Source: an optimization exercise on an open RTL-to-GDS flow (aim: small area, a short achievable clock period and few clock cycles per item). Production flows keep margins and buffers that such runs may drop.
Some runs may be left out. An edit can pass the tests and still lose a function that they never use.
No functional check of the RTL was part of any run shown here.

<file path="flow/config.mk">
export PLATFORM = sky130hd
export DESIGN_NAME = xtea_top
export DESIGN_NICKNAME = xtea_top
export VERILOG_FILES = /design/flow/design.v
export SDC_FILE = /design/flow/constraint.sdc
export NUM_CORES = 4
export LEC_CHECK = 0
export CAP_MARGIN = 20
export CORE_MARGIN = 2
export CORE_UTILIZATION = 60
export SLEW_MARGIN = 20
export SYNTH_HIERARCHICAL = 1
</file>
<file path="flow/constraint.sdc">
create_clock -name core_clock -period 10.0 [get_ports {clock}]
set_input_delay 2.0000 -clock core_clock [delete_from_list [all_inputs] [get_ports {clock}]]
set_output_delay 2.0000 -clock core_clock [all_outputs]
set_load 0.01 [all_outputs]
</file>
<file path="flow/design.v">
module xtea_sx(input [31:0] b, k, output [31:0] s, bk);
assign s[0] = b[5];
assign s[1] = b[6];
assign s[2] = b[7];
assign s[3] = b[8];
assign s[4] = b[0] ^ b[9];
assign s[5] = b[1] ^ b[10];
assign s[6] = b[2] ^ b[11];
assign s[7] = b[3] ^ b[12];
assign s[8] = b[4] ^ b[13];
assign s[9] = b[5] ^ b[14];
assign s[10] = b[6] ^ b[15];
assign s[11] = b[7] ^ b[16];
assign s[12] = b[8] ^ b[17];
assign s[13] = b[9] ^ b[18];
assign s[14] = b[10] ^ b[19];
assign s[15] = b[11] ^ b[20];
assign s[16] = b[12] ^ b[21];
assign s[17] = b[13] ^ b[22];
assign s[18] = b[14] ^ b[23];
assign s[19] = b[15] ^ b[24];
assign s[20] = b[16] ^ b[25];
assign s[21] = b[17] ^ b[26];
assign s[22] = b[18] ^ b[27];
assign s[23] = b[19] ^ b[28];
assign s[24] = b[20] ^ b[29];
assign s[25] = b[21] ^ b[30];
assign s[26] = b[22] ^ b[31];
assign s[27] = b[23];
assign s[28] = b[24];
assign s[29] = b[25];
assign s[30] = b[26];
assign s[31] = b[27];
assign bk = b ^ k;
endmodule
module xtea_pg1(input [31:0] s, b, bk, input go, output [30:0] gn, pn, output [31:0] hk);
assign gn = ~(s[30:0] & b[30:0] & {31{go}});
assign pn = ~(s[30:0] ^ b[30:0]);
assign hk = s ^ bk;
endmodule
module xtea_euv(input [31:0] a, hk, input go, output [31:0] e, u, v);
wire [31:0] hg = hk & {32{go}};
assign e = a ^ hg;
assign u = a & hg;
assign v = a & ~hg;
endmodule
module xtea_pg2(input [30:0] c, input [31:0] e, u, v, input cin, output [30:0] gn, pn, output p31);
assign pn[0] = ~e[0];
assign gn[0] = ~(u[0] | (e[0] & cin));
assign pn[1] = e[1] ^ c[0];
assign gn[1] = ~(c[0] ? u[1] : v[1]);
assign pn[2] = ~(e[2] ^ c[1]);
assign gn[2] = ~(c[1] ? v[2] : u[2]);
assign pn[3] = ~(e[3] ^ c[2]);
assign gn[3] = ~(c[2] ? v[3] : u[3]);
assign pn[4] = e[4] ^ c[3];
assign gn[4] = ~(c[3] ? u[4] : v[4]);
assign pn[5] = ~(e[5] ^ c[4]);
assign gn[5] = ~(c[4] ? v[5] : u[5]);
assign pn[6] = e[6] ^ c[5];
assign gn[6] = ~(c[5] ? u[6] : v[6]);
assign pn[7] = ~(e[7] ^ c[6]);
assign gn[7] = ~(c[6] ? v[7] : u[7]);
assign pn[8] = ~(e[8] ^ c[7]);
assign gn[8] = ~(c[7] ? v[8] : u[8]);
assign pn[9] = ~(e[9] ^ c[8]);
assign gn[9] = ~(c[8] ? v[9] : u[9]);
assign pn[10] = e[10] ^ c[9];
assign gn[10] = ~(c[9] ? u[10] : v[10]);
assign pn[11] = ~(e[11] ^ c[10]);
assign gn[11] = ~(c[10] ? v[11] : u[11]);
assign pn[12] = ~(e[12] ^ c[11]);
assign gn[12] = ~(c[11] ? v[12] : u[12]);
assign pn[13] = ~(e[13] ^ c[12]);
assign gn[13] = ~(c[12] ? v[13] : u[13]);
assign pn[14] = e[14] ^ c[13];
assign gn[14] = ~(c[13] ? u[14] : v[14]);
assign pn[15] = ~(e[15] ^ c[14]);
assign gn[15] = ~(c[14] ? v[15] : u[15]);
assign pn[16] = e[16] ^ c[15];
assign gn[16] = ~(c[15] ? u[16] : v[16]);
assign pn[17] = ~(e[17] ^ c[16]);
assign gn[17] = ~(c[16] ? v[17] : u[17]);
assign pn[18] = e[18] ^ c[17];
assign gn[18] = ~(c[17] ? u[18] : v[18]);
assign pn[19] = ~(e[19] ^ c[18]);
assign gn[19] = ~(c[18] ? v[19] : u[19]);
assign pn[20] = ~(e[20] ^ c[19]);
assign gn[20] = ~(c[19] ? v[20] : u[20]);
assign pn[21] = ~(e[21] ^ c[20]);
assign gn[21] = ~(c[20] ? v[21] : u[21]);
assign pn[22] = e[22] ^ c[21];
assign gn[22] = ~(c[21] ? u[22] : v[22]);
assign pn[23] = ~(e[23] ^ c[22]);
assign gn[23] = ~(c[22] ? v[23] : u[23]);
assign pn[24] = e[24] ^ c[23];
assign gn[24] = ~(c[23] ? u[24] : v[24]);
assign pn[25] = ~(e[25] ^ c[24]);
assign gn[25] = ~(c[24] ? v[25] : u[25]);
assign pn[26] = e[26] ^ c[25];
assign gn[26] = ~(c[25] ? u[26] : v[26]);
assign pn[27] = ~(e[27] ^ c[26]);
assign gn[27] = ~(c[26] ? v[27] : u[27]);
assign pn[28] = ~(e[28] ^ c[27]);
assign gn[28] = ~(c[27] ? v[28] : u[28]);
assign pn[29] = ~(e[29] ^ c[28]);
assign gn[29] = ~(c[28] ? v[29] : u[29]);
assign pn[30] = e[30] ^ c[29];
assign gn[30] = ~(c[29] ? u[30] : v[30]);
assign p31 = e[31] ^ c[30];
endmodule
module xtea_q(input [30:0] pn, input p31, input [31:0] d, input busy, output [31:0] q);
assign q[0] = busy ? ~pn[0] : d[0];
assign q[1] = busy ? ~pn[1] : d[1];
assign q[2] = busy ? ~pn[2] : d[2];
assign q[3] = busy ? ~pn[3] : d[3];
assign q[4] = busy ? ~pn[4] : d[4];
assign q[5] = busy ? ~pn[5] : d[5];
assign q[6] = busy ? ~pn[6] : d[6];
assign q[7] = busy ? ~pn[7] : d[7];
assign q[8] = busy ? ~pn[8] : d[8];
assign q[9] = busy ? ~pn[9] : d[9];
assign q[10] = busy ? ~pn[10] : d[10];
assign q[11] = busy ? ~pn[11] : d[11];
assign q[12] = busy ? ~pn[12] : d[12];
assign q[13] = busy ? ~pn[13] : d[13];
assign q[14] = busy ? ~pn[14] : d[14];
assign q[15] = busy ? ~pn[15] : d[15];
assign q[16] = busy ? ~pn[16] : d[16];
assign q[17] = busy ? ~pn[17] : d[17];
assign q[18] = busy ? ~pn[18] : d[18];
assign q[19] = busy ? ~pn[19] : d[19];
assign q[20] = busy ? ~pn[20] : d[20];
assign q[21] = busy ? ~pn[21] : d[21];
assign q[22] = busy ? ~pn[22] : d[22];
assign q[23] = busy ? ~pn[23] : d[23];
assign q[24] = busy ? ~pn[24] : d[24];
assign q[25] = busy ? ~pn[25] : d[25];
assign q[26] = busy ? ~pn[26] : d[26];
assign q[27] = busy ? ~pn[27] : d[27];
assign q[28] = busy ? ~pn[28] : d[28];
assign q[29] = busy ? ~pn[29] : d[29];
assign q[30] = busy ? ~pn[30] : d[30];
assign q[31] = busy ? p31 : d[31];
endmodule
module xtea_sum(input [31:0] q, input [30:0] C, input cin, output [31:0] n);
assign n[0] = q[0] ^ cin;
assign n[1] = ~(q[1] ^ C[0]);
assign n[2] = q[2] ^ C[1];
assign n[3] = q[3] ^ C[2];
assign n[4] = ~(q[4] ^ C[3]);
assign n[5] = q[5] ^ C[4];
assign n[6] = ~(q[6] ^ C[5]);
assign n[7] = q[7] ^ C[6];
assign n[8] = q[8] ^ C[7];
assign n[9] = q[9] ^ C[8];
assign n[10] = ~(q[10] ^ C[9]);
assign n[11] = q[11] ^ C[10];
assign n[12] = q[12] ^ C[11];
assign n[13] = q[13] ^ C[12];
assign n[14] = ~(q[14] ^ C[13]);
assign n[15] = q[15] ^ C[14];
assign n[16] = ~(q[16] ^ C[15]);
assign n[17] = q[17] ^ C[16];
assign n[18] = ~(q[18] ^ C[17]);
assign n[19] = q[19] ^ C[18];
assign n[20] = q[20] ^ C[19];
assign n[21] = q[21] ^ C[20];
assign n[22] = ~(q[22] ^ C[21]);
assign n[23] = q[23] ^ C[22];
assign n[24] = ~(q[24] ^ C[23]);
assign n[25] = q[25] ^ C[24];
assign n[26] = ~(q[26] ^ C[25]);
assign n[27] = q[27] ^ C[26];
assign n[28] = q[28] ^ C[27];
assign n[29] = q[29] ^ C[28];
assign n[30] = ~(q[30] ^ C[29]);
assign n[31] = q[31] ^ C[30];
endmodule
module xtea_step(input [31:0] a, b, k, d, input go, cin, busy, output [31:0] n);
wire [31:0] s, bk, hk, e, u, v, q;
wire [30:0] g1n, p1n, c, g2n, p2n, C;
wire p31;
xtea_sx  SX  (.b(b), .k(k), .s(s), .bk(bk));
xtea_pg1 PG1 (.s(s), .b(b), .bk(bk), .go(go), .gn(g1n), .pn(p1n), .hk(hk));
xtea_pfx_bk PF (.g(g1n), .p(p1n), .G(c));
xtea_euv EUV (.a(a), .hk(hk), .go(go), .e(e), .u(u), .v(v));
xtea_pg2 PG2 (.c(c), .e(e), .u(u), .v(v), .cin(cin), .gn(g2n), .pn(p2n), .p31(p31));
xtea_pfx_bk PS (.g(g2n), .p(p2n), .G(C));
xtea_q   Q   (.pn(p2n), .p31(p31), .d(d), .busy(busy), .q(q));
xtea_sum SUM (.q(q), .C(C), .cin(cin), .n(n));
endmodule
module xtea_add(input [31:0] x, y, input inv, output [31:0] r);
wire [30:0] gn = ~(x[30:0] & y[30:0]);
wire [30:0] pn = ~(x[30:0] ^ y[30:0]);
wire [30:0] G;
xtea_pfx_bk PF (.g(gn), .p(pn), .G(G));
assign r[0] = x[0] ^ y[0] ^ inv;
assign r[1] = ~(x[1] ^ y[1] ^ inv ^ G[0]);
assign r[2] = x[2] ^ y[2] ^ inv ^ G[1];
assign r[3] = x[3] ^ y[3] ^ inv ^ G[2];
assign r[4] = ~(x[4] ^ y[4] ^ inv ^ G[3]);
assign r[5] = x[5] ^ y[5] ^ inv ^ G[4];
assign r[6] = ~(x[6] ^ y[6] ^ inv ^ G[5]);
assign r[7] = x[7] ^ y[7] ^ inv ^ G[6];
assign r[8] = x[8] ^ y[8] ^ inv ^ G[7];
assign r[9] = x[9] ^ y[9] ^ inv ^ G[8];
assign r[10] = ~(x[10] ^ y[10] ^ inv ^ G[9]);
assign r[11] = x[11] ^ y[11] ^ inv ^ G[10];
assign r[12] = x[12] ^ y[12] ^ inv ^ G[11];
assign r[13] = x[13] ^ y[13] ^ inv ^ G[12];
assign r[14] = ~(x[14] ^ y[14] ^ inv ^ G[13]);
assign r[15] = x[15] ^ y[15] ^ inv ^ G[14];
assign r[16] = ~(x[16] ^ y[16] ^ inv ^ G[15]);
assign r[17] = x[17] ^ y[17] ^ inv ^ G[16];
assign r[18] = ~(x[18] ^ y[18] ^ inv ^ G[17]);
assign r[19] = x[19] ^ y[19] ^ inv ^ G[18];
assign r[20] = x[20] ^ y[20] ^ inv ^ G[19];
assign r[21] = x[21] ^ y[21] ^ inv ^ G[20];
assign r[22] = ~(x[22] ^ y[22] ^ inv ^ G[21]);
assign r[23] = x[23] ^ y[23] ^ inv ^ G[22];
assign r[24] = ~(x[24] ^ y[24] ^ inv ^ G[23]);
assign r[25] = x[25] ^ y[25] ^ inv ^ G[24];
assign r[26] = ~(x[26] ^ y[26] ^ inv ^ G[25]);
assign r[27] = x[27] ^ y[27] ^ inv ^ G[26];
assign r[28] = x[28] ^ y[28] ^ inv ^ G[27];
assign r[29] = x[29] ^ y[29] ^ inv ^ G[28];
assign r[30] = ~(x[30] ^ y[30] ^ inv ^ G[29]);
assign r[31] = x[31] ^ y[31] ^ inv ^ G[30];
endmodule
module xtea_top(
    input clock, reset, cfg, start,
    input[127:0] data_i, key,
    output busy, ready,
    output[127:0] data_o
);
localparam [31:0] DELTA = 32'h9E3779B9;
reg        busy_r, ready_r;
reg        dec;
reg        go;       
reg [6:0]  cnt;
reg [31:0] a0, b0, a1, b1;
reg [127:0] k;
reg [31:0] s;        
reg [31:0] skr;      
reg [3:0]  ksel;     
always @(posedge clock, posedge reset)
begin
    if(reset) begin
        busy_r  <= 1'b0;
        ready_r <= 1'b0;
        go      <= 1'b0;
    end
    else begin
        busy_r  <= busy_r ? !ready_r : start;
        ready_r <= busy_r && !ready_r && (cnt == 7'd64);
        go      <= busy_r ? !ready_r && !(!dec && cnt == 7'd63) : start && cfg;
    end
end
assign busy  = busy_r;
assign ready = ready_r;
wire cin = dec & go;
wire [31:0] kx = (k[ 31: 0] & {32{ksel[0]}}) | (k[ 63:32] & {32{ksel[1]}}) |
                 (k[ 95:64] & {32{ksel[2]}}) | (k[127:96] & {32{ksel[3]}});
wire [31:0] sk_next;
xtea_add SKA (.x(s), .y(kx), .inv(dec), .r(sk_next));
wire        s_upd = cnt[0] ^ dec;
wire [31:0] s_add;
xtea_add SDA (.x(s), .y(dec ? 32'h61C88647 : DELTA), .inv(1'b0), .r(s_add));
wire [31:0] s_nx = s_upd ? s_add : s;
wire [1:0]  idx_next = cnt[0] ? s_nx[12:11] : s_nx[1:0];
wire [31:0] n0, n1;
xtea_step STEP0 (.a(a0), .b(b0), .k(skr), .d(data_i[ 63:32]), .go(go), .cin(cin), .busy(busy_r), .n(n0));
xtea_step STEP1 (.a(a1), .b(b1), .k(skr), .d(data_i[127:96]), .go(go), .cin(cin), .busy(busy_r), .n(n1));
always @(posedge clock)
begin
    b0 <= n0;
    b1 <= n1;
    if(!busy_r) begin
        a0   <= data_i[ 31: 0];
        a1   <= data_i[ 95:64];
        k    <= key;
        dec  <= !cfg;
        cnt  <= 7'd0;
        s    <= cfg ? DELTA : 32'hC6EF3720;
        skr  <= key[31:0];
        ksel <= cfg ? 4'b1000 : 4'b0100;
    end
    else begin
        a0   <= b0;
        a1   <= b1;
        cnt  <= cnt + 7'd1;
        skr  <= sk_next;
        s    <= s_nx;
        ksel <= 4'b0001 << idx_next;
    end
end
assign data_o = {a1, b1, a0, b0};
endmodule
module xtea_pfx_bk_l1(
    input gh_1,
    input ph_1,
    input gl_1,
    output go_1,
    input gh_3,
    input ph_3,
    input gl_3,
    input pl_3,
    output go_3,
    output po_3,
    input gh_5,
    input ph_5,
    input gl_5,
    input pl_5,
    output go_5,
    output po_5,
    input gh_7,
    input ph_7,
    input gl_7,
    input pl_7,
    output go_7,
    output po_7,
    input gh_9,
    input ph_9,
    input gl_9,
    input pl_9,
    output go_9,
    output po_9,
    input gh_11,
    input ph_11,
    input gl_11,
    input pl_11,
    output go_11,
    output po_11,
    input gh_13,
    input ph_13,
    input gl_13,
    input pl_13,
    output go_13,
    output po_13,
    input gh_15,
    input ph_15,
    input gl_15,
    input pl_15,
    output go_15,
    output po_15,
    input gh_17,
    input ph_17,
    input gl_17,
    input pl_17,
    output go_17,
    output po_17,
    input gh_19,
    input ph_19,
    input gl_19,
    input pl_19,
    output go_19,
    output po_19,
    input gh_21,
    input ph_21,
    input gl_21,
    input pl_21,
    output go_21,
    output po_21,
    input gh_23,
    input ph_23,
    input gl_23,
    input pl_23,
    output go_23,
    output po_23,
    input gh_25,
    input ph_25,
    input gl_25,
    input pl_25,
    output go_25,
    output po_25,
    input gh_27,
    input ph_27,
    input gl_27,
    input pl_27,
    output go_27,
    output po_27,
    input gh_29,
    input ph_29,
    input gl_29,
    input pl_29,
    output go_29,
    output po_29
);
assign go_1 = (~gh_1 | (~ph_1 & ~gl_1));
assign go_3 = (~gh_3 | (~ph_3 & ~gl_3));
assign po_3 = (~ph_3 & ~pl_3);
assign go_5 = (~gh_5 | (~ph_5 & ~gl_5));
assign po_5 = (~ph_5 & ~pl_5);
assign go_7 = (~gh_7 | (~ph_7 & ~gl_7));
assign po_7 = (~ph_7 & ~pl_7);
assign go_9 = (~gh_9 | (~ph_9 & ~gl_9));
assign po_9 = (~ph_9 & ~pl_9);
assign go_11 = (~gh_11 | (~ph_11 & ~gl_11));
assign po_11 = (~ph_11 & ~pl_11);
assign go_13 = (~gh_13 | (~ph_13 & ~gl_13));
assign po_13 = (~ph_13 & ~pl_13);
assign go_15 = (~gh_15 | (~ph_15 & ~gl_15));
assign po_15 = (~ph_15 & ~pl_15);
assign go_17 = (~gh_17 | (~ph_17 & ~gl_17));
assign po_17 = (~ph_17 & ~pl_17);
assign go_19 = (~gh_19 | (~ph_19 & ~gl_19));
assign po_19 = (~ph_19 & ~pl_19);
assign go_21 = (~gh_21 | (~ph_21 & ~gl_21));
assign po_21 = (~ph_21 & ~pl_21);
assign go_23 = (~gh_23 | (~ph_23 & ~gl_23));
assign po_23 = (~ph_23 & ~pl_23);
assign go_25 = (~gh_25 | (~ph_25 & ~gl_25));
assign po_25 = (~ph_25 & ~pl_25);
assign go_27 = (~gh_27 | (~ph_27 & ~gl_27));
assign po_27 = (~ph_27 & ~pl_27);
assign go_29 = (~gh_29 | (~ph_29 & ~gl_29));
assign po_29 = (~ph_29 & ~pl_29);
endmodule
module xtea_pfx_bk_l2(
    input gh_3,
    input ph_3,
    input gl_3,
    output go_3,
    input gh_7,
    input ph_7,
    input gl_7,
    input pl_7,
    output go_7,
    output po_7,
    input gh_11,
    input ph_11,
    input gl_11,
    input pl_11,
    output go_11,
    output po_11,
    input gh_15,
    input ph_15,
    input gl_15,
    input pl_15,
    output go_15,
    output po_15,
    input gh_19,
    input ph_19,
    input gl_19,
    input pl_19,
    output go_19,
    output po_19,
    input gh_23,
    input ph_23,
    input gl_23,
    input pl_23,
    output go_23,
    output po_23,
    input gh_27,
    input ph_27,
    input gl_27,
    input pl_27,
    output go_27,
    output po_27
);
assign go_3 = ~(gh_3 | (ph_3 & gl_3));
assign go_7 = ~(gh_7 | (ph_7 & gl_7));
assign po_7 = ~(ph_7 & pl_7);
assign go_11 = ~(gh_11 | (ph_11 & gl_11));
assign po_11 = ~(ph_11 & pl_11);
assign go_15 = ~(gh_15 | (ph_15 & gl_15));
assign po_15 = ~(ph_15 & pl_15);
assign go_19 = ~(gh_19 | (ph_19 & gl_19));
assign po_19 = ~(ph_19 & pl_19);
assign go_23 = ~(gh_23 | (ph_23 & gl_23));
assign po_23 = ~(ph_23 & pl_23);
assign go_27 = ~(gh_27 | (ph_27 & gl_27));
assign po_27 = ~(ph_27 & pl_27);
endmodule
module xtea_pfx_bk_l3(
    input gh_7,
    input ph_7,
    input gl_7,
    output go_7,
    input gh_15,
    input ph_15,
    input gl_15,
    input pl_15,
    output go_15,
    output po_15,
    input gh_23,
    input ph_23,
    input gl_23,
    input pl_23,
    output go_23,
    output po_23
);
assign go_7 = (~gh_7 | (~ph_7 & ~gl_7));
assign go_15 = (~gh_15 | (~ph_15 & ~gl_15));
assign po_15 = (~ph_15 & ~pl_15);
assign go_23 = (~gh_23 | (~ph_23 & ~gl_23));
assign po_23 = (~ph_23 & ~pl_23);
endmodule
module xtea_pfx_bk_l4(
    input gh_15,
    input ph_15,
    input gl_15,
    output go_15
);
assign go_15 = ~(gh_15 | (ph_15 & gl_15));
endmodule
module xtea_pfx_bk_l5(
    input gh_23,
    input ph_23,
    input gl_23,
    output go_23
);
assign go_23 = ~(gh_23 | (ph_23 & ~gl_23));
endmodule
module xtea_pfx_bk_l6(
    input gh_11,
    input ph_11,
    input gl_11,
    output go_11,
    input gh_19,
    input ph_19,
    input gl_19,
    output go_19,
    input gh_27,
    input ph_27,
    input gl_27,
    output go_27
);
assign go_11 = (~gh_11 | (~ph_11 & gl_11));
assign go_19 = (~gh_19 | (~ph_19 & ~gl_19));
assign go_27 = (~gh_27 | (~ph_27 & ~gl_27));
endmodule
module xtea_pfx_bk_l7(
    input gh_5,
    input ph_5,
    input gl_5,
    output go_5,
    input gh_9,
    input ph_9,
    input gl_9,
    output go_9,
    input gh_13,
    input ph_13,
    input gl_13,
    output go_13,
    input gh_17,
    input ph_17,
    input gl_17,
    output go_17,
    input gh_21,
    input ph_21,
    input gl_21,
    output go_21,
    input gh_25,
    input ph_25,
    input gl_25,
    output go_25,
    input gh_29,
    input ph_29,
    input gl_29,
    output go_29
);
assign go_5 = ~(gh_5 | (ph_5 & ~gl_5));
assign go_9 = ~(gh_9 | (ph_9 & gl_9));
assign go_13 = ~(gh_13 | (ph_13 & gl_13));
assign go_17 = ~(gh_17 | (ph_17 & ~gl_17));
assign go_21 = ~(gh_21 | (ph_21 & gl_21));
assign go_25 = ~(gh_25 | (ph_25 & ~gl_25));
assign go_29 = ~(gh_29 | (ph_29 & gl_29));
endmodule
module xtea_pfx_bk_l8(
    input gh_2,
    input ph_2,
    input gl_2,
    output go_2,
    input gh_4,
    input ph_4,
    input gl_4,
    output go_4,
    input gh_6,
    input ph_6,
    input gl_6,
    output go_6,
    input gh_8,
    input ph_8,
    input gl_8,
    output go_8,
    input gh_10,
    input ph_10,
    input gl_10,
    output go_10,
    input gh_12,
    input ph_12,
    input gl_12,
    output go_12,
    input gh_14,
    input ph_14,
    input gl_14,
    output go_14,
    input gh_16,
    input ph_16,
    input gl_16,
    output go_16,
    input gh_18,
    input ph_18,
    input gl_18,
    output go_18,
    input gh_20,
    input ph_20,
    input gl_20,
    output go_20,
    input gh_22,
    input ph_22,
    input gl_22,
    output go_22,
    input gh_24,
    input ph_24,
    input gl_24,
    output go_24,
    input gh_26,
    input ph_26,
    input gl_26,
    output go_26,
    input gh_28,
    input ph_28,
    input gl_28,
    output go_28,
    input gh_30,
    input ph_30,
    input gl_30,
    output go_30
);
assign go_2 = (~gh_2 | (~ph_2 & gl_2));
assign go_4 = (~gh_4 | (~ph_4 & ~gl_4));
assign go_6 = (~gh_6 | (~ph_6 & ~gl_6));
assign go_8 = (~gh_8 | (~ph_8 & gl_8));
assign go_10 = (~gh_10 | (~ph_10 & ~gl_10));
assign go_12 = (~gh_12 | (~ph_12 & gl_12));
assign go_14 = (~gh_14 | (~ph_14 & ~gl_14));
assign go_16 = (~gh_16 | (~ph_16 & ~gl_16));
assign go_18 = (~gh_18 | (~ph_18 & ~gl_18));
assign go_20 = (~gh_20 | (~ph_20 & gl_20));
assign go_22 = (~gh_22 | (~ph_22 & ~gl_22));
assign go_24 = (~gh_24 | (~ph_24 & ~gl_24));
assign go_26 = (~gh_26 | (~ph_26 & ~gl_26));
assign go_28 = (~gh_28 | (~ph_28 & gl_28));
assign go_30 = (~gh_30 | (~ph_30 & ~gl_30));
endmodule
module xtea_pfx_bk(input [30:0] g, p, output [30:0] G);
wire G1_1, G1_3, G1_5, G1_7, G1_9, G1_11, G1_13, G1_15, G1_17, G1_19, G1_21, G1_23, G1_25, G1_27, G1_29, P1_3, P1_5, P1_7, P1_9, P1_11, P1_13, P1_15, P1_17, P1_19, P1_21, P1_23, P1_25, P1_27, P1_29, G2_3, G2_7, G2_11, G2_15, G2_19, G2_23, G2_27, P2_7, P2_11, P2_15, P2_19, P2_23, P2_27, G3_7, G3_15, G3_23, P3_15, P3_23, G4_15, G5_23, G6_11, G6_19, G6_27, G7_5, G7_9, G7_13, G7_17, G7_21, G7_25, G7_29, G8_2, G8_4, G8_6, G8_8, G8_10, G8_12, G8_14, G8_16, G8_18, G8_20, G8_22, G8_24, G8_26, G8_28, G8_30;
xtea_pfx_bk_l1 L1 (.gh_1(g[1]), .ph_1(p[1]), .gl_1(g[0]), .go_1(G1_1), .gh_3(g[3]), .ph_3(p[3]), .gl_3(g[2]), .pl_3(p[2]), .go_3(G1_3), .po_3(P1_3), .gh_5(g[5]), .ph_5(p[5]), .gl_5(g[4]), .pl_5(p[4]), .go_5(G1_5), .po_5(P1_5), .gh_7(g[7]), .ph_7(p[7]), .gl_7(g[6]), .pl_7(p[6]), .go_7(G1_7), .po_7(P1_7), .gh_9(g[9]), .ph_9(p[9]), .gl_9(g[8]), .pl_9(p[8]), .go_9(G1_9), .po_9(P1_9), .gh_11(g[11]), .ph_11(p[11]), .gl_11(g[10]), .pl_11(p[10]), .go_11(G1_11), .po_11(P1_11), .gh_13(g[13]), .ph_13(p[13]), .gl_13(g[12]), .pl_13(p[12]), .go_13(G1_13), .po_13(P1_13), .gh_15(g[15]), .ph_15(p[15]), .gl_15(g[14]), .pl_15(p[14]), .go_15(G1_15), .po_15(P1_15), .gh_17(g[17]), .ph_17(p[17]), .gl_17(g[16]), .pl_17(p[16]), .go_17(G1_17), .po_17(P1_17), .gh_19(g[19]), .ph_19(p[19]), .gl_19(g[18]), .pl_19(p[18]), .go_19(G1_19), .po_19(P1_19), .gh_21(g[21]), .ph_21(p[21]), .gl_21(g[20]), .pl_21(p[20]), .go_21(G1_21), .po_21(P1_21), .gh_23(g[23]), .ph_23(p[23]), .gl_23(g[22]), .pl_23(p[22]), .go_23(G1_23), .po_23(P1_23), .gh_25(g[25]), .ph_25(p[25]), .gl_25(g[24]), .pl_25(p[24]), .go_25(G1_25), .po_25(P1_25), .gh_27(g[27]), .ph_27(p[27]), .gl_27(g[26]), .pl_27(p[26]), .go_27(G1_27), .po_27(P1_27), .gh_29(g[29]), .ph_29(p[29]), .gl_29(g[28]), .pl_29(p[28]), .go_29(G1_29), .po_29(P1_29));
xtea_pfx_bk_l2 L2 (.gh_3(G1_3), .ph_3(P1_3), .gl_3(G1_1), .go_3(G2_3), .gh_7(G1_7), .ph_7(P1_7), .gl_7(G1_5), .pl_7(P1_5), .go_7(G2_7), .po_7(P2_7), .gh_11(G1_11), .ph_11(P1_11), .gl_11(G1_9), .pl_11(P1_9), .go_11(G2_11), .po_11(P2_11), .gh_15(G1_15), .ph_15(P1_15), .gl_15(G1_13), .pl_15(P1_13), .go_15(G2_15), .po_15(P2_15), .gh_19(G1_19), .ph_19(P1_19), .gl_19(G1_17), .pl_19(P1_17), .go_19(G2_19), .po_19(P2_19), .gh_23(G1_23), .ph_23(P1_23), .gl_23(G1_21), .pl_23(P1_21), .go_23(G2_23), .po_23(P2_23), .gh_27(G1_27), .ph_27(P1_27), .gl_27(G1_25), .pl_27(P1_25), .go_27(G2_27), .po_27(P2_27));
xtea_pfx_bk_l3 L3 (.gh_7(G2_7), .ph_7(P2_7), .gl_7(G2_3), .go_7(G3_7), .gh_15(G2_15), .ph_15(P2_15), .gl_15(G2_11), .pl_15(P2_11), .go_15(G3_15), .po_15(P3_15), .gh_23(G2_23), .ph_23(P2_23), .gl_23(G2_19), .pl_23(P2_19), .go_23(G3_23), .po_23(P3_23));
xtea_pfx_bk_l4 L4 (.gh_15(G3_15), .ph_15(P3_15), .gl_15(G3_7), .go_15(G4_15));
xtea_pfx_bk_l5 L5 (.gh_23(G3_23), .ph_23(P3_23), .gl_23(G4_15), .go_23(G5_23));
xtea_pfx_bk_l6 L6 (.gh_11(G2_11), .ph_11(P2_11), .gl_11(G3_7), .go_11(G6_11), .gh_19(G2_19), .ph_19(P2_19), .gl_19(G4_15), .go_19(G6_19), .gh_27(G2_27), .ph_27(P2_27), .gl_27(G5_23), .go_27(G6_27));
xtea_pfx_bk_l7 L7 (.gh_5(G1_5), .ph_5(P1_5), .gl_5(G2_3), .go_5(G7_5), .gh_9(G1_9), .ph_9(P1_9), .gl_9(G3_7), .go_9(G7_9), .gh_13(G1_13), .ph_13(P1_13), .gl_13(G6_11), .go_13(G7_13), .gh_17(G1_17), .ph_17(P1_17), .gl_17(G4_15), .go_17(G7_17), .gh_21(G1_21), .ph_21(P1_21), .gl_21(G6_19), .go_21(G7_21), .gh_25(G1_25), .ph_25(P1_25), .gl_25(G5_23), .go_25(G7_25), .gh_29(G1_29), .ph_29(P1_29), .gl_29(G6_27), .go_29(G7_29));
xtea_pfx_bk_l8 L8 (.gh_2(g[2]), .ph_2(p[2]), .gl_2(G1_1), .go_2(G8_2), .gh_4(g[4]), .ph_4(p[4]), .gl_4(G2_3), .go_4(G8_4), .gh_6(g[6]), .ph_6(p[6]), .gl_6(G7_5), .go_6(G8_6), .gh_8(g[8]), .ph_8(p[8]), .gl_8(G3_7), .go_8(G8_8), .gh_10(g[10]), .ph_10(p[10]), .gl_10(G7_9), .go_10(G8_10), .gh_12(g[12]), .ph_12(p[12]), .gl_12(G6_11), .go_12(G8_12), .gh_14(g[14]), .ph_14(p[14]), .gl_14(G7_13), .go_14(G8_14), .gh_16(g[16]), .ph_16(p[16]), .gl_16(G4_15), .go_16(G8_16), .gh_18(g[18]), .ph_18(p[18]), .gl_18(G7_17), .go_18(G8_18), .gh_20(g[20]), .ph_20(p[20]), .gl_20(G6_19), .go_20(G8_20), .gh_22(g[22]), .ph_22(p[22]), .gl_22(G7_21), .go_22(G8_22), .gh_24(g[24]), .ph_24(p[24]), .gl_24(G5_23), .go_24(G8_24), .gh_26(g[26]), .ph_26(p[26]), .gl_26(G7_25), .go_26(G8_26), .gh_28(g[28]), .ph_28(p[28]), .gl_28(G6_27), .go_28(G8_28), .gh_30(g[30]), .ph_30(p[30]), .gl_30(G7_29), .go_30(G8_30));
assign G[0] = g[0];
assign G[1] = G1_1;
assign G[2] = G8_2;
assign G[3] = G2_3;
assign G[4] = G8_4;
assign G[5] = G7_5;
assign G[6] = G8_6;
assign G[7] = G3_7;
assign G[8] = G8_8;
assign G[9] = G7_9;
assign G[10] = G8_10;
assign G[11] = G6_11;
assign G[12] = G8_12;
assign G[13] = G7_13;
assign G[14] = G8_14;
assign G[15] = G4_15;
assign G[16] = G8_16;
assign G[17] = G7_17;
assign G[18] = G8_18;
assign G[19] = G6_19;
assign G[20] = G8_20;
assign G[21] = G7_21;
assign G[22] = G8_22;
assign G[23] = G5_23;
assign G[24] = G8_24;
assign G[25] = G7_25;
assign G[26] = G8_26;
assign G[27] = G6_27;
assign G[28] = G8_28;
assign G[29] = G7_29;
assign G[30] = G8_30;
endmodule
</file>
<file path="flow/flow/run.sh">
#!/bin/bash
# Standard layout, except that the port buffers are the smallest buffer.
set -euo pipefail
export BUFFER_PORTS_ARGS="-buffer_cell sky130_fd_sc_hd__buf_1"
bash standard.sh finish > standard.log 2>&1
</file>
<file path="flow/standard.sh">
#!/bin/bash
# synth_recipe.tcl (not shown) runs the flow's synth.tcl, then flattens the netlist and writes it again
# the make line also repeats each setting of config.mk as NAME=value (left out here)
make -C /OpenROAD-flow-scripts/flow DESIGN_CONFIG=/design/flow/config.mk WORK_HOME=/design/flow/orfs CLKGATE_MAP_FILE= SYNTH_SCRIPT=/design/flow/synth_recipe.tcl "${@:-finish}"
</file>
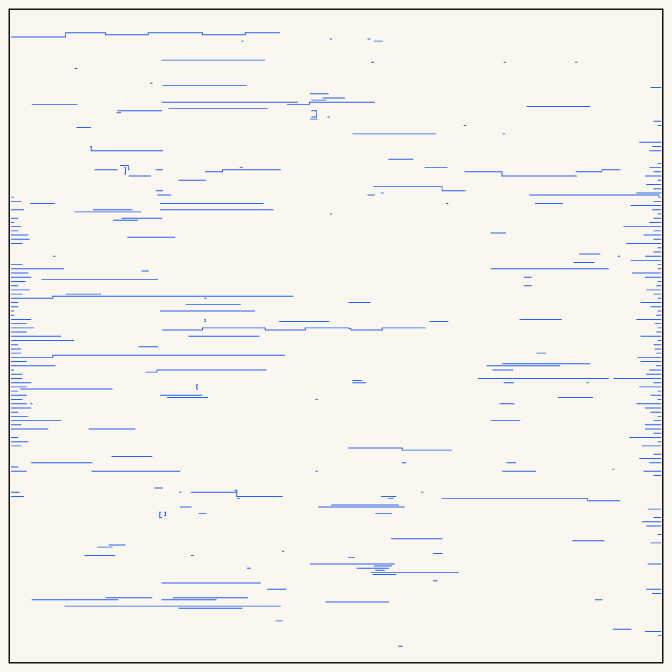
Figure 1: run 1, metal 3.
longest straight run: 77.5 um
wire length on this layer: 2760 um
share of all routed wire: 4.7%
main direction: horizontal
nets with wire on the layer: 239

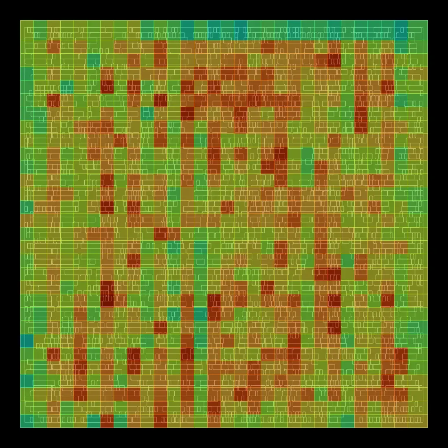
Figure 2: run 1, routing congestion.
post-layout util: 64.3%
WL per Instance: 17.2 um
busiest grt layer: met2
met2 usage: 45.0%
met3 Use GR: 3.43%

==> summary.txt, run 1 <==
Die
  • Starting Density: 60.9%
  • Die area: 0.0442 sq mm

Detailed routing
  • Routed Antenna Nets: 0
  • Top Metal Used: met4
  • WL met3: 2760 um
  • DRT Wirelength: 59200 um
  • DR pass1 iterations: 5
  • First DRT Iteration DRCs: 844
  • WL met2: 27800 um
  • Via count: 17700
  • Post-route DRC: 0

Cells and area
  • Area growth from synthesis to layout: 5.64%
  • Register Area: 0.00830 sq mm
  • Commonest non-fill, non-tap cell in the layout: buf_1

Run status
  • Status: finished clean

Global route
  • Global-route congestion overflow total: 0
  • First-pass GRT wire length: 92100 um

Clocking
  • Clk latency of the worst-skew pair: 570 ps
  • Worst-path clk slew: 60 ps

Timing
  • Maximum clock frequency: 0.196 GHz
  • Worst Clk Skew: 14.7 ps
  • Slew @ Worst Pin: 1140 ps
  • Hold Vio Cnt, Final: 0
  • Total negative setup slack: 0 ps
  • RSZ-0062 raised after global routing: no
  • Tcrit/Tclk final: 51.0%
  • Finish-stage setup viols: 0

Critical path
  • Worst EP required: 10450 ps
  • Arr. time, crit path: 5550 ps

Logic synthesis
  • Syn Area/Cell: 9.45 sq um
  • Post-Syn Area: 0.0255 sq mm
  • Yosys warning count: 7
  • Cells after Synth: 2702
  • Syn_nets: 3214

Job
  • Number of max-cap violations: 0
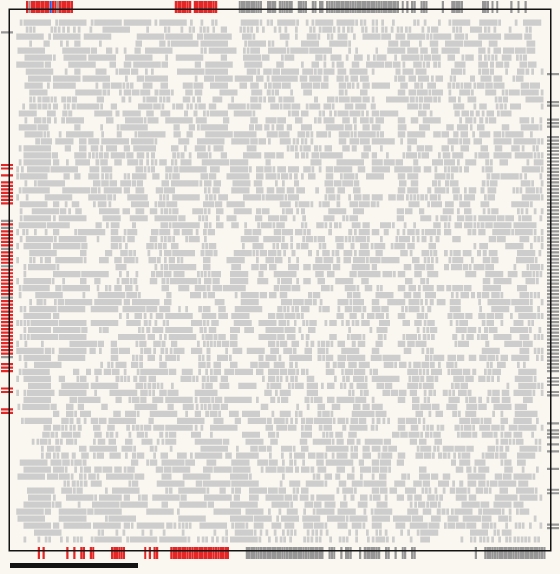
Figure 3: run 1, ports around the boundary.
The bar under the picture is 50 um long. Pins as bars across the die edge, other pins in gray.
legend:
  start:
    color: blue
    pins: 1
    direction: input
    edge: top
  key:
    color: red
    pins: 128
    direction: input
    edge: 51 left, 43 bottom, 34 top
all pins by edge: 125 bottom, 117 top, 90 right, 58 left

run 1: layout make-up:
cell class	count	area share, %
timing repair buffer	400	5.78
tap	539	2.50
sequential	335	30.8
clock buffer	58	4.23
clock inverter	11	0.626
multi-input combinational	1717	50.8
inverter	378	5.28
run 1: final timing paths:
kind | from | to | slack, ps | depth (start not counted)
min in group asynchronous | reset | go | 1330 | 2
setup / recovery | go | b0[31] | 4900 | 19
hold reg to reg | cnt[5] | cnt[5] | 500 | 2
setup reg to reg | go | b0[31] | 4900 | 19
max in group asynchronous | reset | busy_r | 8450 | 2
hold / removal | cnt[5] | cnt[5] | 500 | 2
run 1: critical path, stage by stage, from the launching register on:
cell and delay, ps:
dfrtp_4 840, nand2_1 240, o21ai_1 390, a21oi_1 260, o21ai_1 520, inv_1 120
o21ai_2 240, a21oi_1 180, o21ai_1 290, xnor2_1 210, nor2_1 110, a21oi_2 130
o21ai_1 80, a21oi_2 230, inv_1 80, a21oi_2 260, o21ai_1 190, a21oi_1 270
o21ai_1 140, xor2_1 170
run 1: stage by stage:
step	instance area, sq um	cells	setup slack (ps)	util [%]
floorplan	25500	2702	4250	-
global placement	25700	3369	5130	61.2
detailed placement	25700	3369	4920	61.2
CTS	27000	3438	4850	64.3
global route	27000	3438	4450	64.3
finish	27000	3438	4900	64.3
run 1: per-layer routing:
layer / GRT usage [%] / vias to the layer above
met5: 0 / -
met3: 3.43 / 80
met2: 45.0 / 406
met1: 35.8 / 8207
li1: - / 8958
met4: 7.63 / 0
run 1: flip-flops by register name (all words and copies together), names as in the netlist:
name	cells
a0	32
a1	32
b0	32
b1	32
busy_r	1
cnt	7
dec	1
go	1
k	128
ksel	4
ready_r	1
s	32
skr	32
--- run 2 (changed files replaced; the others as in run 1) ---
==> flow/design.v <==
module xtea_sx(input [31:0] b, output [31:0] s);
assign s[0] = b[5];
assign s[1] = b[6];
assign s[2] = b[7];
assign s[3] = b[8];
assign s[4] = b[0] ^ b[9];
assign s[5] = b[1] ^ b[10];
assign s[6] = b[2] ^ b[11];
assign s[7] = b[3] ^ b[12];
assign s[8] = b[4] ^ b[13];
assign s[9] = b[5] ^ b[14];
assign s[10] = b[6] ^ b[15];
assign s[11] = b[7] ^ b[16];
assign s[12] = b[8] ^ b[17];
assign s[13] = b[9] ^ b[18];
assign s[14] = b[10] ^ b[19];
assign s[15] = b[11] ^ b[20];
assign s[16] = b[12] ^ b[21];
assign s[17] = b[13] ^ b[22];
assign s[18] = b[14] ^ b[23];
assign s[19] = b[15] ^ b[24];
assign s[20] = b[16] ^ b[25];
assign s[21] = b[17] ^ b[26];
assign s[22] = b[18] ^ b[27];
assign s[23] = b[19] ^ b[28];
assign s[24] = b[20] ^ b[29];
assign s[25] = b[21] ^ b[30];
assign s[26] = b[22] ^ b[31];
assign s[27] = b[23];
assign s[28] = b[24];
assign s[29] = b[25];
assign s[30] = b[26];
assign s[31] = b[27];
endmodule
module xtea_pg1(input [31:0] s, b, input go, output [30:0] g, p, output p31);
assign g = s[30:0] & b[30:0] & {31{go}};
assign p = s[30:0] ^ b[30:0];
assign p31 = s[31] ^ b[31];
endmodule
module xtea_e(input [31:0] a, k, input [30:0] p, input p31, go, output [31:0] e);
wire [31:0] hg = ({p31, p} ^ k) & {32{go}};
assign e = a ^ hg;
endmodule
module xtea_pg2(input [30:0] c, input [31:0] e, a, input cin, output [30:0] gn, pn, output p31);
assign pn[0] = ~e[0];
assign gn[0] = ~((a[0] & ~e[0]) | (e[0] & cin));
assign pn[1] = ~(e[1] ^ c[0]);
assign gn[1] = ~(a[1] & pn[1]);
assign pn[2] = e[2] ^ c[1];
assign gn[2] = ~(a[2] & pn[2]);
assign pn[3] = e[3] ^ c[2];
assign gn[3] = ~(a[3] & pn[3]);
assign pn[4] = ~(e[4] ^ c[3]);
assign gn[4] = ~(a[4] & pn[4]);
assign pn[5] = e[5] ^ c[4];
assign gn[5] = ~(a[5] & pn[5]);
assign pn[6] = ~(e[6] ^ c[5]);
assign gn[6] = ~(a[6] & pn[6]);
assign pn[7] = e[7] ^ c[6];
assign gn[7] = ~(a[7] & pn[7]);
assign pn[8] = e[8] ^ c[7];
assign gn[8] = ~(a[8] & pn[8]);
assign pn[9] = e[9] ^ c[8];
assign gn[9] = ~(a[9] & pn[9]);
assign pn[10] = ~(e[10] ^ c[9]);
assign gn[10] = ~(a[10] & pn[10]);
assign pn[11] = e[11] ^ c[10];
assign gn[11] = ~(a[11] & pn[11]);
assign pn[12] = e[12] ^ c[11];
assign gn[12] = ~(a[12] & pn[12]);
assign pn[13] = e[13] ^ c[12];
assign gn[13] = ~(a[13] & pn[13]);
assign pn[14] = ~(e[14] ^ c[13]);
assign gn[14] = ~(a[14] & pn[14]);
assign pn[15] = e[15] ^ c[14];
assign gn[15] = ~(a[15] & pn[15]);
assign pn[16] = ~(e[16] ^ c[15]);
assign gn[16] = ~(a[16] & pn[16]);
assign pn[17] = e[17] ^ c[16];
assign gn[17] = ~(a[17] & pn[17]);
assign pn[18] = ~(e[18] ^ c[17]);
assign gn[18] = ~(a[18] & pn[18]);
assign pn[19] = e[19] ^ c[18];
assign gn[19] = ~(a[19] & pn[19]);
assign pn[20] = e[20] ^ c[19];
assign gn[20] = ~(a[20] & pn[20]);
assign pn[21] = e[21] ^ c[20];
assign gn[21] = ~(a[21] & pn[21]);
assign pn[22] = ~(e[22] ^ c[21]);
assign gn[22] = ~(a[22] & pn[22]);
assign pn[23] = e[23] ^ c[22];
assign gn[23] = ~(a[23] & pn[23]);
assign pn[24] = ~(e[24] ^ c[23]);
assign gn[24] = ~(a[24] & pn[24]);
assign pn[25] = e[25] ^ c[24];
assign gn[25] = ~(a[25] & pn[25]);
assign pn[26] = ~(e[26] ^ c[25]);
assign gn[26] = ~(a[26] & pn[26]);
assign pn[27] = e[27] ^ c[26];
assign gn[27] = ~(a[27] & pn[27]);
assign pn[28] = e[28] ^ c[27];
assign gn[28] = ~(a[28] & pn[28]);
assign pn[29] = e[29] ^ c[28];
assign gn[29] = ~(a[29] & pn[29]);
assign pn[30] = ~(e[30] ^ c[29]);
assign gn[30] = ~(a[30] & pn[30]);
assign p31 = ~(e[31] ^ c[30]);
endmodule
module xtea_q(input [30:0] pn, input p31, input [31:0] d, input busy, output [31:0] q);
assign q[0] = busy ? ~pn[0] : d[0];
assign q[1] = busy ? ~pn[1] : d[1];
assign q[2] = busy ? ~pn[2] : d[2];
assign q[3] = busy ? ~pn[3] : d[3];
assign q[4] = busy ? ~pn[4] : d[4];
assign q[5] = busy ? ~pn[5] : d[5];
assign q[6] = busy ? ~pn[6] : d[6];
assign q[7] = busy ? ~pn[7] : d[7];
assign q[8] = busy ? ~pn[8] : d[8];
assign q[9] = busy ? ~pn[9] : d[9];
assign q[10] = busy ? ~pn[10] : d[10];
assign q[11] = busy ? ~pn[11] : d[11];
assign q[12] = busy ? ~pn[12] : d[12];
assign q[13] = busy ? ~pn[13] : d[13];
assign q[14] = busy ? ~pn[14] : d[14];
assign q[15] = busy ? ~pn[15] : d[15];
assign q[16] = busy ? ~pn[16] : d[16];
assign q[17] = busy ? ~pn[17] : d[17];
assign q[18] = busy ? ~pn[18] : d[18];
assign q[19] = busy ? ~pn[19] : d[19];
assign q[20] = busy ? ~pn[20] : d[20];
assign q[21] = busy ? ~pn[21] : d[21];
assign q[22] = busy ? ~pn[22] : d[22];
assign q[23] = busy ? ~pn[23] : d[23];
assign q[24] = busy ? ~pn[24] : d[24];
assign q[25] = busy ? ~pn[25] : d[25];
assign q[26] = busy ? ~pn[26] : d[26];
assign q[27] = busy ? ~pn[27] : d[27];
assign q[28] = busy ? ~pn[28] : d[28];
assign q[29] = busy ? ~pn[29] : d[29];
assign q[30] = busy ? ~pn[30] : d[30];
assign q[31] = busy ? p31 : d[31];
endmodule
module xtea_sum(input [31:0] q, input [30:0] C, input cin, output [31:0] n);
assign n[0] = q[0] ^ cin;
assign n[1] = ~(q[1] ^ C[0]);
assign n[2] = q[2] ^ C[1];
assign n[3] = q[3] ^ C[2];
assign n[4] = ~(q[4] ^ C[3]);
assign n[5] = q[5] ^ C[4];
assign n[6] = ~(q[6] ^ C[5]);
assign n[7] = q[7] ^ C[6];
assign n[8] = q[8] ^ C[7];
assign n[9] = q[9] ^ C[8];
assign n[10] = ~(q[10] ^ C[9]);
assign n[11] = q[11] ^ C[10];
assign n[12] = q[12] ^ C[11];
assign n[13] = q[13] ^ C[12];
assign n[14] = ~(q[14] ^ C[13]);
assign n[15] = q[15] ^ C[14];
assign n[16] = ~(q[16] ^ C[15]);
assign n[17] = q[17] ^ C[16];
assign n[18] = ~(q[18] ^ C[17]);
assign n[19] = q[19] ^ C[18];
assign n[20] = q[20] ^ C[19];
assign n[21] = q[21] ^ C[20];
assign n[22] = ~(q[22] ^ C[21]);
assign n[23] = q[23] ^ C[22];
assign n[24] = ~(q[24] ^ C[23]);
assign n[25] = q[25] ^ C[24];
assign n[26] = ~(q[26] ^ C[25]);
assign n[27] = q[27] ^ C[26];
assign n[28] = q[28] ^ C[27];
assign n[29] = q[29] ^ C[28];
assign n[30] = ~(q[30] ^ C[29]);
assign n[31] = q[31] ^ C[30];
endmodule
module xtea_step(input [31:0] a, b, k, d, input go, cin, busy, output [31:0] n);
wire [31:0] s, e, q;
wire [30:0] g1, p1, c, g2n, p2n, C;
wire p31, f31;
xtea_sx  SX  (.b(b), .s(s));
xtea_pg1 PG1 (.s(s), .b(b), .go(go), .g(g1), .p(p1), .p31(f31));
xtea_pfx_bk_p0 PF (.g(g1), .p(p1), .G(c));
xtea_e   E   (.a(a), .k(k), .p(p1), .p31(f31), .go(go), .e(e));
xtea_pg2 PG2 (.c(c), .e(e), .a(a), .cin(cin), .gn(g2n), .pn(p2n), .p31(p31));
xtea_pfx_bk_p1 PS (.g(g2n), .p(p2n), .G(C));
xtea_q   Q   (.pn(p2n), .p31(p31), .d(d), .busy(busy), .q(q));
xtea_sum SUM (.q(q), .C(C), .cin(cin), .n(n));
endmodule
module xtea_add(input [31:0] x, y, input inv, output [31:0] r);
wire [31:0] h = x ^ y ^ {32{inv}};
wire [30:0] g = x[30:0] & y[30:0];
wire [30:0] p = x[30:0] ^ y[30:0];
wire [30:0] G;
xtea_pfx_bk_p0 PF (.g(g), .p(p), .G(G));
assign r[0] = h[0];
assign r[1] = h[1] ^ G[0];
assign r[2] = ~(h[2] ^ G[1]);
assign r[3] = ~(h[3] ^ G[2]);
assign r[4] = h[4] ^ G[3];
assign r[5] = ~(h[5] ^ G[4]);
assign r[6] = h[6] ^ G[5];
assign r[7] = ~(h[7] ^ G[6]);
assign r[8] = ~(h[8] ^ G[7]);
assign r[9] = ~(h[9] ^ G[8]);
assign r[10] = h[10] ^ G[9];
assign r[11] = ~(h[11] ^ G[10]);
assign r[12] = ~(h[12] ^ G[11]);
assign r[13] = ~(h[13] ^ G[12]);
assign r[14] = h[14] ^ G[13];
assign r[15] = ~(h[15] ^ G[14]);
assign r[16] = h[16] ^ G[15];
assign r[17] = ~(h[17] ^ G[16]);
assign r[18] = h[18] ^ G[17];
assign r[19] = ~(h[19] ^ G[18]);
assign r[20] = ~(h[20] ^ G[19]);
assign r[21] = ~(h[21] ^ G[20]);
assign r[22] = h[22] ^ G[21];
assign r[23] = ~(h[23] ^ G[22]);
assign r[24] = h[24] ^ G[23];
assign r[25] = ~(h[25] ^ G[24]);
assign r[26] = h[26] ^ G[25];
assign r[27] = ~(h[27] ^ G[26]);
assign r[28] = ~(h[28] ^ G[27]);
assign r[29] = ~(h[29] ^ G[28]);
assign r[30] = h[30] ^ G[29];
assign r[31] = ~(h[31] ^ G[30]);
endmodule
module xtea_sadd(input [31:0] x, input dec, output [31:0] r);
wire [31:0] y = dec ? 32'h61C88647 : 32'h9E3779B9;
wire [31:0] h = x ^ y;
wire [30:0] g = x[30:0] & y[30:0];
wire [30:0] p = x[30:0] ^ y[30:0];
wire [30:0] G;
xtea_pfx_bk_p0 PF (.g(g), .p(p), .G(G));
assign r[0] = h[0];
assign r[1] = h[1] ^ G[0];
assign r[2] = ~(h[2] ^ G[1]);
assign r[3] = ~(h[3] ^ G[2]);
assign r[4] = h[4] ^ G[3];
assign r[5] = ~(h[5] ^ G[4]);
assign r[6] = h[6] ^ G[5];
assign r[7] = ~(h[7] ^ G[6]);
assign r[8] = ~(h[8] ^ G[7]);
assign r[9] = ~(h[9] ^ G[8]);
assign r[10] = h[10] ^ G[9];
assign r[11] = ~(h[11] ^ G[10]);
assign r[12] = ~(h[12] ^ G[11]);
assign r[13] = ~(h[13] ^ G[12]);
assign r[14] = h[14] ^ G[13];
assign r[15] = ~(h[15] ^ G[14]);
assign r[16] = h[16] ^ G[15];
assign r[17] = ~(h[17] ^ G[16]);
assign r[18] = h[18] ^ G[17];
assign r[19] = ~(h[19] ^ G[18]);
assign r[20] = ~(h[20] ^ G[19]);
assign r[21] = ~(h[21] ^ G[20]);
assign r[22] = h[22] ^ G[21];
assign r[23] = ~(h[23] ^ G[22]);
assign r[24] = h[24] ^ G[23];
assign r[25] = ~(h[25] ^ G[24]);
assign r[26] = h[26] ^ G[25];
assign r[27] = ~(h[27] ^ G[26]);
assign r[28] = ~(h[28] ^ G[27]);
assign r[29] = ~(h[29] ^ G[28]);
assign r[30] = h[30] ^ G[29];
assign r[31] = ~(h[31] ^ G[30]);
endmodule
module xtea_top(
    input clock, reset, cfg, start,
    input[127:0] data_i, key,
    output busy, ready,
    output[127:0] data_o
);
localparam [31:0] DELTA = 32'h9E3779B9;
reg        busy_r, ready_r;
reg        dec;
reg        go;       
reg [6:0]  cnt;
reg [31:0] a0, b0, a1, b1;
reg [127:0] k;
reg [31:0] s;        
reg [31:0] skr;      
reg [3:0]  ksel;     
always @(posedge clock, posedge reset)
begin
    if(reset) begin
        busy_r  <= 1'b0;
        ready_r <= 1'b0;
        go      <= 1'b0;
    end
    else begin
        busy_r  <= busy_r ? !ready_r : start;
        ready_r <= busy_r && !ready_r && (cnt == 7'd64);
        go      <= busy_r ? !ready_r && !(!dec && cnt == 7'd63) : start && cfg;
    end
end
assign busy  = busy_r;
assign ready = ready_r;
wire cin = dec & go;
wire [31:0] kx = (k[ 31: 0] & {32{ksel[0]}}) | (k[ 63:32] & {32{ksel[1]}}) |
                 (k[ 95:64] & {32{ksel[2]}}) | (k[127:96] & {32{ksel[3]}});
wire [31:0] sk_next;
xtea_add SKA (.x(s), .y(kx), .inv(dec), .r(sk_next));
wire        s_upd = cnt[0] ^ dec;
wire [31:0] s_add;
xtea_sadd SDA (.x(s), .dec(dec), .r(s_add));
wire [31:0] s_nx = s_upd ? s_add : s;
wire [1:0]  idx_next = cnt[0] ? s_nx[12:11] : s_nx[1:0];
wire [31:0] n0, n1;
xtea_step STEP0 (.a(a0), .b(b0), .k(skr), .d(data_i[ 63:32]), .go(go), .cin(cin), .busy(busy_r), .n(n0));
xtea_step STEP1 (.a(a1), .b(b1), .k(skr), .d(data_i[127:96]), .go(go), .cin(cin), .busy(busy_r), .n(n1));
always @(posedge clock)
begin
    b0 <= n0;
    b1 <= n1;
    if(!busy_r) begin
        a0   <= data_i[ 31: 0];
        a1   <= data_i[ 95:64];
        k    <= key;
        dec  <= !cfg;
        cnt  <= 7'd0;
        s    <= cfg ? DELTA : 32'hC6EF3720;
        skr  <= key[31:0];
        ksel <= cfg ? 4'b1000 : 4'b0100;
    end
    else begin
        a0   <= b0;
        a1   <= b1;
        cnt  <= cnt + 7'd1;
        skr  <= sk_next;
        s    <= s_nx;
        ksel <= 4'b0001 << idx_next;
    end
end
assign data_o = {a1, b1, a0, b0};
endmodule
module xtea_pfx_bk_p0_l1(
    input gh_1,
    input ph_1,
    input gl_1,
    output go_1,
    input gh_3,
    input ph_3,
    input gl_3,
    input pl_3,
    output go_3,
    output po_3,
    input gh_5,
    input ph_5,
    input gl_5,
    input pl_5,
    output go_5,
    output po_5,
    input gh_7,
    input ph_7,
    input gl_7,
    input pl_7,
    output go_7,
    output po_7,
    input gh_9,
    input ph_9,
    input gl_9,
    input pl_9,
    output go_9,
    output po_9,
    input gh_11,
    input ph_11,
    input gl_11,
    input pl_11,
    output go_11,
    output po_11,
    input gh_13,
    input ph_13,
    input gl_13,
    input pl_13,
    output go_13,
    output po_13,
    input gh_15,
    input ph_15,
    input gl_15,
    input pl_15,
    output go_15,
    output po_15,
    input gh_17,
    input ph_17,
    input gl_17,
    input pl_17,
    output go_17,
    output po_17,
    input gh_19,
    input ph_19,
    input gl_19,
    input pl_19,
    output go_19,
    output po_19,
    input gh_21,
    input ph_21,
    input gl_21,
    input pl_21,
    output go_21,
    output po_21,
    input gh_23,
    input ph_23,
    input gl_23,
    input pl_23,
    output go_23,
    output po_23,
    input gh_25,
    input ph_25,
    input gl_25,
    input pl_25,
    output go_25,
    output po_25,
    input gh_27,
    input ph_27,
    input gl_27,
    input pl_27,
    output go_27,
    output po_27,
    input gh_29,
    input ph_29,
    input gl_29,
    input pl_29,
    output go_29,
    output po_29
);
assign go_1 = ~(gh_1 | (ph_1 & gl_1));
assign go_3 = ~(gh_3 | (ph_3 & gl_3));
assign po_3 = ~(ph_3 & pl_3);
assign go_5 = ~(gh_5 | (ph_5 & gl_5));
assign po_5 = ~(ph_5 & pl_5);
assign go_7 = ~(gh_7 | (ph_7 & gl_7));
assign po_7 = ~(ph_7 & pl_7);
assign go_9 = ~(gh_9 | (ph_9 & gl_9));
assign po_9 = ~(ph_9 & pl_9);
assign go_11 = ~(gh_11 | (ph_11 & gl_11));
assign po_11 = ~(ph_11 & pl_11);
assign go_13 = ~(gh_13 | (ph_13 & gl_13));
assign po_13 = ~(ph_13 & pl_13);
assign go_15 = ~(gh_15 | (ph_15 & gl_15));
assign po_15 = ~(ph_15 & pl_15);
assign go_17 = ~(gh_17 | (ph_17 & gl_17));
assign po_17 = ~(ph_17 & pl_17);
assign go_19 = ~(gh_19 | (ph_19 & gl_19));
assign po_19 = ~(ph_19 & pl_19);
assign go_21 = ~(gh_21 | (ph_21 & gl_21));
assign po_21 = ~(ph_21 & pl_21);
assign go_23 = ~(gh_23 | (ph_23 & gl_23));
assign po_23 = ~(ph_23 & pl_23);
assign go_25 = ~(gh_25 | (ph_25 & gl_25));
assign po_25 = ~(ph_25 & pl_25);
assign go_27 = ~(gh_27 | (ph_27 & gl_27));
assign po_27 = ~(ph_27 & pl_27);
assign go_29 = ~(gh_29 | (ph_29 & gl_29));
assign po_29 = ~(ph_29 & pl_29);
endmodule
module xtea_pfx_bk_p0_l2(
    input gh_3,
    input ph_3,
    input gl_3,
    output go_3,
    input gh_7,
    input ph_7,
    input gl_7,
    input pl_7,
    output go_7,
    output po_7,
    input gh_11,
    input ph_11,
    input gl_11,
    input pl_11,
    output go_11,
    output po_11,
    input gh_15,
    input ph_15,
    input gl_15,
    input pl_15,
    output go_15,
    output po_15,
    input gh_19,
    input ph_19,
    input gl_19,
    input pl_19,
    output go_19,
    output po_19,
    input gh_23,
    input ph_23,
    input gl_23,
    input pl_23,
    output go_23,
    output po_23,
    input gh_27,
    input ph_27,
    input gl_27,
    input pl_27,
    output go_27,
    output po_27
);
assign go_3 = (~gh_3 | (~ph_3 & ~gl_3));
assign go_7 = (~gh_7 | (~ph_7 & ~gl_7));
assign po_7 = (~ph_7 & ~pl_7);
assign go_11 = (~gh_11 | (~ph_11 & ~gl_11));
assign po_11 = (~ph_11 & ~pl_11);
assign go_15 = (~gh_15 | (~ph_15 & ~gl_15));
assign po_15 = (~ph_15 & ~pl_15);
assign go_19 = (~gh_19 | (~ph_19 & ~gl_19));
assign po_19 = (~ph_19 & ~pl_19);
assign go_23 = (~gh_23 | (~ph_23 & ~gl_23));
assign po_23 = (~ph_23 & ~pl_23);
assign go_27 = (~gh_27 | (~ph_27 & ~gl_27));
assign po_27 = (~ph_27 & ~pl_27);
endmodule
module xtea_pfx_bk_p0_l3(
    input gh_7,
    input ph_7,
    input gl_7,
    output go_7,
    input gh_15,
    input ph_15,
    input gl_15,
    input pl_15,
    output go_15,
    output po_15,
    input gh_23,
    input ph_23,
    input gl_23,
    input pl_23,
    output go_23,
    output po_23
);
assign go_7 = ~(gh_7 | (ph_7 & gl_7));
assign go_15 = ~(gh_15 | (ph_15 & gl_15));
assign po_15 = ~(ph_15 & pl_15);
assign go_23 = ~(gh_23 | (ph_23 & gl_23));
assign po_23 = ~(ph_23 & pl_23);
endmodule
module xtea_pfx_bk_p0_l4(
    input gh_15,
    input ph_15,
    input gl_15,
    output go_15
);
assign go_15 = (~gh_15 | (~ph_15 & ~gl_15));
endmodule
module xtea_pfx_bk_p0_l5(
    input gh_23,
    input ph_23,
    input gl_23,
    output go_23
);
assign go_23 = (~gh_23 | (~ph_23 & gl_23));
endmodule
module xtea_pfx_bk_p0_l6(
    input gh_11,
    input ph_11,
    input gl_11,
    output go_11,
    input gh_19,
    input ph_19,
    input gl_19,
    output go_19,
    input gh_27,
    input ph_27,
    input gl_27,
    output go_27
);
assign go_11 = ~(gh_11 | (ph_11 & ~gl_11));
assign go_19 = ~(gh_19 | (ph_19 & gl_19));
assign go_27 = ~(gh_27 | (ph_27 & gl_27));
endmodule
module xtea_pfx_bk_p0_l7(
    input gh_5,
    input ph_5,
    input gl_5,
    output go_5,
    input gh_9,
    input ph_9,
    input gl_9,
    output go_9,
    input gh_13,
    input ph_13,
    input gl_13,
    output go_13,
    input gh_17,
    input ph_17,
    input gl_17,
    output go_17,
    input gh_21,
    input ph_21,
    input gl_21,
    output go_21,
    input gh_25,
    input ph_25,
    input gl_25,
    output go_25,
    input gh_29,
    input ph_29,
    input gl_29,
    output go_29
);
assign go_5 = (~gh_5 | (~ph_5 & gl_5));
assign go_9 = (~gh_9 | (~ph_9 & ~gl_9));
assign go_13 = (~gh_13 | (~ph_13 & ~gl_13));
assign go_17 = (~gh_17 | (~ph_17 & gl_17));
assign go_21 = (~gh_21 | (~ph_21 & ~gl_21));
assign go_25 = (~gh_25 | (~ph_25 & gl_25));
assign go_29 = (~gh_29 | (~ph_29 & ~gl_29));
endmodule
module xtea_pfx_bk_p0_l8(
    input gh_2,
    input ph_2,
    input gl_2,
    output go_2,
    input gh_4,
    input ph_4,
    input gl_4,
    output go_4,
    input gh_6,
    input ph_6,
    input gl_6,
    output go_6,
    input gh_8,
    input ph_8,
    input gl_8,
    output go_8,
    input gh_10,
    input ph_10,
    input gl_10,
    output go_10,
    input gh_12,
    input ph_12,
    input gl_12,
    output go_12,
    input gh_14,
    input ph_14,
    input gl_14,
    output go_14,
    input gh_16,
    input ph_16,
    input gl_16,
    output go_16,
    input gh_18,
    input ph_18,
    input gl_18,
    output go_18,
    input gh_20,
    input ph_20,
    input gl_20,
    output go_20,
    input gh_22,
    input ph_22,
    input gl_22,
    output go_22,
    input gh_24,
    input ph_24,
    input gl_24,
    output go_24,
    input gh_26,
    input ph_26,
    input gl_26,
    output go_26,
    input gh_28,
    input ph_28,
    input gl_28,
    output go_28,
    input gh_30,
    input ph_30,
    input gl_30,
    output go_30
);
assign go_2 = ~(gh_2 | (ph_2 & ~gl_2));
assign go_4 = ~(gh_4 | (ph_4 & gl_4));
assign go_6 = ~(gh_6 | (ph_6 & gl_6));
assign go_8 = ~(gh_8 | (ph_8 & ~gl_8));
assign go_10 = ~(gh_10 | (ph_10 & gl_10));
assign go_12 = ~(gh_12 | (ph_12 & ~gl_12));
assign go_14 = ~(gh_14 | (ph_14 & gl_14));
assign go_16 = ~(gh_16 | (ph_16 & gl_16));
assign go_18 = ~(gh_18 | (ph_18 & gl_18));
assign go_20 = ~(gh_20 | (ph_20 & ~gl_20));
assign go_22 = ~(gh_22 | (ph_22 & gl_22));
assign go_24 = ~(gh_24 | (ph_24 & gl_24));
assign go_26 = ~(gh_26 | (ph_26 & gl_26));
assign go_28 = ~(gh_28 | (ph_28 & ~gl_28));
assign go_30 = ~(gh_30 | (ph_30 & gl_30));
endmodule
module xtea_pfx_bk_p0(input [30:0] g, p, output [30:0] G);
wire G1_1, G1_3, G1_5, G1_7, G1_9, G1_11, G1_13, G1_15, G1_17, G1_19, G1_21, G1_23, G1_25, G1_27, G1_29, P1_3, P1_5, P1_7, P1_9, P1_11, P1_13, P1_15, P1_17, P1_19, P1_21, P1_23, P1_25, P1_27, P1_29, G2_3, G2_7, G2_11, G2_15, G2_19, G2_23, G2_27, P2_7, P2_11, P2_15, P2_19, P2_23, P2_27, G3_7, G3_15, G3_23, P3_15, P3_23, G4_15, G5_23, G6_11, G6_19, G6_27, G7_5, G7_9, G7_13, G7_17, G7_21, G7_25, G7_29, G8_2, G8_4, G8_6, G8_8, G8_10, G8_12, G8_14, G8_16, G8_18, G8_20, G8_22, G8_24, G8_26, G8_28, G8_30;
xtea_pfx_bk_p0_l1 L1 (.gh_1(g[1]), .ph_1(p[1]), .gl_1(g[0]), .go_1(G1_1), .gh_3(g[3]), .ph_3(p[3]), .gl_3(g[2]), .pl_3(p[2]), .go_3(G1_3), .po_3(P1_3), .gh_5(g[5]), .ph_5(p[5]), .gl_5(g[4]), .pl_5(p[4]), .go_5(G1_5), .po_5(P1_5), .gh_7(g[7]), .ph_7(p[7]), .gl_7(g[6]), .pl_7(p[6]), .go_7(G1_7), .po_7(P1_7), .gh_9(g[9]), .ph_9(p[9]), .gl_9(g[8]), .pl_9(p[8]), .go_9(G1_9), .po_9(P1_9), .gh_11(g[11]), .ph_11(p[11]), .gl_11(g[10]), .pl_11(p[10]), .go_11(G1_11), .po_11(P1_11), .gh_13(g[13]), .ph_13(p[13]), .gl_13(g[12]), .pl_13(p[12]), .go_13(G1_13), .po_13(P1_13), .gh_15(g[15]), .ph_15(p[15]), .gl_15(g[14]), .pl_15(p[14]), .go_15(G1_15), .po_15(P1_15), .gh_17(g[17]), .ph_17(p[17]), .gl_17(g[16]), .pl_17(p[16]), .go_17(G1_17), .po_17(P1_17), .gh_19(g[19]), .ph_19(p[19]), .gl_19(g[18]), .pl_19(p[18]), .go_19(G1_19), .po_19(P1_19), .gh_21(g[21]), .ph_21(p[21]), .gl_21(g[20]), .pl_21(p[20]), .go_21(G1_21), .po_21(P1_21), .gh_23(g[23]), .ph_23(p[23]), .gl_23(g[22]), .pl_23(p[22]), .go_23(G1_23), .po_23(P1_23), .gh_25(g[25]), .ph_25(p[25]), .gl_25(g[24]), .pl_25(p[24]), .go_25(G1_25), .po_25(P1_25), .gh_27(g[27]), .ph_27(p[27]), .gl_27(g[26]), .pl_27(p[26]), .go_27(G1_27), .po_27(P1_27), .gh_29(g[29]), .ph_29(p[29]), .gl_29(g[28]), .pl_29(p[28]), .go_29(G1_29), .po_29(P1_29));
xtea_pfx_bk_p0_l2 L2 (.gh_3(G1_3), .ph_3(P1_3), .gl_3(G1_1), .go_3(G2_3), .gh_7(G1_7), .ph_7(P1_7), .gl_7(G1_5), .pl_7(P1_5), .go_7(G2_7), .po_7(P2_7), .gh_11(G1_11), .ph_11(P1_11), .gl_11(G1_9), .pl_11(P1_9), .go_11(G2_11), .po_11(P2_11), .gh_15(G1_15), .ph_15(P1_15), .gl_15(G1_13), .pl_15(P1_13), .go_15(G2_15), .po_15(P2_15), .gh_19(G1_19), .ph_19(P1_19), .gl_19(G1_17), .pl_19(P1_17), .go_19(G2_19), .po_19(P2_19), .gh_23(G1_23), .ph_23(P1_23), .gl_23(G1_21), .pl_23(P1_21), .go_23(G2_23), .po_23(P2_23), .gh_27(G1_27), .ph_27(P1_27), .gl_27(G1_25), .pl_27(P1_25), .go_27(G2_27), .po_27(P2_27));
xtea_pfx_bk_p0_l3 L3 (.gh_7(G2_7), .ph_7(P2_7), .gl_7(G2_3), .go_7(G3_7), .gh_15(G2_15), .ph_15(P2_15), .gl_15(G2_11), .pl_15(P2_11), .go_15(G3_15), .po_15(P3_15), .gh_23(G2_23), .ph_23(P2_23), .gl_23(G2_19), .pl_23(P2_19), .go_23(G3_23), .po_23(P3_23));
xtea_pfx_bk_p0_l4 L4 (.gh_15(G3_15), .ph_15(P3_15), .gl_15(G3_7), .go_15(G4_15));
xtea_pfx_bk_p0_l5 L5 (.gh_23(G3_23), .ph_23(P3_23), .gl_23(G4_15), .go_23(G5_23));
xtea_pfx_bk_p0_l6 L6 (.gh_11(G2_11), .ph_11(P2_11), .gl_11(G3_7), .go_11(G6_11), .gh_19(G2_19), .ph_19(P2_19), .gl_19(G4_15), .go_19(G6_19), .gh_27(G2_27), .ph_27(P2_27), .gl_27(G5_23), .go_27(G6_27));
xtea_pfx_bk_p0_l7 L7 (.gh_5(G1_5), .ph_5(P1_5), .gl_5(G2_3), .go_5(G7_5), .gh_9(G1_9), .ph_9(P1_9), .gl_9(G3_7), .go_9(G7_9), .gh_13(G1_13), .ph_13(P1_13), .gl_13(G6_11), .go_13(G7_13), .gh_17(G1_17), .ph_17(P1_17), .gl_17(G4_15), .go_17(G7_17), .gh_21(G1_21), .ph_21(P1_21), .gl_21(G6_19), .go_21(G7_21), .gh_25(G1_25), .ph_25(P1_25), .gl_25(G5_23), .go_25(G7_25), .gh_29(G1_29), .ph_29(P1_29), .gl_29(G6_27), .go_29(G7_29));
xtea_pfx_bk_p0_l8 L8 (.gh_2(g[2]), .ph_2(p[2]), .gl_2(G1_1), .go_2(G8_2), .gh_4(g[4]), .ph_4(p[4]), .gl_4(G2_3), .go_4(G8_4), .gh_6(g[6]), .ph_6(p[6]), .gl_6(G7_5), .go_6(G8_6), .gh_8(g[8]), .ph_8(p[8]), .gl_8(G3_7), .go_8(G8_8), .gh_10(g[10]), .ph_10(p[10]), .gl_10(G7_9), .go_10(G8_10), .gh_12(g[12]), .ph_12(p[12]), .gl_12(G6_11), .go_12(G8_12), .gh_14(g[14]), .ph_14(p[14]), .gl_14(G7_13), .go_14(G8_14), .gh_16(g[16]), .ph_16(p[16]), .gl_16(G4_15), .go_16(G8_16), .gh_18(g[18]), .ph_18(p[18]), .gl_18(G7_17), .go_18(G8_18), .gh_20(g[20]), .ph_20(p[20]), .gl_20(G6_19), .go_20(G8_20), .gh_22(g[22]), .ph_22(p[22]), .gl_22(G7_21), .go_22(G8_22), .gh_24(g[24]), .ph_24(p[24]), .gl_24(G5_23), .go_24(G8_24), .gh_26(g[26]), .ph_26(p[26]), .gl_26(G7_25), .go_26(G8_26), .gh_28(g[28]), .ph_28(p[28]), .gl_28(G6_27), .go_28(G8_28), .gh_30(g[30]), .ph_30(p[30]), .gl_30(G7_29), .go_30(G8_30));
assign G[0] = g[0];
assign G[1] = G1_1;
assign G[2] = G8_2;
assign G[3] = G2_3;
assign G[4] = G8_4;
assign G[5] = G7_5;
assign G[6] = G8_6;
assign G[7] = G3_7;
assign G[8] = G8_8;
assign G[9] = G7_9;
assign G[10] = G8_10;
assign G[11] = G6_11;
assign G[12] = G8_12;
assign G[13] = G7_13;
assign G[14] = G8_14;
assign G[15] = G4_15;
assign G[16] = G8_16;
assign G[17] = G7_17;
assign G[18] = G8_18;
assign G[19] = G6_19;
assign G[20] = G8_20;
assign G[21] = G7_21;
assign G[22] = G8_22;
assign G[23] = G5_23;
assign G[24] = G8_24;
assign G[25] = G7_25;
assign G[26] = G8_26;
assign G[27] = G6_27;
assign G[28] = G8_28;
assign G[29] = G7_29;
assign G[30] = G8_30;
endmodule
module xtea_pfx_bk_p1_l1(
    input gh_1,
    input ph_1,
    input gl_1,
    output go_1,
    input gh_3,
    input ph_3,
    input gl_3,
    input pl_3,
    output go_3,
    output po_3,
    input gh_5,
    input ph_5,
    input gl_5,
    input pl_5,
    output go_5,
    output po_5,
    input gh_7,
    input ph_7,
    input gl_7,
    input pl_7,
    output go_7,
    output po_7,
    input gh_9,
    input ph_9,
    input gl_9,
    input pl_9,
    output go_9,
    output po_9,
    input gh_11,
    input ph_11,
    input gl_11,
    input pl_11,
    output go_11,
    output po_11,
    input gh_13,
    input ph_13,
    input gl_13,
    input pl_13,
    output go_13,
    output po_13,
    input gh_15,
    input ph_15,
    input gl_15,
    input pl_15,
    output go_15,
    output po_15,
    input gh_17,
    input ph_17,
    input gl_17,
    input pl_17,
    output go_17,
    output po_17,
    input gh_19,
    input ph_19,
    input gl_19,
    input pl_19,
    output go_19,
    output po_19,
    input gh_21,
    input ph_21,
    input gl_21,
    input pl_21,
    output go_21,
    output po_21,
    input gh_23,
    input ph_23,
    input gl_23,
    input pl_23,
    output go_23,
    output po_23,
    input gh_25,
    input ph_25,
    input gl_25,
    input pl_25,
    output go_25,
    output po_25,
    input gh_27,
    input ph_27,
    input gl_27,
    input pl_27,
    output go_27,
    output po_27,
    input gh_29,
    input ph_29,
    input gl_29,
    input pl_29,
    output go_29,
    output po_29
);
assign go_1 = (~gh_1 | (~ph_1 & ~gl_1));
assign go_3 = (~gh_3 | (~ph_3 & ~gl_3));
assign po_3 = (~ph_3 & ~pl_3);
assign go_5 = (~gh_5 | (~ph_5 & ~gl_5));
assign po_5 = (~ph_5 & ~pl_5);
assign go_7 = (~gh_7 | (~ph_7 & ~gl_7));
assign po_7 = (~ph_7 & ~pl_7);
assign go_9 = (~gh_9 | (~ph_9 & ~gl_9));
assign po_9 = (~ph_9 & ~pl_9);
assign go_11 = (~gh_11 | (~ph_11 & ~gl_11));
assign po_11 = (~ph_11 & ~pl_11);
assign go_13 = (~gh_13 | (~ph_13 & ~gl_13));
assign po_13 = (~ph_13 & ~pl_13);
assign go_15 = (~gh_15 | (~ph_15 & ~gl_15));
assign po_15 = (~ph_15 & ~pl_15);
assign go_17 = (~gh_17 | (~ph_17 & ~gl_17));
assign po_17 = (~ph_17 & ~pl_17);
assign go_19 = (~gh_19 | (~ph_19 & ~gl_19));
assign po_19 = (~ph_19 & ~pl_19);
assign go_21 = (~gh_21 | (~ph_21 & ~gl_21));
assign po_21 = (~ph_21 & ~pl_21);
assign go_23 = (~gh_23 | (~ph_23 & ~gl_23));
assign po_23 = (~ph_23 & ~pl_23);
assign go_25 = (~gh_25 | (~ph_25 & ~gl_25));
assign po_25 = (~ph_25 & ~pl_25);
assign go_27 = (~gh_27 | (~ph_27 & ~gl_27));
assign po_27 = (~ph_27 & ~pl_27);
assign go_29 = (~gh_29 | (~ph_29 & ~gl_29));
assign po_29 = (~ph_29 & ~pl_29);
endmodule
module xtea_pfx_bk_p1_l2(
    input gh_3,
    input ph_3,
    input gl_3,
    output go_3,
    input gh_7,
    input ph_7,
    input gl_7,
    input pl_7,
    output go_7,
    output po_7,
    input gh_11,
    input ph_11,
    input gl_11,
    input pl_11,
    output go_11,
    output po_11,
    input gh_15,
    input ph_15,
    input gl_15,
    input pl_15,
    output go_15,
    output po_15,
    input gh_19,
    input ph_19,
    input gl_19,
    input pl_19,
    output go_19,
    output po_19,
    input gh_23,
    input ph_23,
    input gl_23,
    input pl_23,
    output go_23,
    output po_23,
    input gh_27,
    input ph_27,
    input gl_27,
    input pl_27,
    output go_27,
    output po_27
);
assign go_3 = ~(gh_3 | (ph_3 & gl_3));
assign go_7 = ~(gh_7 | (ph_7 & gl_7));
assign po_7 = ~(ph_7 & pl_7);
assign go_11 = ~(gh_11 | (ph_11 & gl_11));
assign po_11 = ~(ph_11 & pl_11);
assign go_15 = ~(gh_15 | (ph_15 & gl_15));
assign po_15 = ~(ph_15 & pl_15);
assign go_19 = ~(gh_19 | (ph_19 & gl_19));
assign po_19 = ~(ph_19 & pl_19);
assign go_23 = ~(gh_23 | (ph_23 & gl_23));
assign po_23 = ~(ph_23 & pl_23);
assign go_27 = ~(gh_27 | (ph_27 & gl_27));
assign po_27 = ~(ph_27 & pl_27);
endmodule
module xtea_pfx_bk_p1_l3(
    input gh_7,
    input ph_7,
    input gl_7,
    output go_7,
    input gh_15,
    input ph_15,
    input gl_15,
    input pl_15,
    output go_15,
    output po_15,
    input gh_23,
    input ph_23,
    input gl_23,
    input pl_23,
    output go_23,
    output po_23
);
assign go_7 = (~gh_7 | (~ph_7 & ~gl_7));
assign go_15 = (~gh_15 | (~ph_15 & ~gl_15));
assign po_15 = (~ph_15 & ~pl_15);
assign go_23 = (~gh_23 | (~ph_23 & ~gl_23));
assign po_23 = (~ph_23 & ~pl_23);
endmodule
module xtea_pfx_bk_p1_l4(
    input gh_15,
    input ph_15,
    input gl_15,
    output go_15
);
assign go_15 = ~(gh_15 | (ph_15 & gl_15));
endmodule
module xtea_pfx_bk_p1_l5(
    input gh_23,
    input ph_23,
    input gl_23,
    output go_23
);
assign go_23 = ~(gh_23 | (ph_23 & ~gl_23));
endmodule
module xtea_pfx_bk_p1_l6(
    input gh_11,
    input ph_11,
    input gl_11,
    output go_11,
    input gh_19,
    input ph_19,
    input gl_19,
    output go_19,
    input gh_27,
    input ph_27,
    input gl_27,
    output go_27
);
assign go_11 = (~gh_11 | (~ph_11 & gl_11));
assign go_19 = (~gh_19 | (~ph_19 & ~gl_19));
assign go_27 = (~gh_27 | (~ph_27 & ~gl_27));
endmodule
module xtea_pfx_bk_p1_l7(
    input gh_5,
    input ph_5,
    input gl_5,
    output go_5,
    input gh_9,
    input ph_9,
    input gl_9,
    output go_9,
    input gh_13,
    input ph_13,
    input gl_13,
    output go_13,
    input gh_17,
    input ph_17,
    input gl_17,
    output go_17,
    input gh_21,
    input ph_21,
    input gl_21,
    output go_21,
    input gh_25,
    input ph_25,
    input gl_25,
    output go_25,
    input gh_29,
    input ph_29,
    input gl_29,
    output go_29
);
assign go_5 = ~(gh_5 | (ph_5 & ~gl_5));
assign go_9 = ~(gh_9 | (ph_9 & gl_9));
assign go_13 = ~(gh_13 | (ph_13 & gl_13));
assign go_17 = ~(gh_17 | (ph_17 & ~gl_17));
assign go_21 = ~(gh_21 | (ph_21 & gl_21));
assign go_25 = ~(gh_25 | (ph_25 & ~gl_25));
assign go_29 = ~(gh_29 | (ph_29 & gl_29));
endmodule
module xtea_pfx_bk_p1_l8(
    input gh_2,
    input ph_2,
    input gl_2,
    output go_2,
    input gh_4,
    input ph_4,
    input gl_4,
    output go_4,
    input gh_6,
    input ph_6,
    input gl_6,
    output go_6,
    input gh_8,
    input ph_8,
    input gl_8,
    output go_8,
    input gh_10,
    input ph_10,
    input gl_10,
    output go_10,
    input gh_12,
    input ph_12,
    input gl_12,
    output go_12,
    input gh_14,
    input ph_14,
    input gl_14,
    output go_14,
    input gh_16,
    input ph_16,
    input gl_16,
    output go_16,
    input gh_18,
    input ph_18,
    input gl_18,
    output go_18,
    input gh_20,
    input ph_20,
    input gl_20,
    output go_20,
    input gh_22,
    input ph_22,
    input gl_22,
    output go_22,
    input gh_24,
    input ph_24,
    input gl_24,
    output go_24,
    input gh_26,
    input ph_26,
    input gl_26,
    output go_26,
    input gh_28,
    input ph_28,
    input gl_28,
    output go_28,
    input gh_30,
    input ph_30,
    input gl_30,
    output go_30
);
assign go_2 = (~gh_2 | (~ph_2 & gl_2));
assign go_4 = (~gh_4 | (~ph_4 & ~gl_4));
assign go_6 = (~gh_6 | (~ph_6 & ~gl_6));
assign go_8 = (~gh_8 | (~ph_8 & gl_8));
assign go_10 = (~gh_10 | (~ph_10 & ~gl_10));
assign go_12 = (~gh_12 | (~ph_12 & gl_12));
assign go_14 = (~gh_14 | (~ph_14 & ~gl_14));
assign go_16 = (~gh_16 | (~ph_16 & ~gl_16));
assign go_18 = (~gh_18 | (~ph_18 & ~gl_18));
assign go_20 = (~gh_20 | (~ph_20 & gl_20));
assign go_22 = (~gh_22 | (~ph_22 & ~gl_22));
assign go_24 = (~gh_24 | (~ph_24 & ~gl_24));
assign go_26 = (~gh_26 | (~ph_26 & ~gl_26));
assign go_28 = (~gh_28 | (~ph_28 & gl_28));
assign go_30 = (~gh_30 | (~ph_30 & ~gl_30));
endmodule
module xtea_pfx_bk_p1(input [30:0] g, p, output [30:0] G);
wire G1_1, G1_3, G1_5, G1_7, G1_9, G1_11, G1_13, G1_15, G1_17, G1_19, G1_21, G1_23, G1_25, G1_27, G1_29, P1_3, P1_5, P1_7, P1_9, P1_11, P1_13, P1_15, P1_17, P1_19, P1_21, P1_23, P1_25, P1_27, P1_29, G2_3, G2_7, G2_11, G2_15, G2_19, G2_23, G2_27, P2_7, P2_11, P2_15, P2_19, P2_23, P2_27, G3_7, G3_15, G3_23, P3_15, P3_23, G4_15, G5_23, G6_11, G6_19, G6_27, G7_5, G7_9, G7_13, G7_17, G7_21, G7_25, G7_29, G8_2, G8_4, G8_6, G8_8, G8_10, G8_12, G8_14, G8_16, G8_18, G8_20, G8_22, G8_24, G8_26, G8_28, G8_30;
xtea_pfx_bk_p1_l1 L1 (.gh_1(g[1]), .ph_1(p[1]), .gl_1(g[0]), .go_1(G1_1), .gh_3(g[3]), .ph_3(p[3]), .gl_3(g[2]), .pl_3(p[2]), .go_3(G1_3), .po_3(P1_3), .gh_5(g[5]), .ph_5(p[5]), .gl_5(g[4]), .pl_5(p[4]), .go_5(G1_5), .po_5(P1_5), .gh_7(g[7]), .ph_7(p[7]), .gl_7(g[6]), .pl_7(p[6]), .go_7(G1_7), .po_7(P1_7), .gh_9(g[9]), .ph_9(p[9]), .gl_9(g[8]), .pl_9(p[8]), .go_9(G1_9), .po_9(P1_9), .gh_11(g[11]), .ph_11(p[11]), .gl_11(g[10]), .pl_11(p[10]), .go_11(G1_11), .po_11(P1_11), .gh_13(g[13]), .ph_13(p[13]), .gl_13(g[12]), .pl_13(p[12]), .go_13(G1_13), .po_13(P1_13), .gh_15(g[15]), .ph_15(p[15]), .gl_15(g[14]), .pl_15(p[14]), .go_15(G1_15), .po_15(P1_15), .gh_17(g[17]), .ph_17(p[17]), .gl_17(g[16]), .pl_17(p[16]), .go_17(G1_17), .po_17(P1_17), .gh_19(g[19]), .ph_19(p[19]), .gl_19(g[18]), .pl_19(p[18]), .go_19(G1_19), .po_19(P1_19), .gh_21(g[21]), .ph_21(p[21]), .gl_21(g[20]), .pl_21(p[20]), .go_21(G1_21), .po_21(P1_21), .gh_23(g[23]), .ph_23(p[23]), .gl_23(g[22]), .pl_23(p[22]), .go_23(G1_23), .po_23(P1_23), .gh_25(g[25]), .ph_25(p[25]), .gl_25(g[24]), .pl_25(p[24]), .go_25(G1_25), .po_25(P1_25), .gh_27(g[27]), .ph_27(p[27]), .gl_27(g[26]), .pl_27(p[26]), .go_27(G1_27), .po_27(P1_27), .gh_29(g[29]), .ph_29(p[29]), .gl_29(g[28]), .pl_29(p[28]), .go_29(G1_29), .po_29(P1_29));
xtea_pfx_bk_p1_l2 L2 (.gh_3(G1_3), .ph_3(P1_3), .gl_3(G1_1), .go_3(G2_3), .gh_7(G1_7), .ph_7(P1_7), .gl_7(G1_5), .pl_7(P1_5), .go_7(G2_7), .po_7(P2_7), .gh_11(G1_11), .ph_11(P1_11), .gl_11(G1_9), .pl_11(P1_9), .go_11(G2_11), .po_11(P2_11), .gh_15(G1_15), .ph_15(P1_15), .gl_15(G1_13), .pl_15(P1_13), .go_15(G2_15), .po_15(P2_15), .gh_19(G1_19), .ph_19(P1_19), .gl_19(G1_17), .pl_19(P1_17), .go_19(G2_19), .po_19(P2_19), .gh_23(G1_23), .ph_23(P1_23), .gl_23(G1_21), .pl_23(P1_21), .go_23(G2_23), .po_23(P2_23), .gh_27(G1_27), .ph_27(P1_27), .gl_27(G1_25), .pl_27(P1_25), .go_27(G2_27), .po_27(P2_27));
xtea_pfx_bk_p1_l3 L3 (.gh_7(G2_7), .ph_7(P2_7), .gl_7(G2_3), .go_7(G3_7), .gh_15(G2_15), .ph_15(P2_15), .gl_15(G2_11), .pl_15(P2_11), .go_15(G3_15), .po_15(P3_15), .gh_23(G2_23), .ph_23(P2_23), .gl_23(G2_19), .pl_23(P2_19), .go_23(G3_23), .po_23(P3_23));
xtea_pfx_bk_p1_l4 L4 (.gh_15(G3_15), .ph_15(P3_15), .gl_15(G3_7), .go_15(G4_15));
xtea_pfx_bk_p1_l5 L5 (.gh_23(G3_23), .ph_23(P3_23), .gl_23(G4_15), .go_23(G5_23));
xtea_pfx_bk_p1_l6 L6 (.gh_11(G2_11), .ph_11(P2_11), .gl_11(G3_7), .go_11(G6_11), .gh_19(G2_19), .ph_19(P2_19), .gl_19(G4_15), .go_19(G6_19), .gh_27(G2_27), .ph_27(P2_27), .gl_27(G5_23), .go_27(G6_27));
xtea_pfx_bk_p1_l7 L7 (.gh_5(G1_5), .ph_5(P1_5), .gl_5(G2_3), .go_5(G7_5), .gh_9(G1_9), .ph_9(P1_9), .gl_9(G3_7), .go_9(G7_9), .gh_13(G1_13), .ph_13(P1_13), .gl_13(G6_11), .go_13(G7_13), .gh_17(G1_17), .ph_17(P1_17), .gl_17(G4_15), .go_17(G7_17), .gh_21(G1_21), .ph_21(P1_21), .gl_21(G6_19), .go_21(G7_21), .gh_25(G1_25), .ph_25(P1_25), .gl_25(G5_23), .go_25(G7_25), .gh_29(G1_29), .ph_29(P1_29), .gl_29(G6_27), .go_29(G7_29));
xtea_pfx_bk_p1_l8 L8 (.gh_2(g[2]), .ph_2(p[2]), .gl_2(G1_1), .go_2(G8_2), .gh_4(g[4]), .ph_4(p[4]), .gl_4(G2_3), .go_4(G8_4), .gh_6(g[6]), .ph_6(p[6]), .gl_6(G7_5), .go_6(G8_6), .gh_8(g[8]), .ph_8(p[8]), .gl_8(G3_7), .go_8(G8_8), .gh_10(g[10]), .ph_10(p[10]), .gl_10(G7_9), .go_10(G8_10), .gh_12(g[12]), .ph_12(p[12]), .gl_12(G6_11), .go_12(G8_12), .gh_14(g[14]), .ph_14(p[14]), .gl_14(G7_13), .go_14(G8_14), .gh_16(g[16]), .ph_16(p[16]), .gl_16(G4_15), .go_16(G8_16), .gh_18(g[18]), .ph_18(p[18]), .gl_18(G7_17), .go_18(G8_18), .gh_20(g[20]), .ph_20(p[20]), .gl_20(G6_19), .go_20(G8_20), .gh_22(g[22]), .ph_22(p[22]), .gl_22(G7_21), .go_22(G8_22), .gh_24(g[24]), .ph_24(p[24]), .gl_24(G5_23), .go_24(G8_24), .gh_26(g[26]), .ph_26(p[26]), .gl_26(G7_25), .go_26(G8_26), .gh_28(g[28]), .ph_28(p[28]), .gl_28(G6_27), .go_28(G8_28), .gh_30(g[30]), .ph_30(p[30]), .gl_30(G7_29), .go_30(G8_30));
assign G[0] = g[0];
assign G[1] = G1_1;
assign G[2] = G8_2;
assign G[3] = G2_3;
assign G[4] = G8_4;
assign G[5] = G7_5;
assign G[6] = G8_6;
assign G[7] = G3_7;
assign G[8] = G8_8;
assign G[9] = G7_9;
assign G[10] = G8_10;
assign G[11] = G6_11;
assign G[12] = G8_12;
assign G[13] = G7_13;
assign G[14] = G8_14;
assign G[15] = G4_15;
assign G[16] = G8_16;
assign G[17] = G7_17;
assign G[18] = G8_18;
assign G[19] = G6_19;
assign G[20] = G8_20;
assign G[21] = G7_21;
assign G[22] = G8_22;
assign G[23] = G5_23;
assign G[24] = G8_24;
assign G[25] = G7_25;
assign G[26] = G8_26;
assign G[27] = G6_27;
assign G[28] = G8_28;
assign G[29] = G7_29;
assign G[30] = G8_30;
endmodule
==> flow/flow/run.sh <==
#!/bin/bash
# Standard layout, except that the port buffers are the smallest buffer and
# timing repair aims well below the clock period.
set -euo pipefail
export BUFFER_PORTS_ARGS="-buffer_cell sky130_fd_sc_hd__buf_1"
bash standard.sh SETUP_SLACK_MARGIN=6.3 finish > standard.log 2>&1
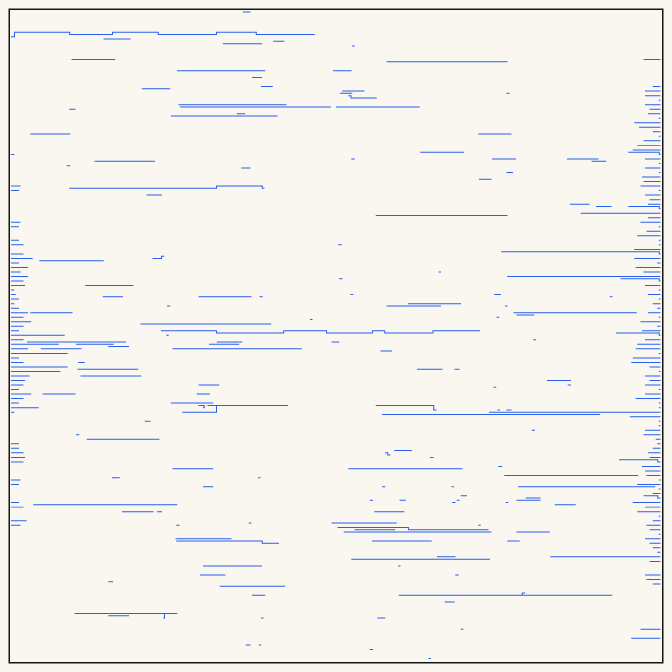
Figure 4: run 2, metal 3.
longest straight run: 65.3 um
share of all routed wire: 5.0%
wire length on this layer: 2700 um
nets with wire on the layer: 261

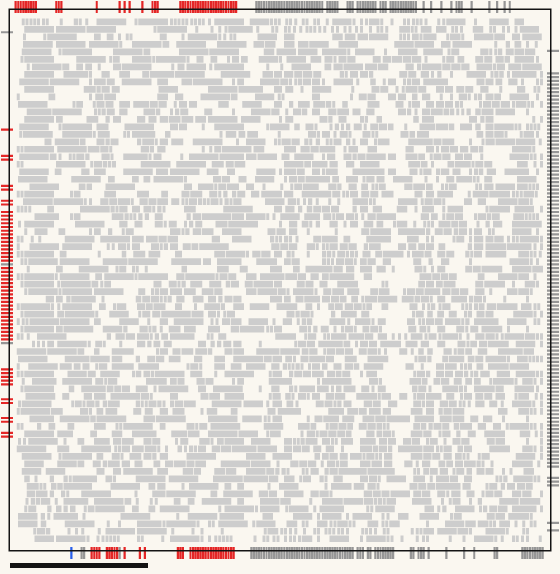
Figure 5: run 2, ports around the boundary.
The bar under the picture is 50 um long. Pins as bars across the die edge, other pins in gray.
legend:
  start:
    color: blue
    pins: 1
    direction: input
    edge: bottom
  key:
    color: red
    pins: 128
    direction: input
    edge: 52 left, 43 top, 33 bottom

==> run 2 against run 1 <==
Setup slack gained 1500 ps. Register-to-register slack gained 1500 ps. Clock skew rose by 6.4 ps. Non-clock buffer count rose by 57. Die area shrank 13%. Worst hold slack worse by 9.3 ps. Routed wire length decreased by 8.7%.
==> summary.txt, run 2 <==
Critical path
  • CP Class: flip-flop to flip-flop
  • Setup crit start: go
  • Worst reg2reg setup slack: 6400 ps (+1500 ps)
  • CP Capture Type: flip-flop
  • Worst EP required: 10430 ps (-20 ps)
  • Arr. time, crit path: 4030 ps (-1520 ps)

Placement
  • Post-Place Cell Area: 0.0223 sq mm (-13%)
  • # placed instances: 2832 (-16%)
  • Placer Congestion: 0.885

Timing
  • Hold Vio Cnt, Final: 0 (unchanged)
  • Maximum clock frequency: 0.278 GHz (+42%)
  • Slew @ Worst Pin: 1050 ps (-92.3 ps)
  • Finish-stage setup viols: 0 (unchanged)
  • Tcrit/Tclk final: 36.0% (-15 points)
  • RSZ-0062 raised after global routing: yes
  • Total negative setup slack: 0 ps (unchanged)
  • Worst Clk Skew: 21.1 ps (+6.42 ps)

Clocking
  • Clk latency of the worst-skew pair: 560 ps (about the same)
  • Worst-path clk slew: 60 ps (about the same)

Logic synthesis
  • Syn_nets: 2610 (-19%)
  • Syn Area/Cell: 9.95 sq um (+5.3%)
  • Post-Syn Area: 0.0221 sq mm (-13%)
  • Yosys warning count: 7 (unchanged)

Cells and area
  • Post-layout util: 68.1% (+3.8 points)
  • Area growth from synthesis to layout: 12.0%
  • Final instance area: 0.0248 sq mm (-8.0%)
  • Commonest non-fill, non-tap cell in the layout: buf_1
  • Number of flip-flops in the largest register: 128 (unchanged)
  • Biggest register: k

Detailed routing
  • Via count: 15800 (-11%)
  • First DRT Iteration DRCs: 697 (-17%)
  • Routed Antenna Nets: 0 (unchanged)
  • WL per Instance: 18.3 um (+6.1%)
  • DRT Wirelength: 54000 um (-8.7%)
  • Post-route DRC: 0 (unchanged)

Worst hold path
  • Hold path cells: 1 (-1)
  • Hold EP: ready_r
  • Min-Delay Startpoint: cnt[4]

Global route
  • Gr usage total: 27.4%
  • Global-route congestion overflow total: 0 (unchanged)
  • First-pass GRT wire length: 81700 um (-11%)

Die
  • Die area: 0.0385 sq mm (-13%)
  • Starting Density: 60.8% (-0.11 points)
  • I/O pin cnt: 390

Job
  • Number of max-cap violations: 0 (unchanged)

Run status
  • Status: finished clean
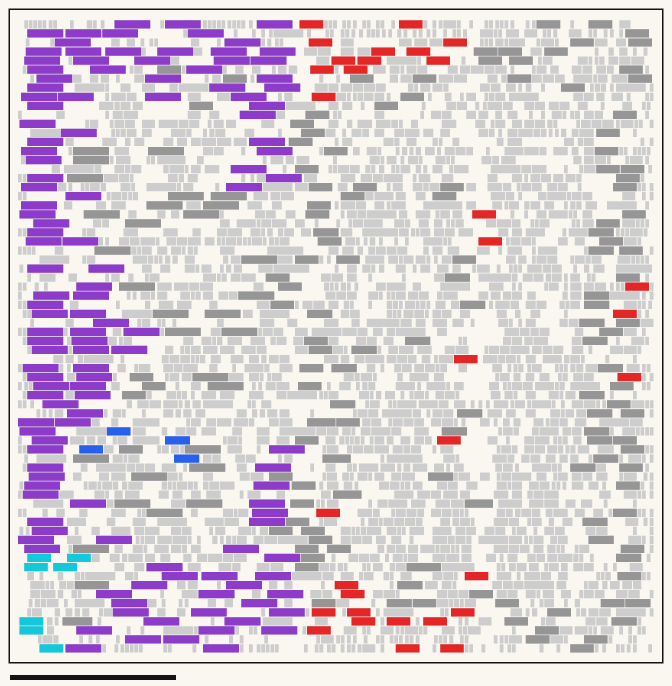
Figure 6: run 2, register map, names as in the netlist.
The bar under the picture is 50 um long. Other sequential cells in the stronger gray, the rest of the logic in the fainter gray.
legend:
  a0:
    color: red
    placed_flops: 32
  ksel:
    color: blue
    placed_flops: 4
  cnt:
    color: cyan
    placed_flops: 7
    where: lower left
  k:
    color: purple
    placed_flops: 128

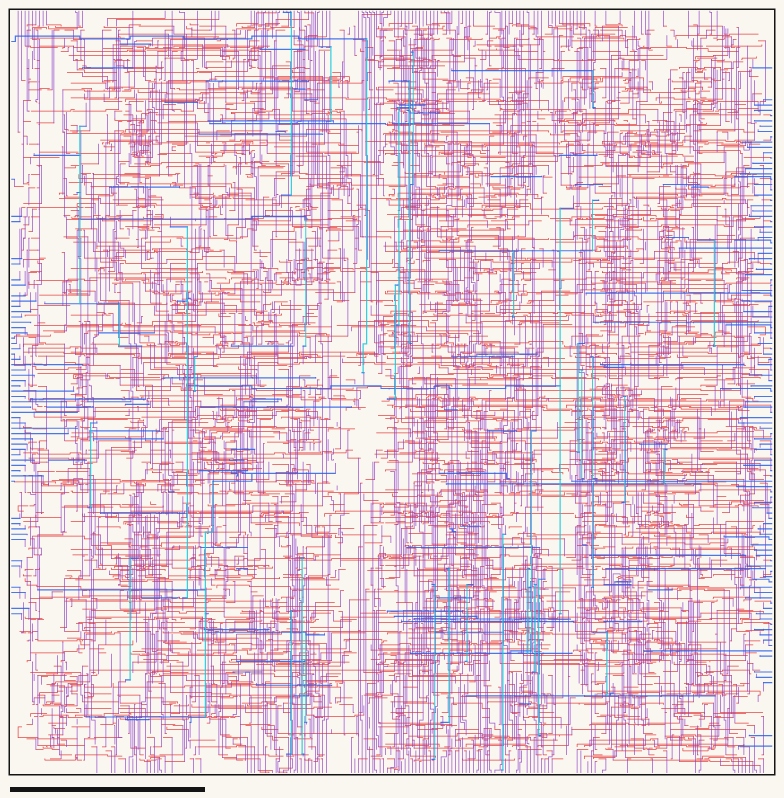
Figure 7: run 2, routed metal, one color a layer.
The bar under the picture is 50 um long.
legend:
  M1:
    color: red
    wire_length: 24.4 mm
  M3:
    color: blue
    wire_length: 2700 um
  M2:
    color: purple
    wire_length: 25.5 mm
  M4:
    color: cyan
    wire_length: 1400 um

==> run 2: modules after synthesis (local to each module, per instance), a selection <==
module	cells	area (sq um)	copies in the design
xtea_pfx_bk_p0	31	233	4
xtea_add	99	1020	1
xtea_pfx_bk_p0_l1	29	180	4
xtea_pfx_bk_p0_l8	20	113	4
xtea_sum	32	280	2
xtea_pfx_bk_p1_l4	1	8.76	2
xtea_pfx_bk_p1_l7	10	57.6	2
xtea_pg1	66	619	2
xtea_pfx_bk_p0_l3	5	30.0	4
xtea_pfx_bk_p0_l4	1	5.00	4
==> run 2: repair_timing <==
item	CTS	global route
cloned	1	2
buffers inserted	26	28
endpoints found under the setup margin	54	32
gates resized for setup	44	113
pin swaps	10	40
==> run 2: worst max-delay path: stages, from the launching register on <==
cell and delay, ps:
dfrtp_4 550, buf_6 150, buf_6 120, and2_1 160, a21oi_4 130, o21ai_1 80
a21oi_2 190, buf_4 160, o21ai_4 70, a21oi_4 200, o21ai_2 110, a21oi_2 140
xor2_1 280, nor2_1 120, a21oi_2 150, o21ai_1 110, a21oi_4 220, inv_2 50
a21oi_2 150, o21ai_1 110, xor2_1 180
==> run 2: cell families (layout without fill, tap and decap cells) <==
family                   after synthesis  count (layout)
AND/OR/NAND/NOR                      403             403
XOR/XNOR                             401             401
AO/OA/AOI/OAI                        399             399
buffers and inverters                394             658
flip-flops                           335             335
multiplexers                         168             168
adder cells (fa/ha/maj)              125             125
other                                  0               1
==> run 2: layout make-up <==
class | count | area, sq um | share of cell area (%)
Antenna cell | 1 | 2.50 | 0.0101
Clock inverter | 17 | 263 | 1.06
Inverter | 133 | 508 | 2.05
Timing Repair Buffer | 457 | 2100 | 8.48
Tap cell | 468 | 586 | 2.36
Clock buffer | 51 | 1100 | 4.44
Multi-Input combinational cell | 1496 | 11900 | 47.9
Sequential cell | 335 | 8360 | 33.7
==> run 2: how the worst max path moves through the flow <==
| stage | slack (ps) | cells past startpoint | end |
|---|---|---|---|
| 3_3_place_gp | 5500 | 20 | b0[31] |
| 2_1_floorplan | 6350 | 22 | b0[31] |
| 6_report | 6400 | 20 | b1[27] |
| 4_1_cts | 6250 | 20 | b0[31] |
| 5_1_grt | 6210 | 20 | b1[31] |
| 3_5_place_dp | 5340 | 20 | b0[31] |
==> run 2: stage by stage <==
| stage | worst slack (ps) | hold WS [ps] |
|---|---|---|
| CTS | 6250 | 490 |
| global placement | 5500 | 482 |
| detailed placement | 5340 | 479 |
| floorplan | 6350 | 456 |
| finish | 6400 | 489 |
| global route | 6210 | 538 |
==> run 2: routing by layer <==
| layer | vias to the layer above | global-route usage, % | routed length (um) |
|---|---|---|---|
| met5 | - | 0 | 0 |
| met4 | 0 | 9.23 | 1400 |
| met3 | 86 | 3.46 | 2700 |
| met2 | 416 | 45.2 | 25500 |
| met1 | 7460 | 37.3 | 24400 |
| li1 | 7797 | - | - |
==> run 2 -> run 3 <==
--- a/flow/config.mk
+++ b/flow/config.mk
@@ -8,5 +8,6 @@
 export CAP_MARGIN = 20
 export CORE_MARGIN = 2
 export CORE_UTILIZATION = 60
+export CTS_BUF_LIST = sky130_fd_sc_hd__clkbuf_4 sky130_fd_sc_hd__clkbuf_8
 export SLEW_MARGIN = 20
 export SYNTH_HIERARCHICAL = 1
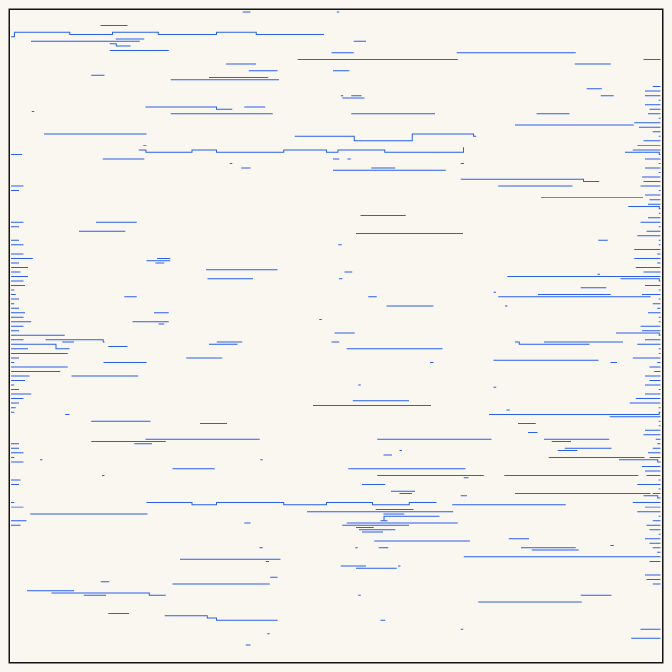
Figure 8: run 3, metal 3.
wire length on this layer: 3130 um
main direction: horizontal
nets with wire on the layer: 258

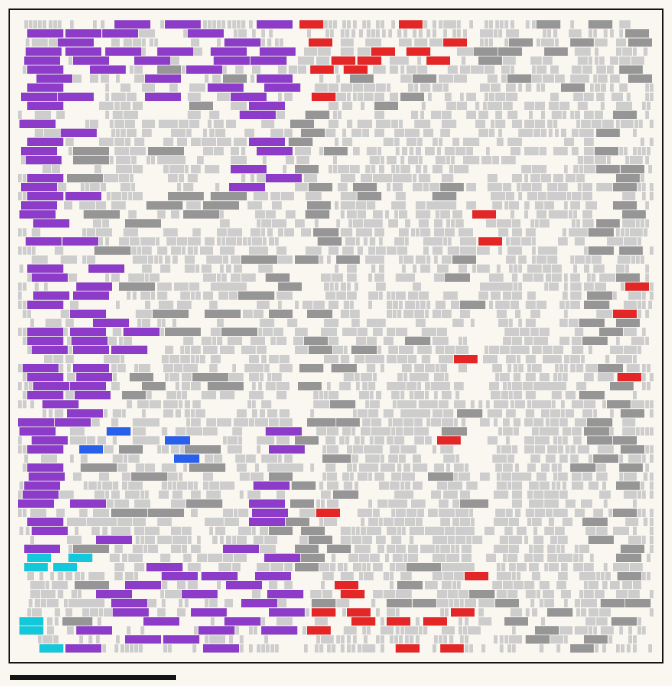
Figure 9: run 3, register map, names as in the netlist.
The bar under the picture is 50 um long. Other sequential cells in the stronger gray, the rest of the logic in the fainter gray.
legend:
  cnt:
    color: cyan
    placed_flops: 7
    where: lower left
  a0:
    color: red
    placed_flops: 32
  k:
    color: purple
    placed_flops: 128
  ksel:
    color: blue
    placed_flops: 4

==> run 3 against run 2 <==
Synthesized cell count unchanged. Register-to-register slack about the same. Highest routed layer unchanged. Fmax decreased by 0.34%. Die area unchanged. Largest cell class unchanged. Still clean. Synthesized area unchanged. First-iteration DRC count decreased by 15%. Non-clock buffer count increased by 6. Critical path depth unchanged.
==> summary.txt, run 3 <==
Critical path
  • Slowest-stage cell, CP: dfrtp_4
  • Cell family with most CP delay: compound AO/OA/AOI/OAI gates
  • CP Capture Type: flip-flop
  • CP Cell Sequence: buf_16, and2_1, a21oi_2, o21ai_2, a21oi_4, inv_2, a21oi_4, o21ai_4, buf_4, xnor2_2, nor2_2, a21oi_2, o21ai_2, a21oi_2, inv_2, a21oi_4, o21ai_4, a21oi_2, o21ai_1, xor2_1
  • Setup crit start: go
  • Worst EP required: 10530 ps (+100 ps)
  • CP Class: flip-flop to flip-flop
  • Crit-path max cell delay: 550 ps (about the same)
  • CP dominant cell by count: a21oi_2
  • Worst reg2reg setup slack: 6390 ps (about the same)
  • Arr. time, crit path: 4140 ps (+110 ps)

Worst hold path
  • Min-Delay Startpoint: cnt[4]
  • Hold EP: ready_r

Timing
  • Worst Clk Skew: 34.8 ps (+13.7 ps)
  • Finish-stage setup viols: 0 (unchanged)
  • Maximum clock frequency: 0.277 GHz (-0.34%)
  • Total negative setup slack: 0 ps (unchanged)
  • Hold Vio Cnt, Final: 0 (unchanged)
  • Worst setup margin: 6390 ps (-12.1 ps)
  • Tcrit/Tclk final: 36.1% (+0.12 points)
  • RSZ-0062 raised after global routing: yes

Logic synthesis
  • Yosys warning count: 7 (unchanged)
  • Syn_nets: 2610 (unchanged)
  • Post-Syn Area: 0.0221 sq mm (unchanged)
  • Main synth FF type: dfxtp_1
  • Syn Area/Cell: 9.95 sq um (unchanged)

Clocking
  • Clk latency of the worst-skew pair: 670 ps (+110 ps)
  • CTS max path bufs: 3
  • Worst-path clk slew: 60 ps (about the same)
  • Num CTS Buffers: 56
  • CTS tree: built

Global route
  • Global-route congestion overflow total: 0 (unchanged)
  • Gr usage total: 27.5% (+0.11 points)
  • First-pass GRT wire length: 82000 um (+0.43%)

Placement
  • Pre-CTS setup slack: 5340 ps (unchanged)
  • Placer Congestion: 0.885 (unchanged)

Detailed routing
  • DR pass1 iterations: 5
  • First DRT Iteration DRCs: 590 (-15%)
  • DRT Wirelength: 54000 um (about the same)
  • Routed Antenna Nets: 0 (unchanged)
  • Post-route DRC: 0 (unchanged)
  • Via count: 15800 (+0.37%)

Die
  • Starting Density: 60.8% (unchanged)
  • I/O pin cnt: 390 (unchanged)
  • Die area: 0.0385 sq mm (unchanged)

Cells and area
  • Area growth from synthesis to layout: 11.6%
  • Number of flip-flops in the largest register: 128 (unchanged)
  • Commonest non-fill, non-tap cell in the layout: buf_1
  • Ant diodes: 0 (-1)
  • Biggest register: k

Run status
  • Status: finished clean

Job
  • Number of max-cap violations: 0 (unchanged)
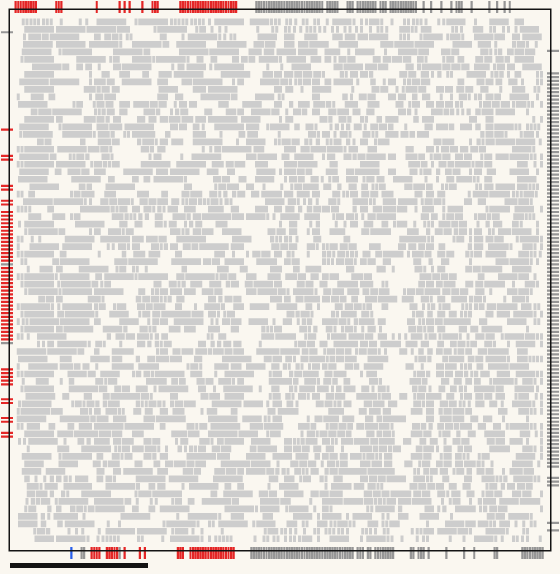
Figure 10: run 3, ports around the boundary.
The bar under the picture is 50 um long. Pins as bars across the die edge, other pins in gray.
legend:
  start:
    color: blue
    pins: 1
    direction: input
    edge: bottom
  key:
    color: red
    pins: 128
    direction: input
    edge: 52 left, 43 top, 33 bottom

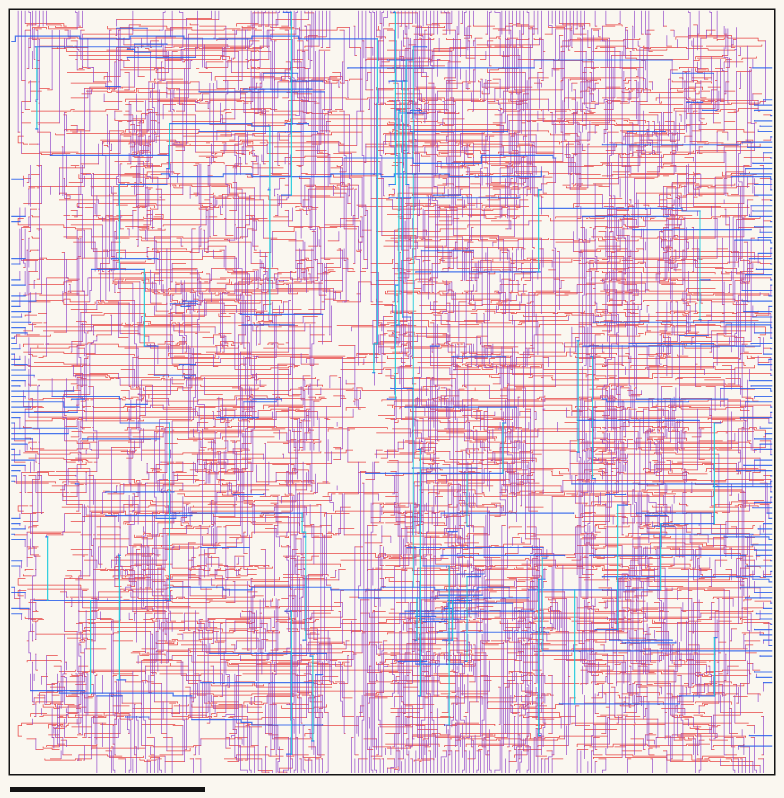
Figure 11: run 3, routed metal, one color a layer.
The bar under the picture is 50 um long.
legend:
  M2:
    color: purple
    wire_length: 25.4 mm
  M1:
    color: red
    wire_length: 24.2 mm
  M3:
    color: blue
    wire_length: 3130 um
  M4:
    color: cyan
    wire_length: 1290 um

## run 3: cell count changes in the layout (fill, tap and decap cells not counted), moves of 4 or more
cell,change
buf_4,+7
clkbuf_1,-5
clkbuf_16,-39
clkbuf_4,+17
clkbuf_8,+61
o21ai_2,+4
## run 3: cell families (layout without fill, tap and decap cells)
logic type               Yosys count  after routing  synth area share (%)
XOR/XNOR                         401            401                  16.0
multiplexers                     168            168                  8.26
buffers and inverters            394            699                  11.1
flip-flops                       335            335                  37.5
adder cells (fa/ha/maj)          125            125                  7.06
AO/OA/AOI/OAI                    399            399                  12.3
AND/OR/NAND/NOR                  403            403                  7.89
## run 3: routing by layer
layer | up-vias | GRT usage [%] | routed length, um
li1 | 7850 | - | -
met1 | 7429 | 37.2 | 24200
met2 | 452 | 45.3 | 25400
met3 | 86 | 4.52 | 3130
met4 | 0 | 8.14 | 1290
met5 | - | 0 | 0
## run 3: repair_timing
action,CTS,global route
pin swaps,12,44
setup buffers,28,33
gates cloned,0,2
gates resized for setup,57,108
setup endpoints to repair,57,30
endpoints found under the hold margin,0,0
## run 3: area by class of cell
class                      instances  area [sq um]  share of cell area [%]
sequential                       335          8360                    33.8
inverter                         133           508                    2.06
clock inverter                    19           173                   0.699
timing repair buffer             463          2140                    8.67
clock buffer                      84          1050                    4.25
multi-input combinational       1496         11900                    48.2
tap                              468           586                    2.37
## run 3: worst max path at each step
stage                     depth (start not counted)  slack [ps]  endpoint
after floorplan                                  22        6350    b0[31]
after global placement                           20        5500    b0[31]
after detailed placement                         20        5340    b0[31]
after CTS                                        20        6230    b0[31]
after global routing                             20        6240    b0[23]
final                                            20        6390    b0[31]
## run 3: worst register-to-register path: cells and delay by family, from the launching register on
kind | cells | cell delay, ps
xor+xnor | 2 | 420
simple gates | 2 | 260
flops | 1 | 550
compound gates | 12 | 1780
buf+inv | 4 | 470
## run 3: per-module statistics from Yosys (local to each module, per instance), a selection
module / cell area (sq um) / flip-flops and latches / cells
xtea_sadd: 677 / 0 / 64
xtea_sum: 280 / 0 / 32
xtea_sx: 269 / 0 / 32
xtea_pfx_bk_p1_l8: 113 / 0 / 20
xtea_pfx_bk_p1_l2: 80.1 / 0 / 13
xtea_pfx_bk_p1_l7: 57.6 / 0 / 10
xtea_pfx_bk_p0_l3: 30.0 / 0 / 5
xtea_pfx_bk_p0_l4: 5.00 / 0 / 1
## run 3: metrics by stage
| stage | cell area (sq um) | hold slack [ps] | util, % | std cells |
|---|---|---|---|---|
| finish | 24700 | 493 | 67.8 | 2998 |
| global route | 24700 | 524 | 67.8 | 2998 |
| CTS | 24000 | 485 | 65.8 | 2963 |
| detailed placement | 22300 | 479 | 61.3 | 2832 |
| global placement | 22300 | 482 | 61.3 | 2832 |
| floorplan | 22100 | 456 | - | 2225 |
==> run 3 -> run 4 <==
==> flow/flow/run.sh (replaced) <==
#!/bin/bash
# Standard layout, except that the port buffers are the smallest buffer and
# timing repair aims well below the clock period.
set -euo pipefail
export BUFFER_PORTS_ARGS="-buffer_cell sky130_fd_sc_hd__buf_1"
bash standard.sh SETUP_SLACK_MARGIN=6.0 finish > standard.log 2>&1
--- a/flow/config.mk
+++ b/flow/config.mk
@@ -8,6 +8,5 @@
 export CAP_MARGIN = 20
 export CORE_MARGIN = 2
 export CORE_UTILIZATION = 60
-export CTS_BUF_LIST = sky130_fd_sc_hd__clkbuf_4 sky130_fd_sc_hd__clkbuf_8
 export SLEW_MARGIN = 20
 export SYNTH_HIERARCHICAL = 1
==> run 4 against run 3 <==
Still clean on timing, DRC and antenna. Non-clock buffer count fell by 35. Synthesized area unchanged. Final cell count down 2.3%. Routed wire length fell by 0.39%. Critical path type unchanged.
==> summary.txt, run 4 <==
Critical path
  • CP dominant cell by count: a21oi_2
  • Worst EP required: 10440 ps (-90 ps)
  • Crit-path max cell delay: 550 ps (about the same)
  • Slowest-stage cell, CP: dfrtp_4
  • Setup crit start: go
  • CP Cell Sequence: buf_4, and2_1, a21oi_4, o21ai_4, a21oi_4, inv_1, a21oi_2, o21ai_2, a21oi_2, xor2_2, buf_4, nand2_1, o21ai_1, a21oi_2, o21ai_1, a21oi_2, inv_2, a21oi_4, o21ai_4, a21oi_2, o21ai_1, xor2_1
  • End of the critical path: b1[31]
  • CP Capture Type: flip-flop

Detailed routing
  • DR pass1 iterations: 5 (unchanged)
  • Post-route DRC: 0 (unchanged)
  • Routed Antenna Nets: 0 (unchanged)
  • DRT Wirelength: 53800 um (-0.39%)
  • First DRT Iteration DRCs: 687 (+16%)

Clocking
  • Num CTS Buffers: 38 (-32%)
  • Clk latency of the worst-skew pair: 570 ps (-100 ps)

Die
  • Die area: 0.0385 sq mm (unchanged)
  • Starting Density: 60.8% (unchanged)

Timing
  • RSZ-0062 raised after global routing: yes
  • Worst Clk Skew: 23.4 ps (-11.5 ps)
  • Tcrit/Tclk final: 38.6% (+2.5 points)
  • Maximum clock frequency: 0.259 GHz (-6.5%)
  • Final Hold Slack: 490 ps (-2.96 ps)
  • Finish-stage setup viols: 0 (unchanged)

Worst hold path
  • Min-Delay Startpoint: cnt[4]

Placement
  • Placer Congestion: 0.880 (-0.64%)

Global route
  • First-pass GRT wire length: 81600 um (-0.54%)
  • Busiest grt layer: met2
  • Global-route congestion overflow total: 0 (unchanged)

Logic synthesis
  • Post-Syn Area: 0.0221 sq mm (unchanged)
  • Syn_nets: 2610 (unchanged)
  • Yosys warning count: 7 (unchanged)

Job
  • Number of max-cap violations: 0 (unchanged)

Cells and area
  • Biggest register: k
  • Commonest non-fill, non-tap cell in the layout: buf_1

Run status
  • Status: finished clean
-- run 4: cell count changes in the layout (fill, tap and decap cells not counted), moves of 7 or more --
cell and change:
clkbuf_8 -62, clkbuf_16 +37, buf_4 -31, clkbuf_4 -16, dfxtp_1 +15, dfxtp_2 -15
o21ai_1 +15, xor2_1 +13, a21oi_1 +12, a21oi_2 -12, xor2_2 -12, o21ai_2 -10
clkbuf_1 +7
-- run 4: final cells by class --
| class | instances | area [sq um] |
|---|---|---|
| sequential | 335 | 8340 |
| clock buffer | 51 | 1070 |
| fill | 3040 | 12300 |
| timing repair buffer | 428 | 1830 |
| antenna | 1 | 2.50 |
| inverter | 133 | 508 |
| clock inverter | 16 | 259 |
| multi-input combinational | 1496 | 11600 |
| tap | 468 | 586 |
-- run 4: cells by family (layout without fill, tap and decap cells) --
kind of cell    count (synthesis)  after routing  synth area share [%]
compound gates                399            399                  12.3
fa+ha+maj                     125            125                  7.06
mux                           168            168                  8.26
other cells                     0              1                     0
xor+xnor                      401            401                  16.0
flops                         335            335                  37.5
simple gates                  403            403                  7.89
buf+inv                       394            628                  11.1
-- run 4: repair_timing --
action	in CTS	in global routing
gates cloned	0	1
pin swaps	3	10
setup buffers	11	16
resized for setup	19	54
endpoints found under the setup margin	30	27
-- run 4: modules after synthesis, one instance, submodules excluded, a selection --
module | area [sq um] | times used | cells
xtea_pfx_bk_p0_l5 | 12.5 | 4 | 2
xtea_pfx_bk_p0_l6 | 22.5 | 4 | 4
xtea_pfx_bk_p0_l8 | 113 | 4 | 20
xtea_pfx_bk_p1 | 233 | 2 | 31
xtea_pfx_bk_p1_l7 | 57.6 | 2 | 10
xtea_sx | 269 | 2 | 32
xtea_top | 10700 | 1 | 654
-- run 4: worst max-delay path, delay by kind of cell (launching register included) --
kind                      cells  cell delay [ps]
DFF                           1              550
buffers and inverters         4              490
AOI/OAI and AO/OA            14             2170
and+or+nand+nor               2              230
xor gates and xnor gates      2              280
-- run 4: how the worst min path moves through the flow --
| stage | end | slack, ps | depth (start not counted) |
|---|---|---|---|
| after detailed placement | ready_r | 470 | 1 |
| after floorplan | ready_r | 460 | 1 |
| after global routing | ready_r | 530 | 1 |
| after CTS | ready_r | 480 | 1 |
| after global placement | ready_r | 480 | 1 |
| final | ready_r | 490 | 1 |
-- run 4: per-stage QoR --
stage | setup slack [ps] | utilization, % | instance area [sq um]
floorplan | 6270 | - | 22100
global placement | 5500 | 61.3 | 22300
detailed placement | 5320 | 61.3 | 22300
CTS | 5870 | 65.4 | 23800
global route | 5930 | 66.4 | 24200
finish | 6140 | 66.4 | 24200
-- run 4: per-layer routing --
metal,vias up,part of all wire [%]
li1,7749,-
met1,7312,45
met2,389,47
met3,91,4.9
met4,2,2.8
met5,-,0.024
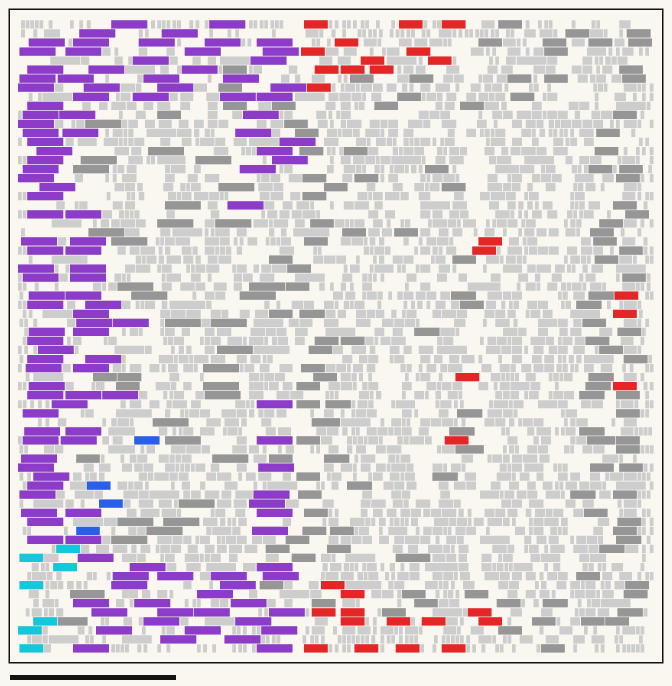
Figure 12: run 4, register map, names as in the netlist.
The bar under the picture is 50 um long. Other sequential cells in the stronger gray, the rest of the logic in the fainter gray.
legend:
  cnt:
    color: cyan
    placed_flops: 7
    where: lower left
  a0:
    color: red
    placed_flops: 32
  ksel:
    color: blue
    placed_flops: 4
    where: lower left
  k:
    color: purple
    placed_flops: 128

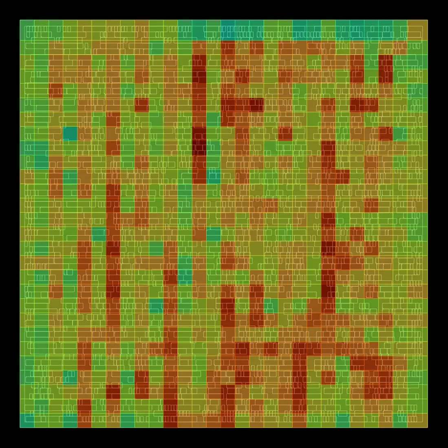
Figure 13: run 4, routing congestion.
met2 usage: 45.8%
met1 usage: 36.7%
WL per Instance: 18.4 um
gr usage total: 27.4%
post-layout util: 66.4%

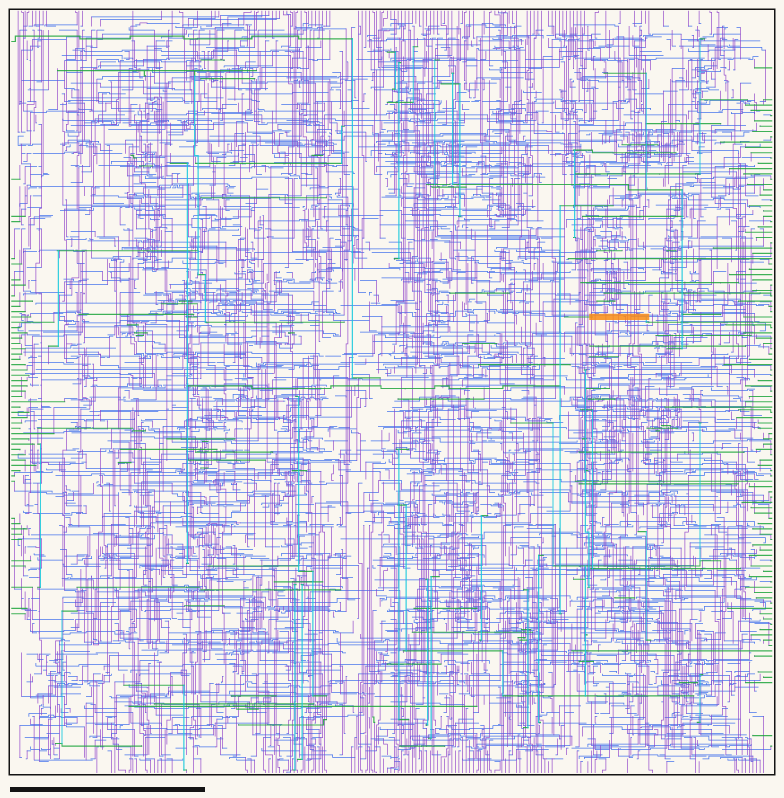
Figure 14: run 4, routed metal, one color a layer.
The bar under the picture is 50 um long.
legend:
  M1:
    color: blue
    wire_length: 24.3 mm
  M4:
    color: cyan
    wire_length: 1500 um
  M2:
    color: purple
    wire_length: 25.3 mm
  M3:
    color: green
    wire_length: 2660 um
  M5:
    color: orange
    wire_length: 13.8 um

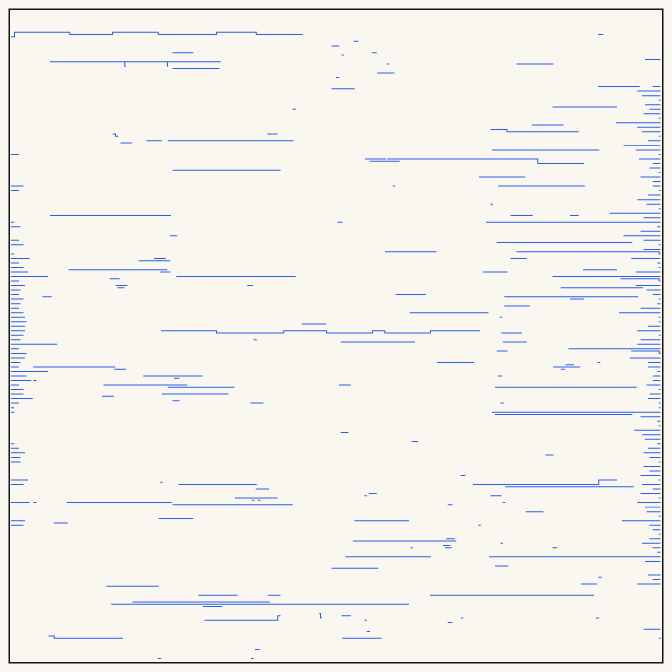
Figure 15: run 4, metal 3.
share of all routed wire: 4.9%
main direction: horizontal
wire length on this layer: 2660 um

afterwards: timing with drivers on the ports:
Ports are ideal in the flow. The routed layouts listed here were re-timed in OpenROAD. Step 1 (the two cells are an assumption about what drives the block):
set clk [get_ports {clock}]
set_driving_cell -lib_cell sky130_fd_sc_hd__clkbuf_16 $clk
set_driving_cell -lib_cell sky130_fd_sc_hd__buf_2 [delete_from_list [all_inputs] $clk]
Step 2 times the ports against the registers' clock, not the clock port: input delays grow and output delays shrink by t, the midpoint of the rising clock arrivals with the driver on. a / b / c = no drivers / after step 1 / after step 2; a / b = the first two.
run | t, ns | slack for setup (ns) | worst register clock-pin slew, ns | worst data-port slew with drivers (ns)
run 1 | 0.621 | 4.901 / 4.901 / 4.901 | 0.06 / 0.06 | 0.09
run 2 | 0.610 | 6.400 / 6.400 / 6.399 | 0.06 / 0.06 | 0.08
run 3 | 0.697 | 6.388 / 6.388 / 6.388 | 0.07 / 0.07 | 0.07
run 4 | 0.617 | 6.138 / 6.138 / 6.138 | 0.07 / 0.07 | 0.08
After both steps every run listed still meets setup and hold. For run 2, which loses most, drivers alone change the setup slack by 0.000 ns; drivers and shift together by -0.001 ns.
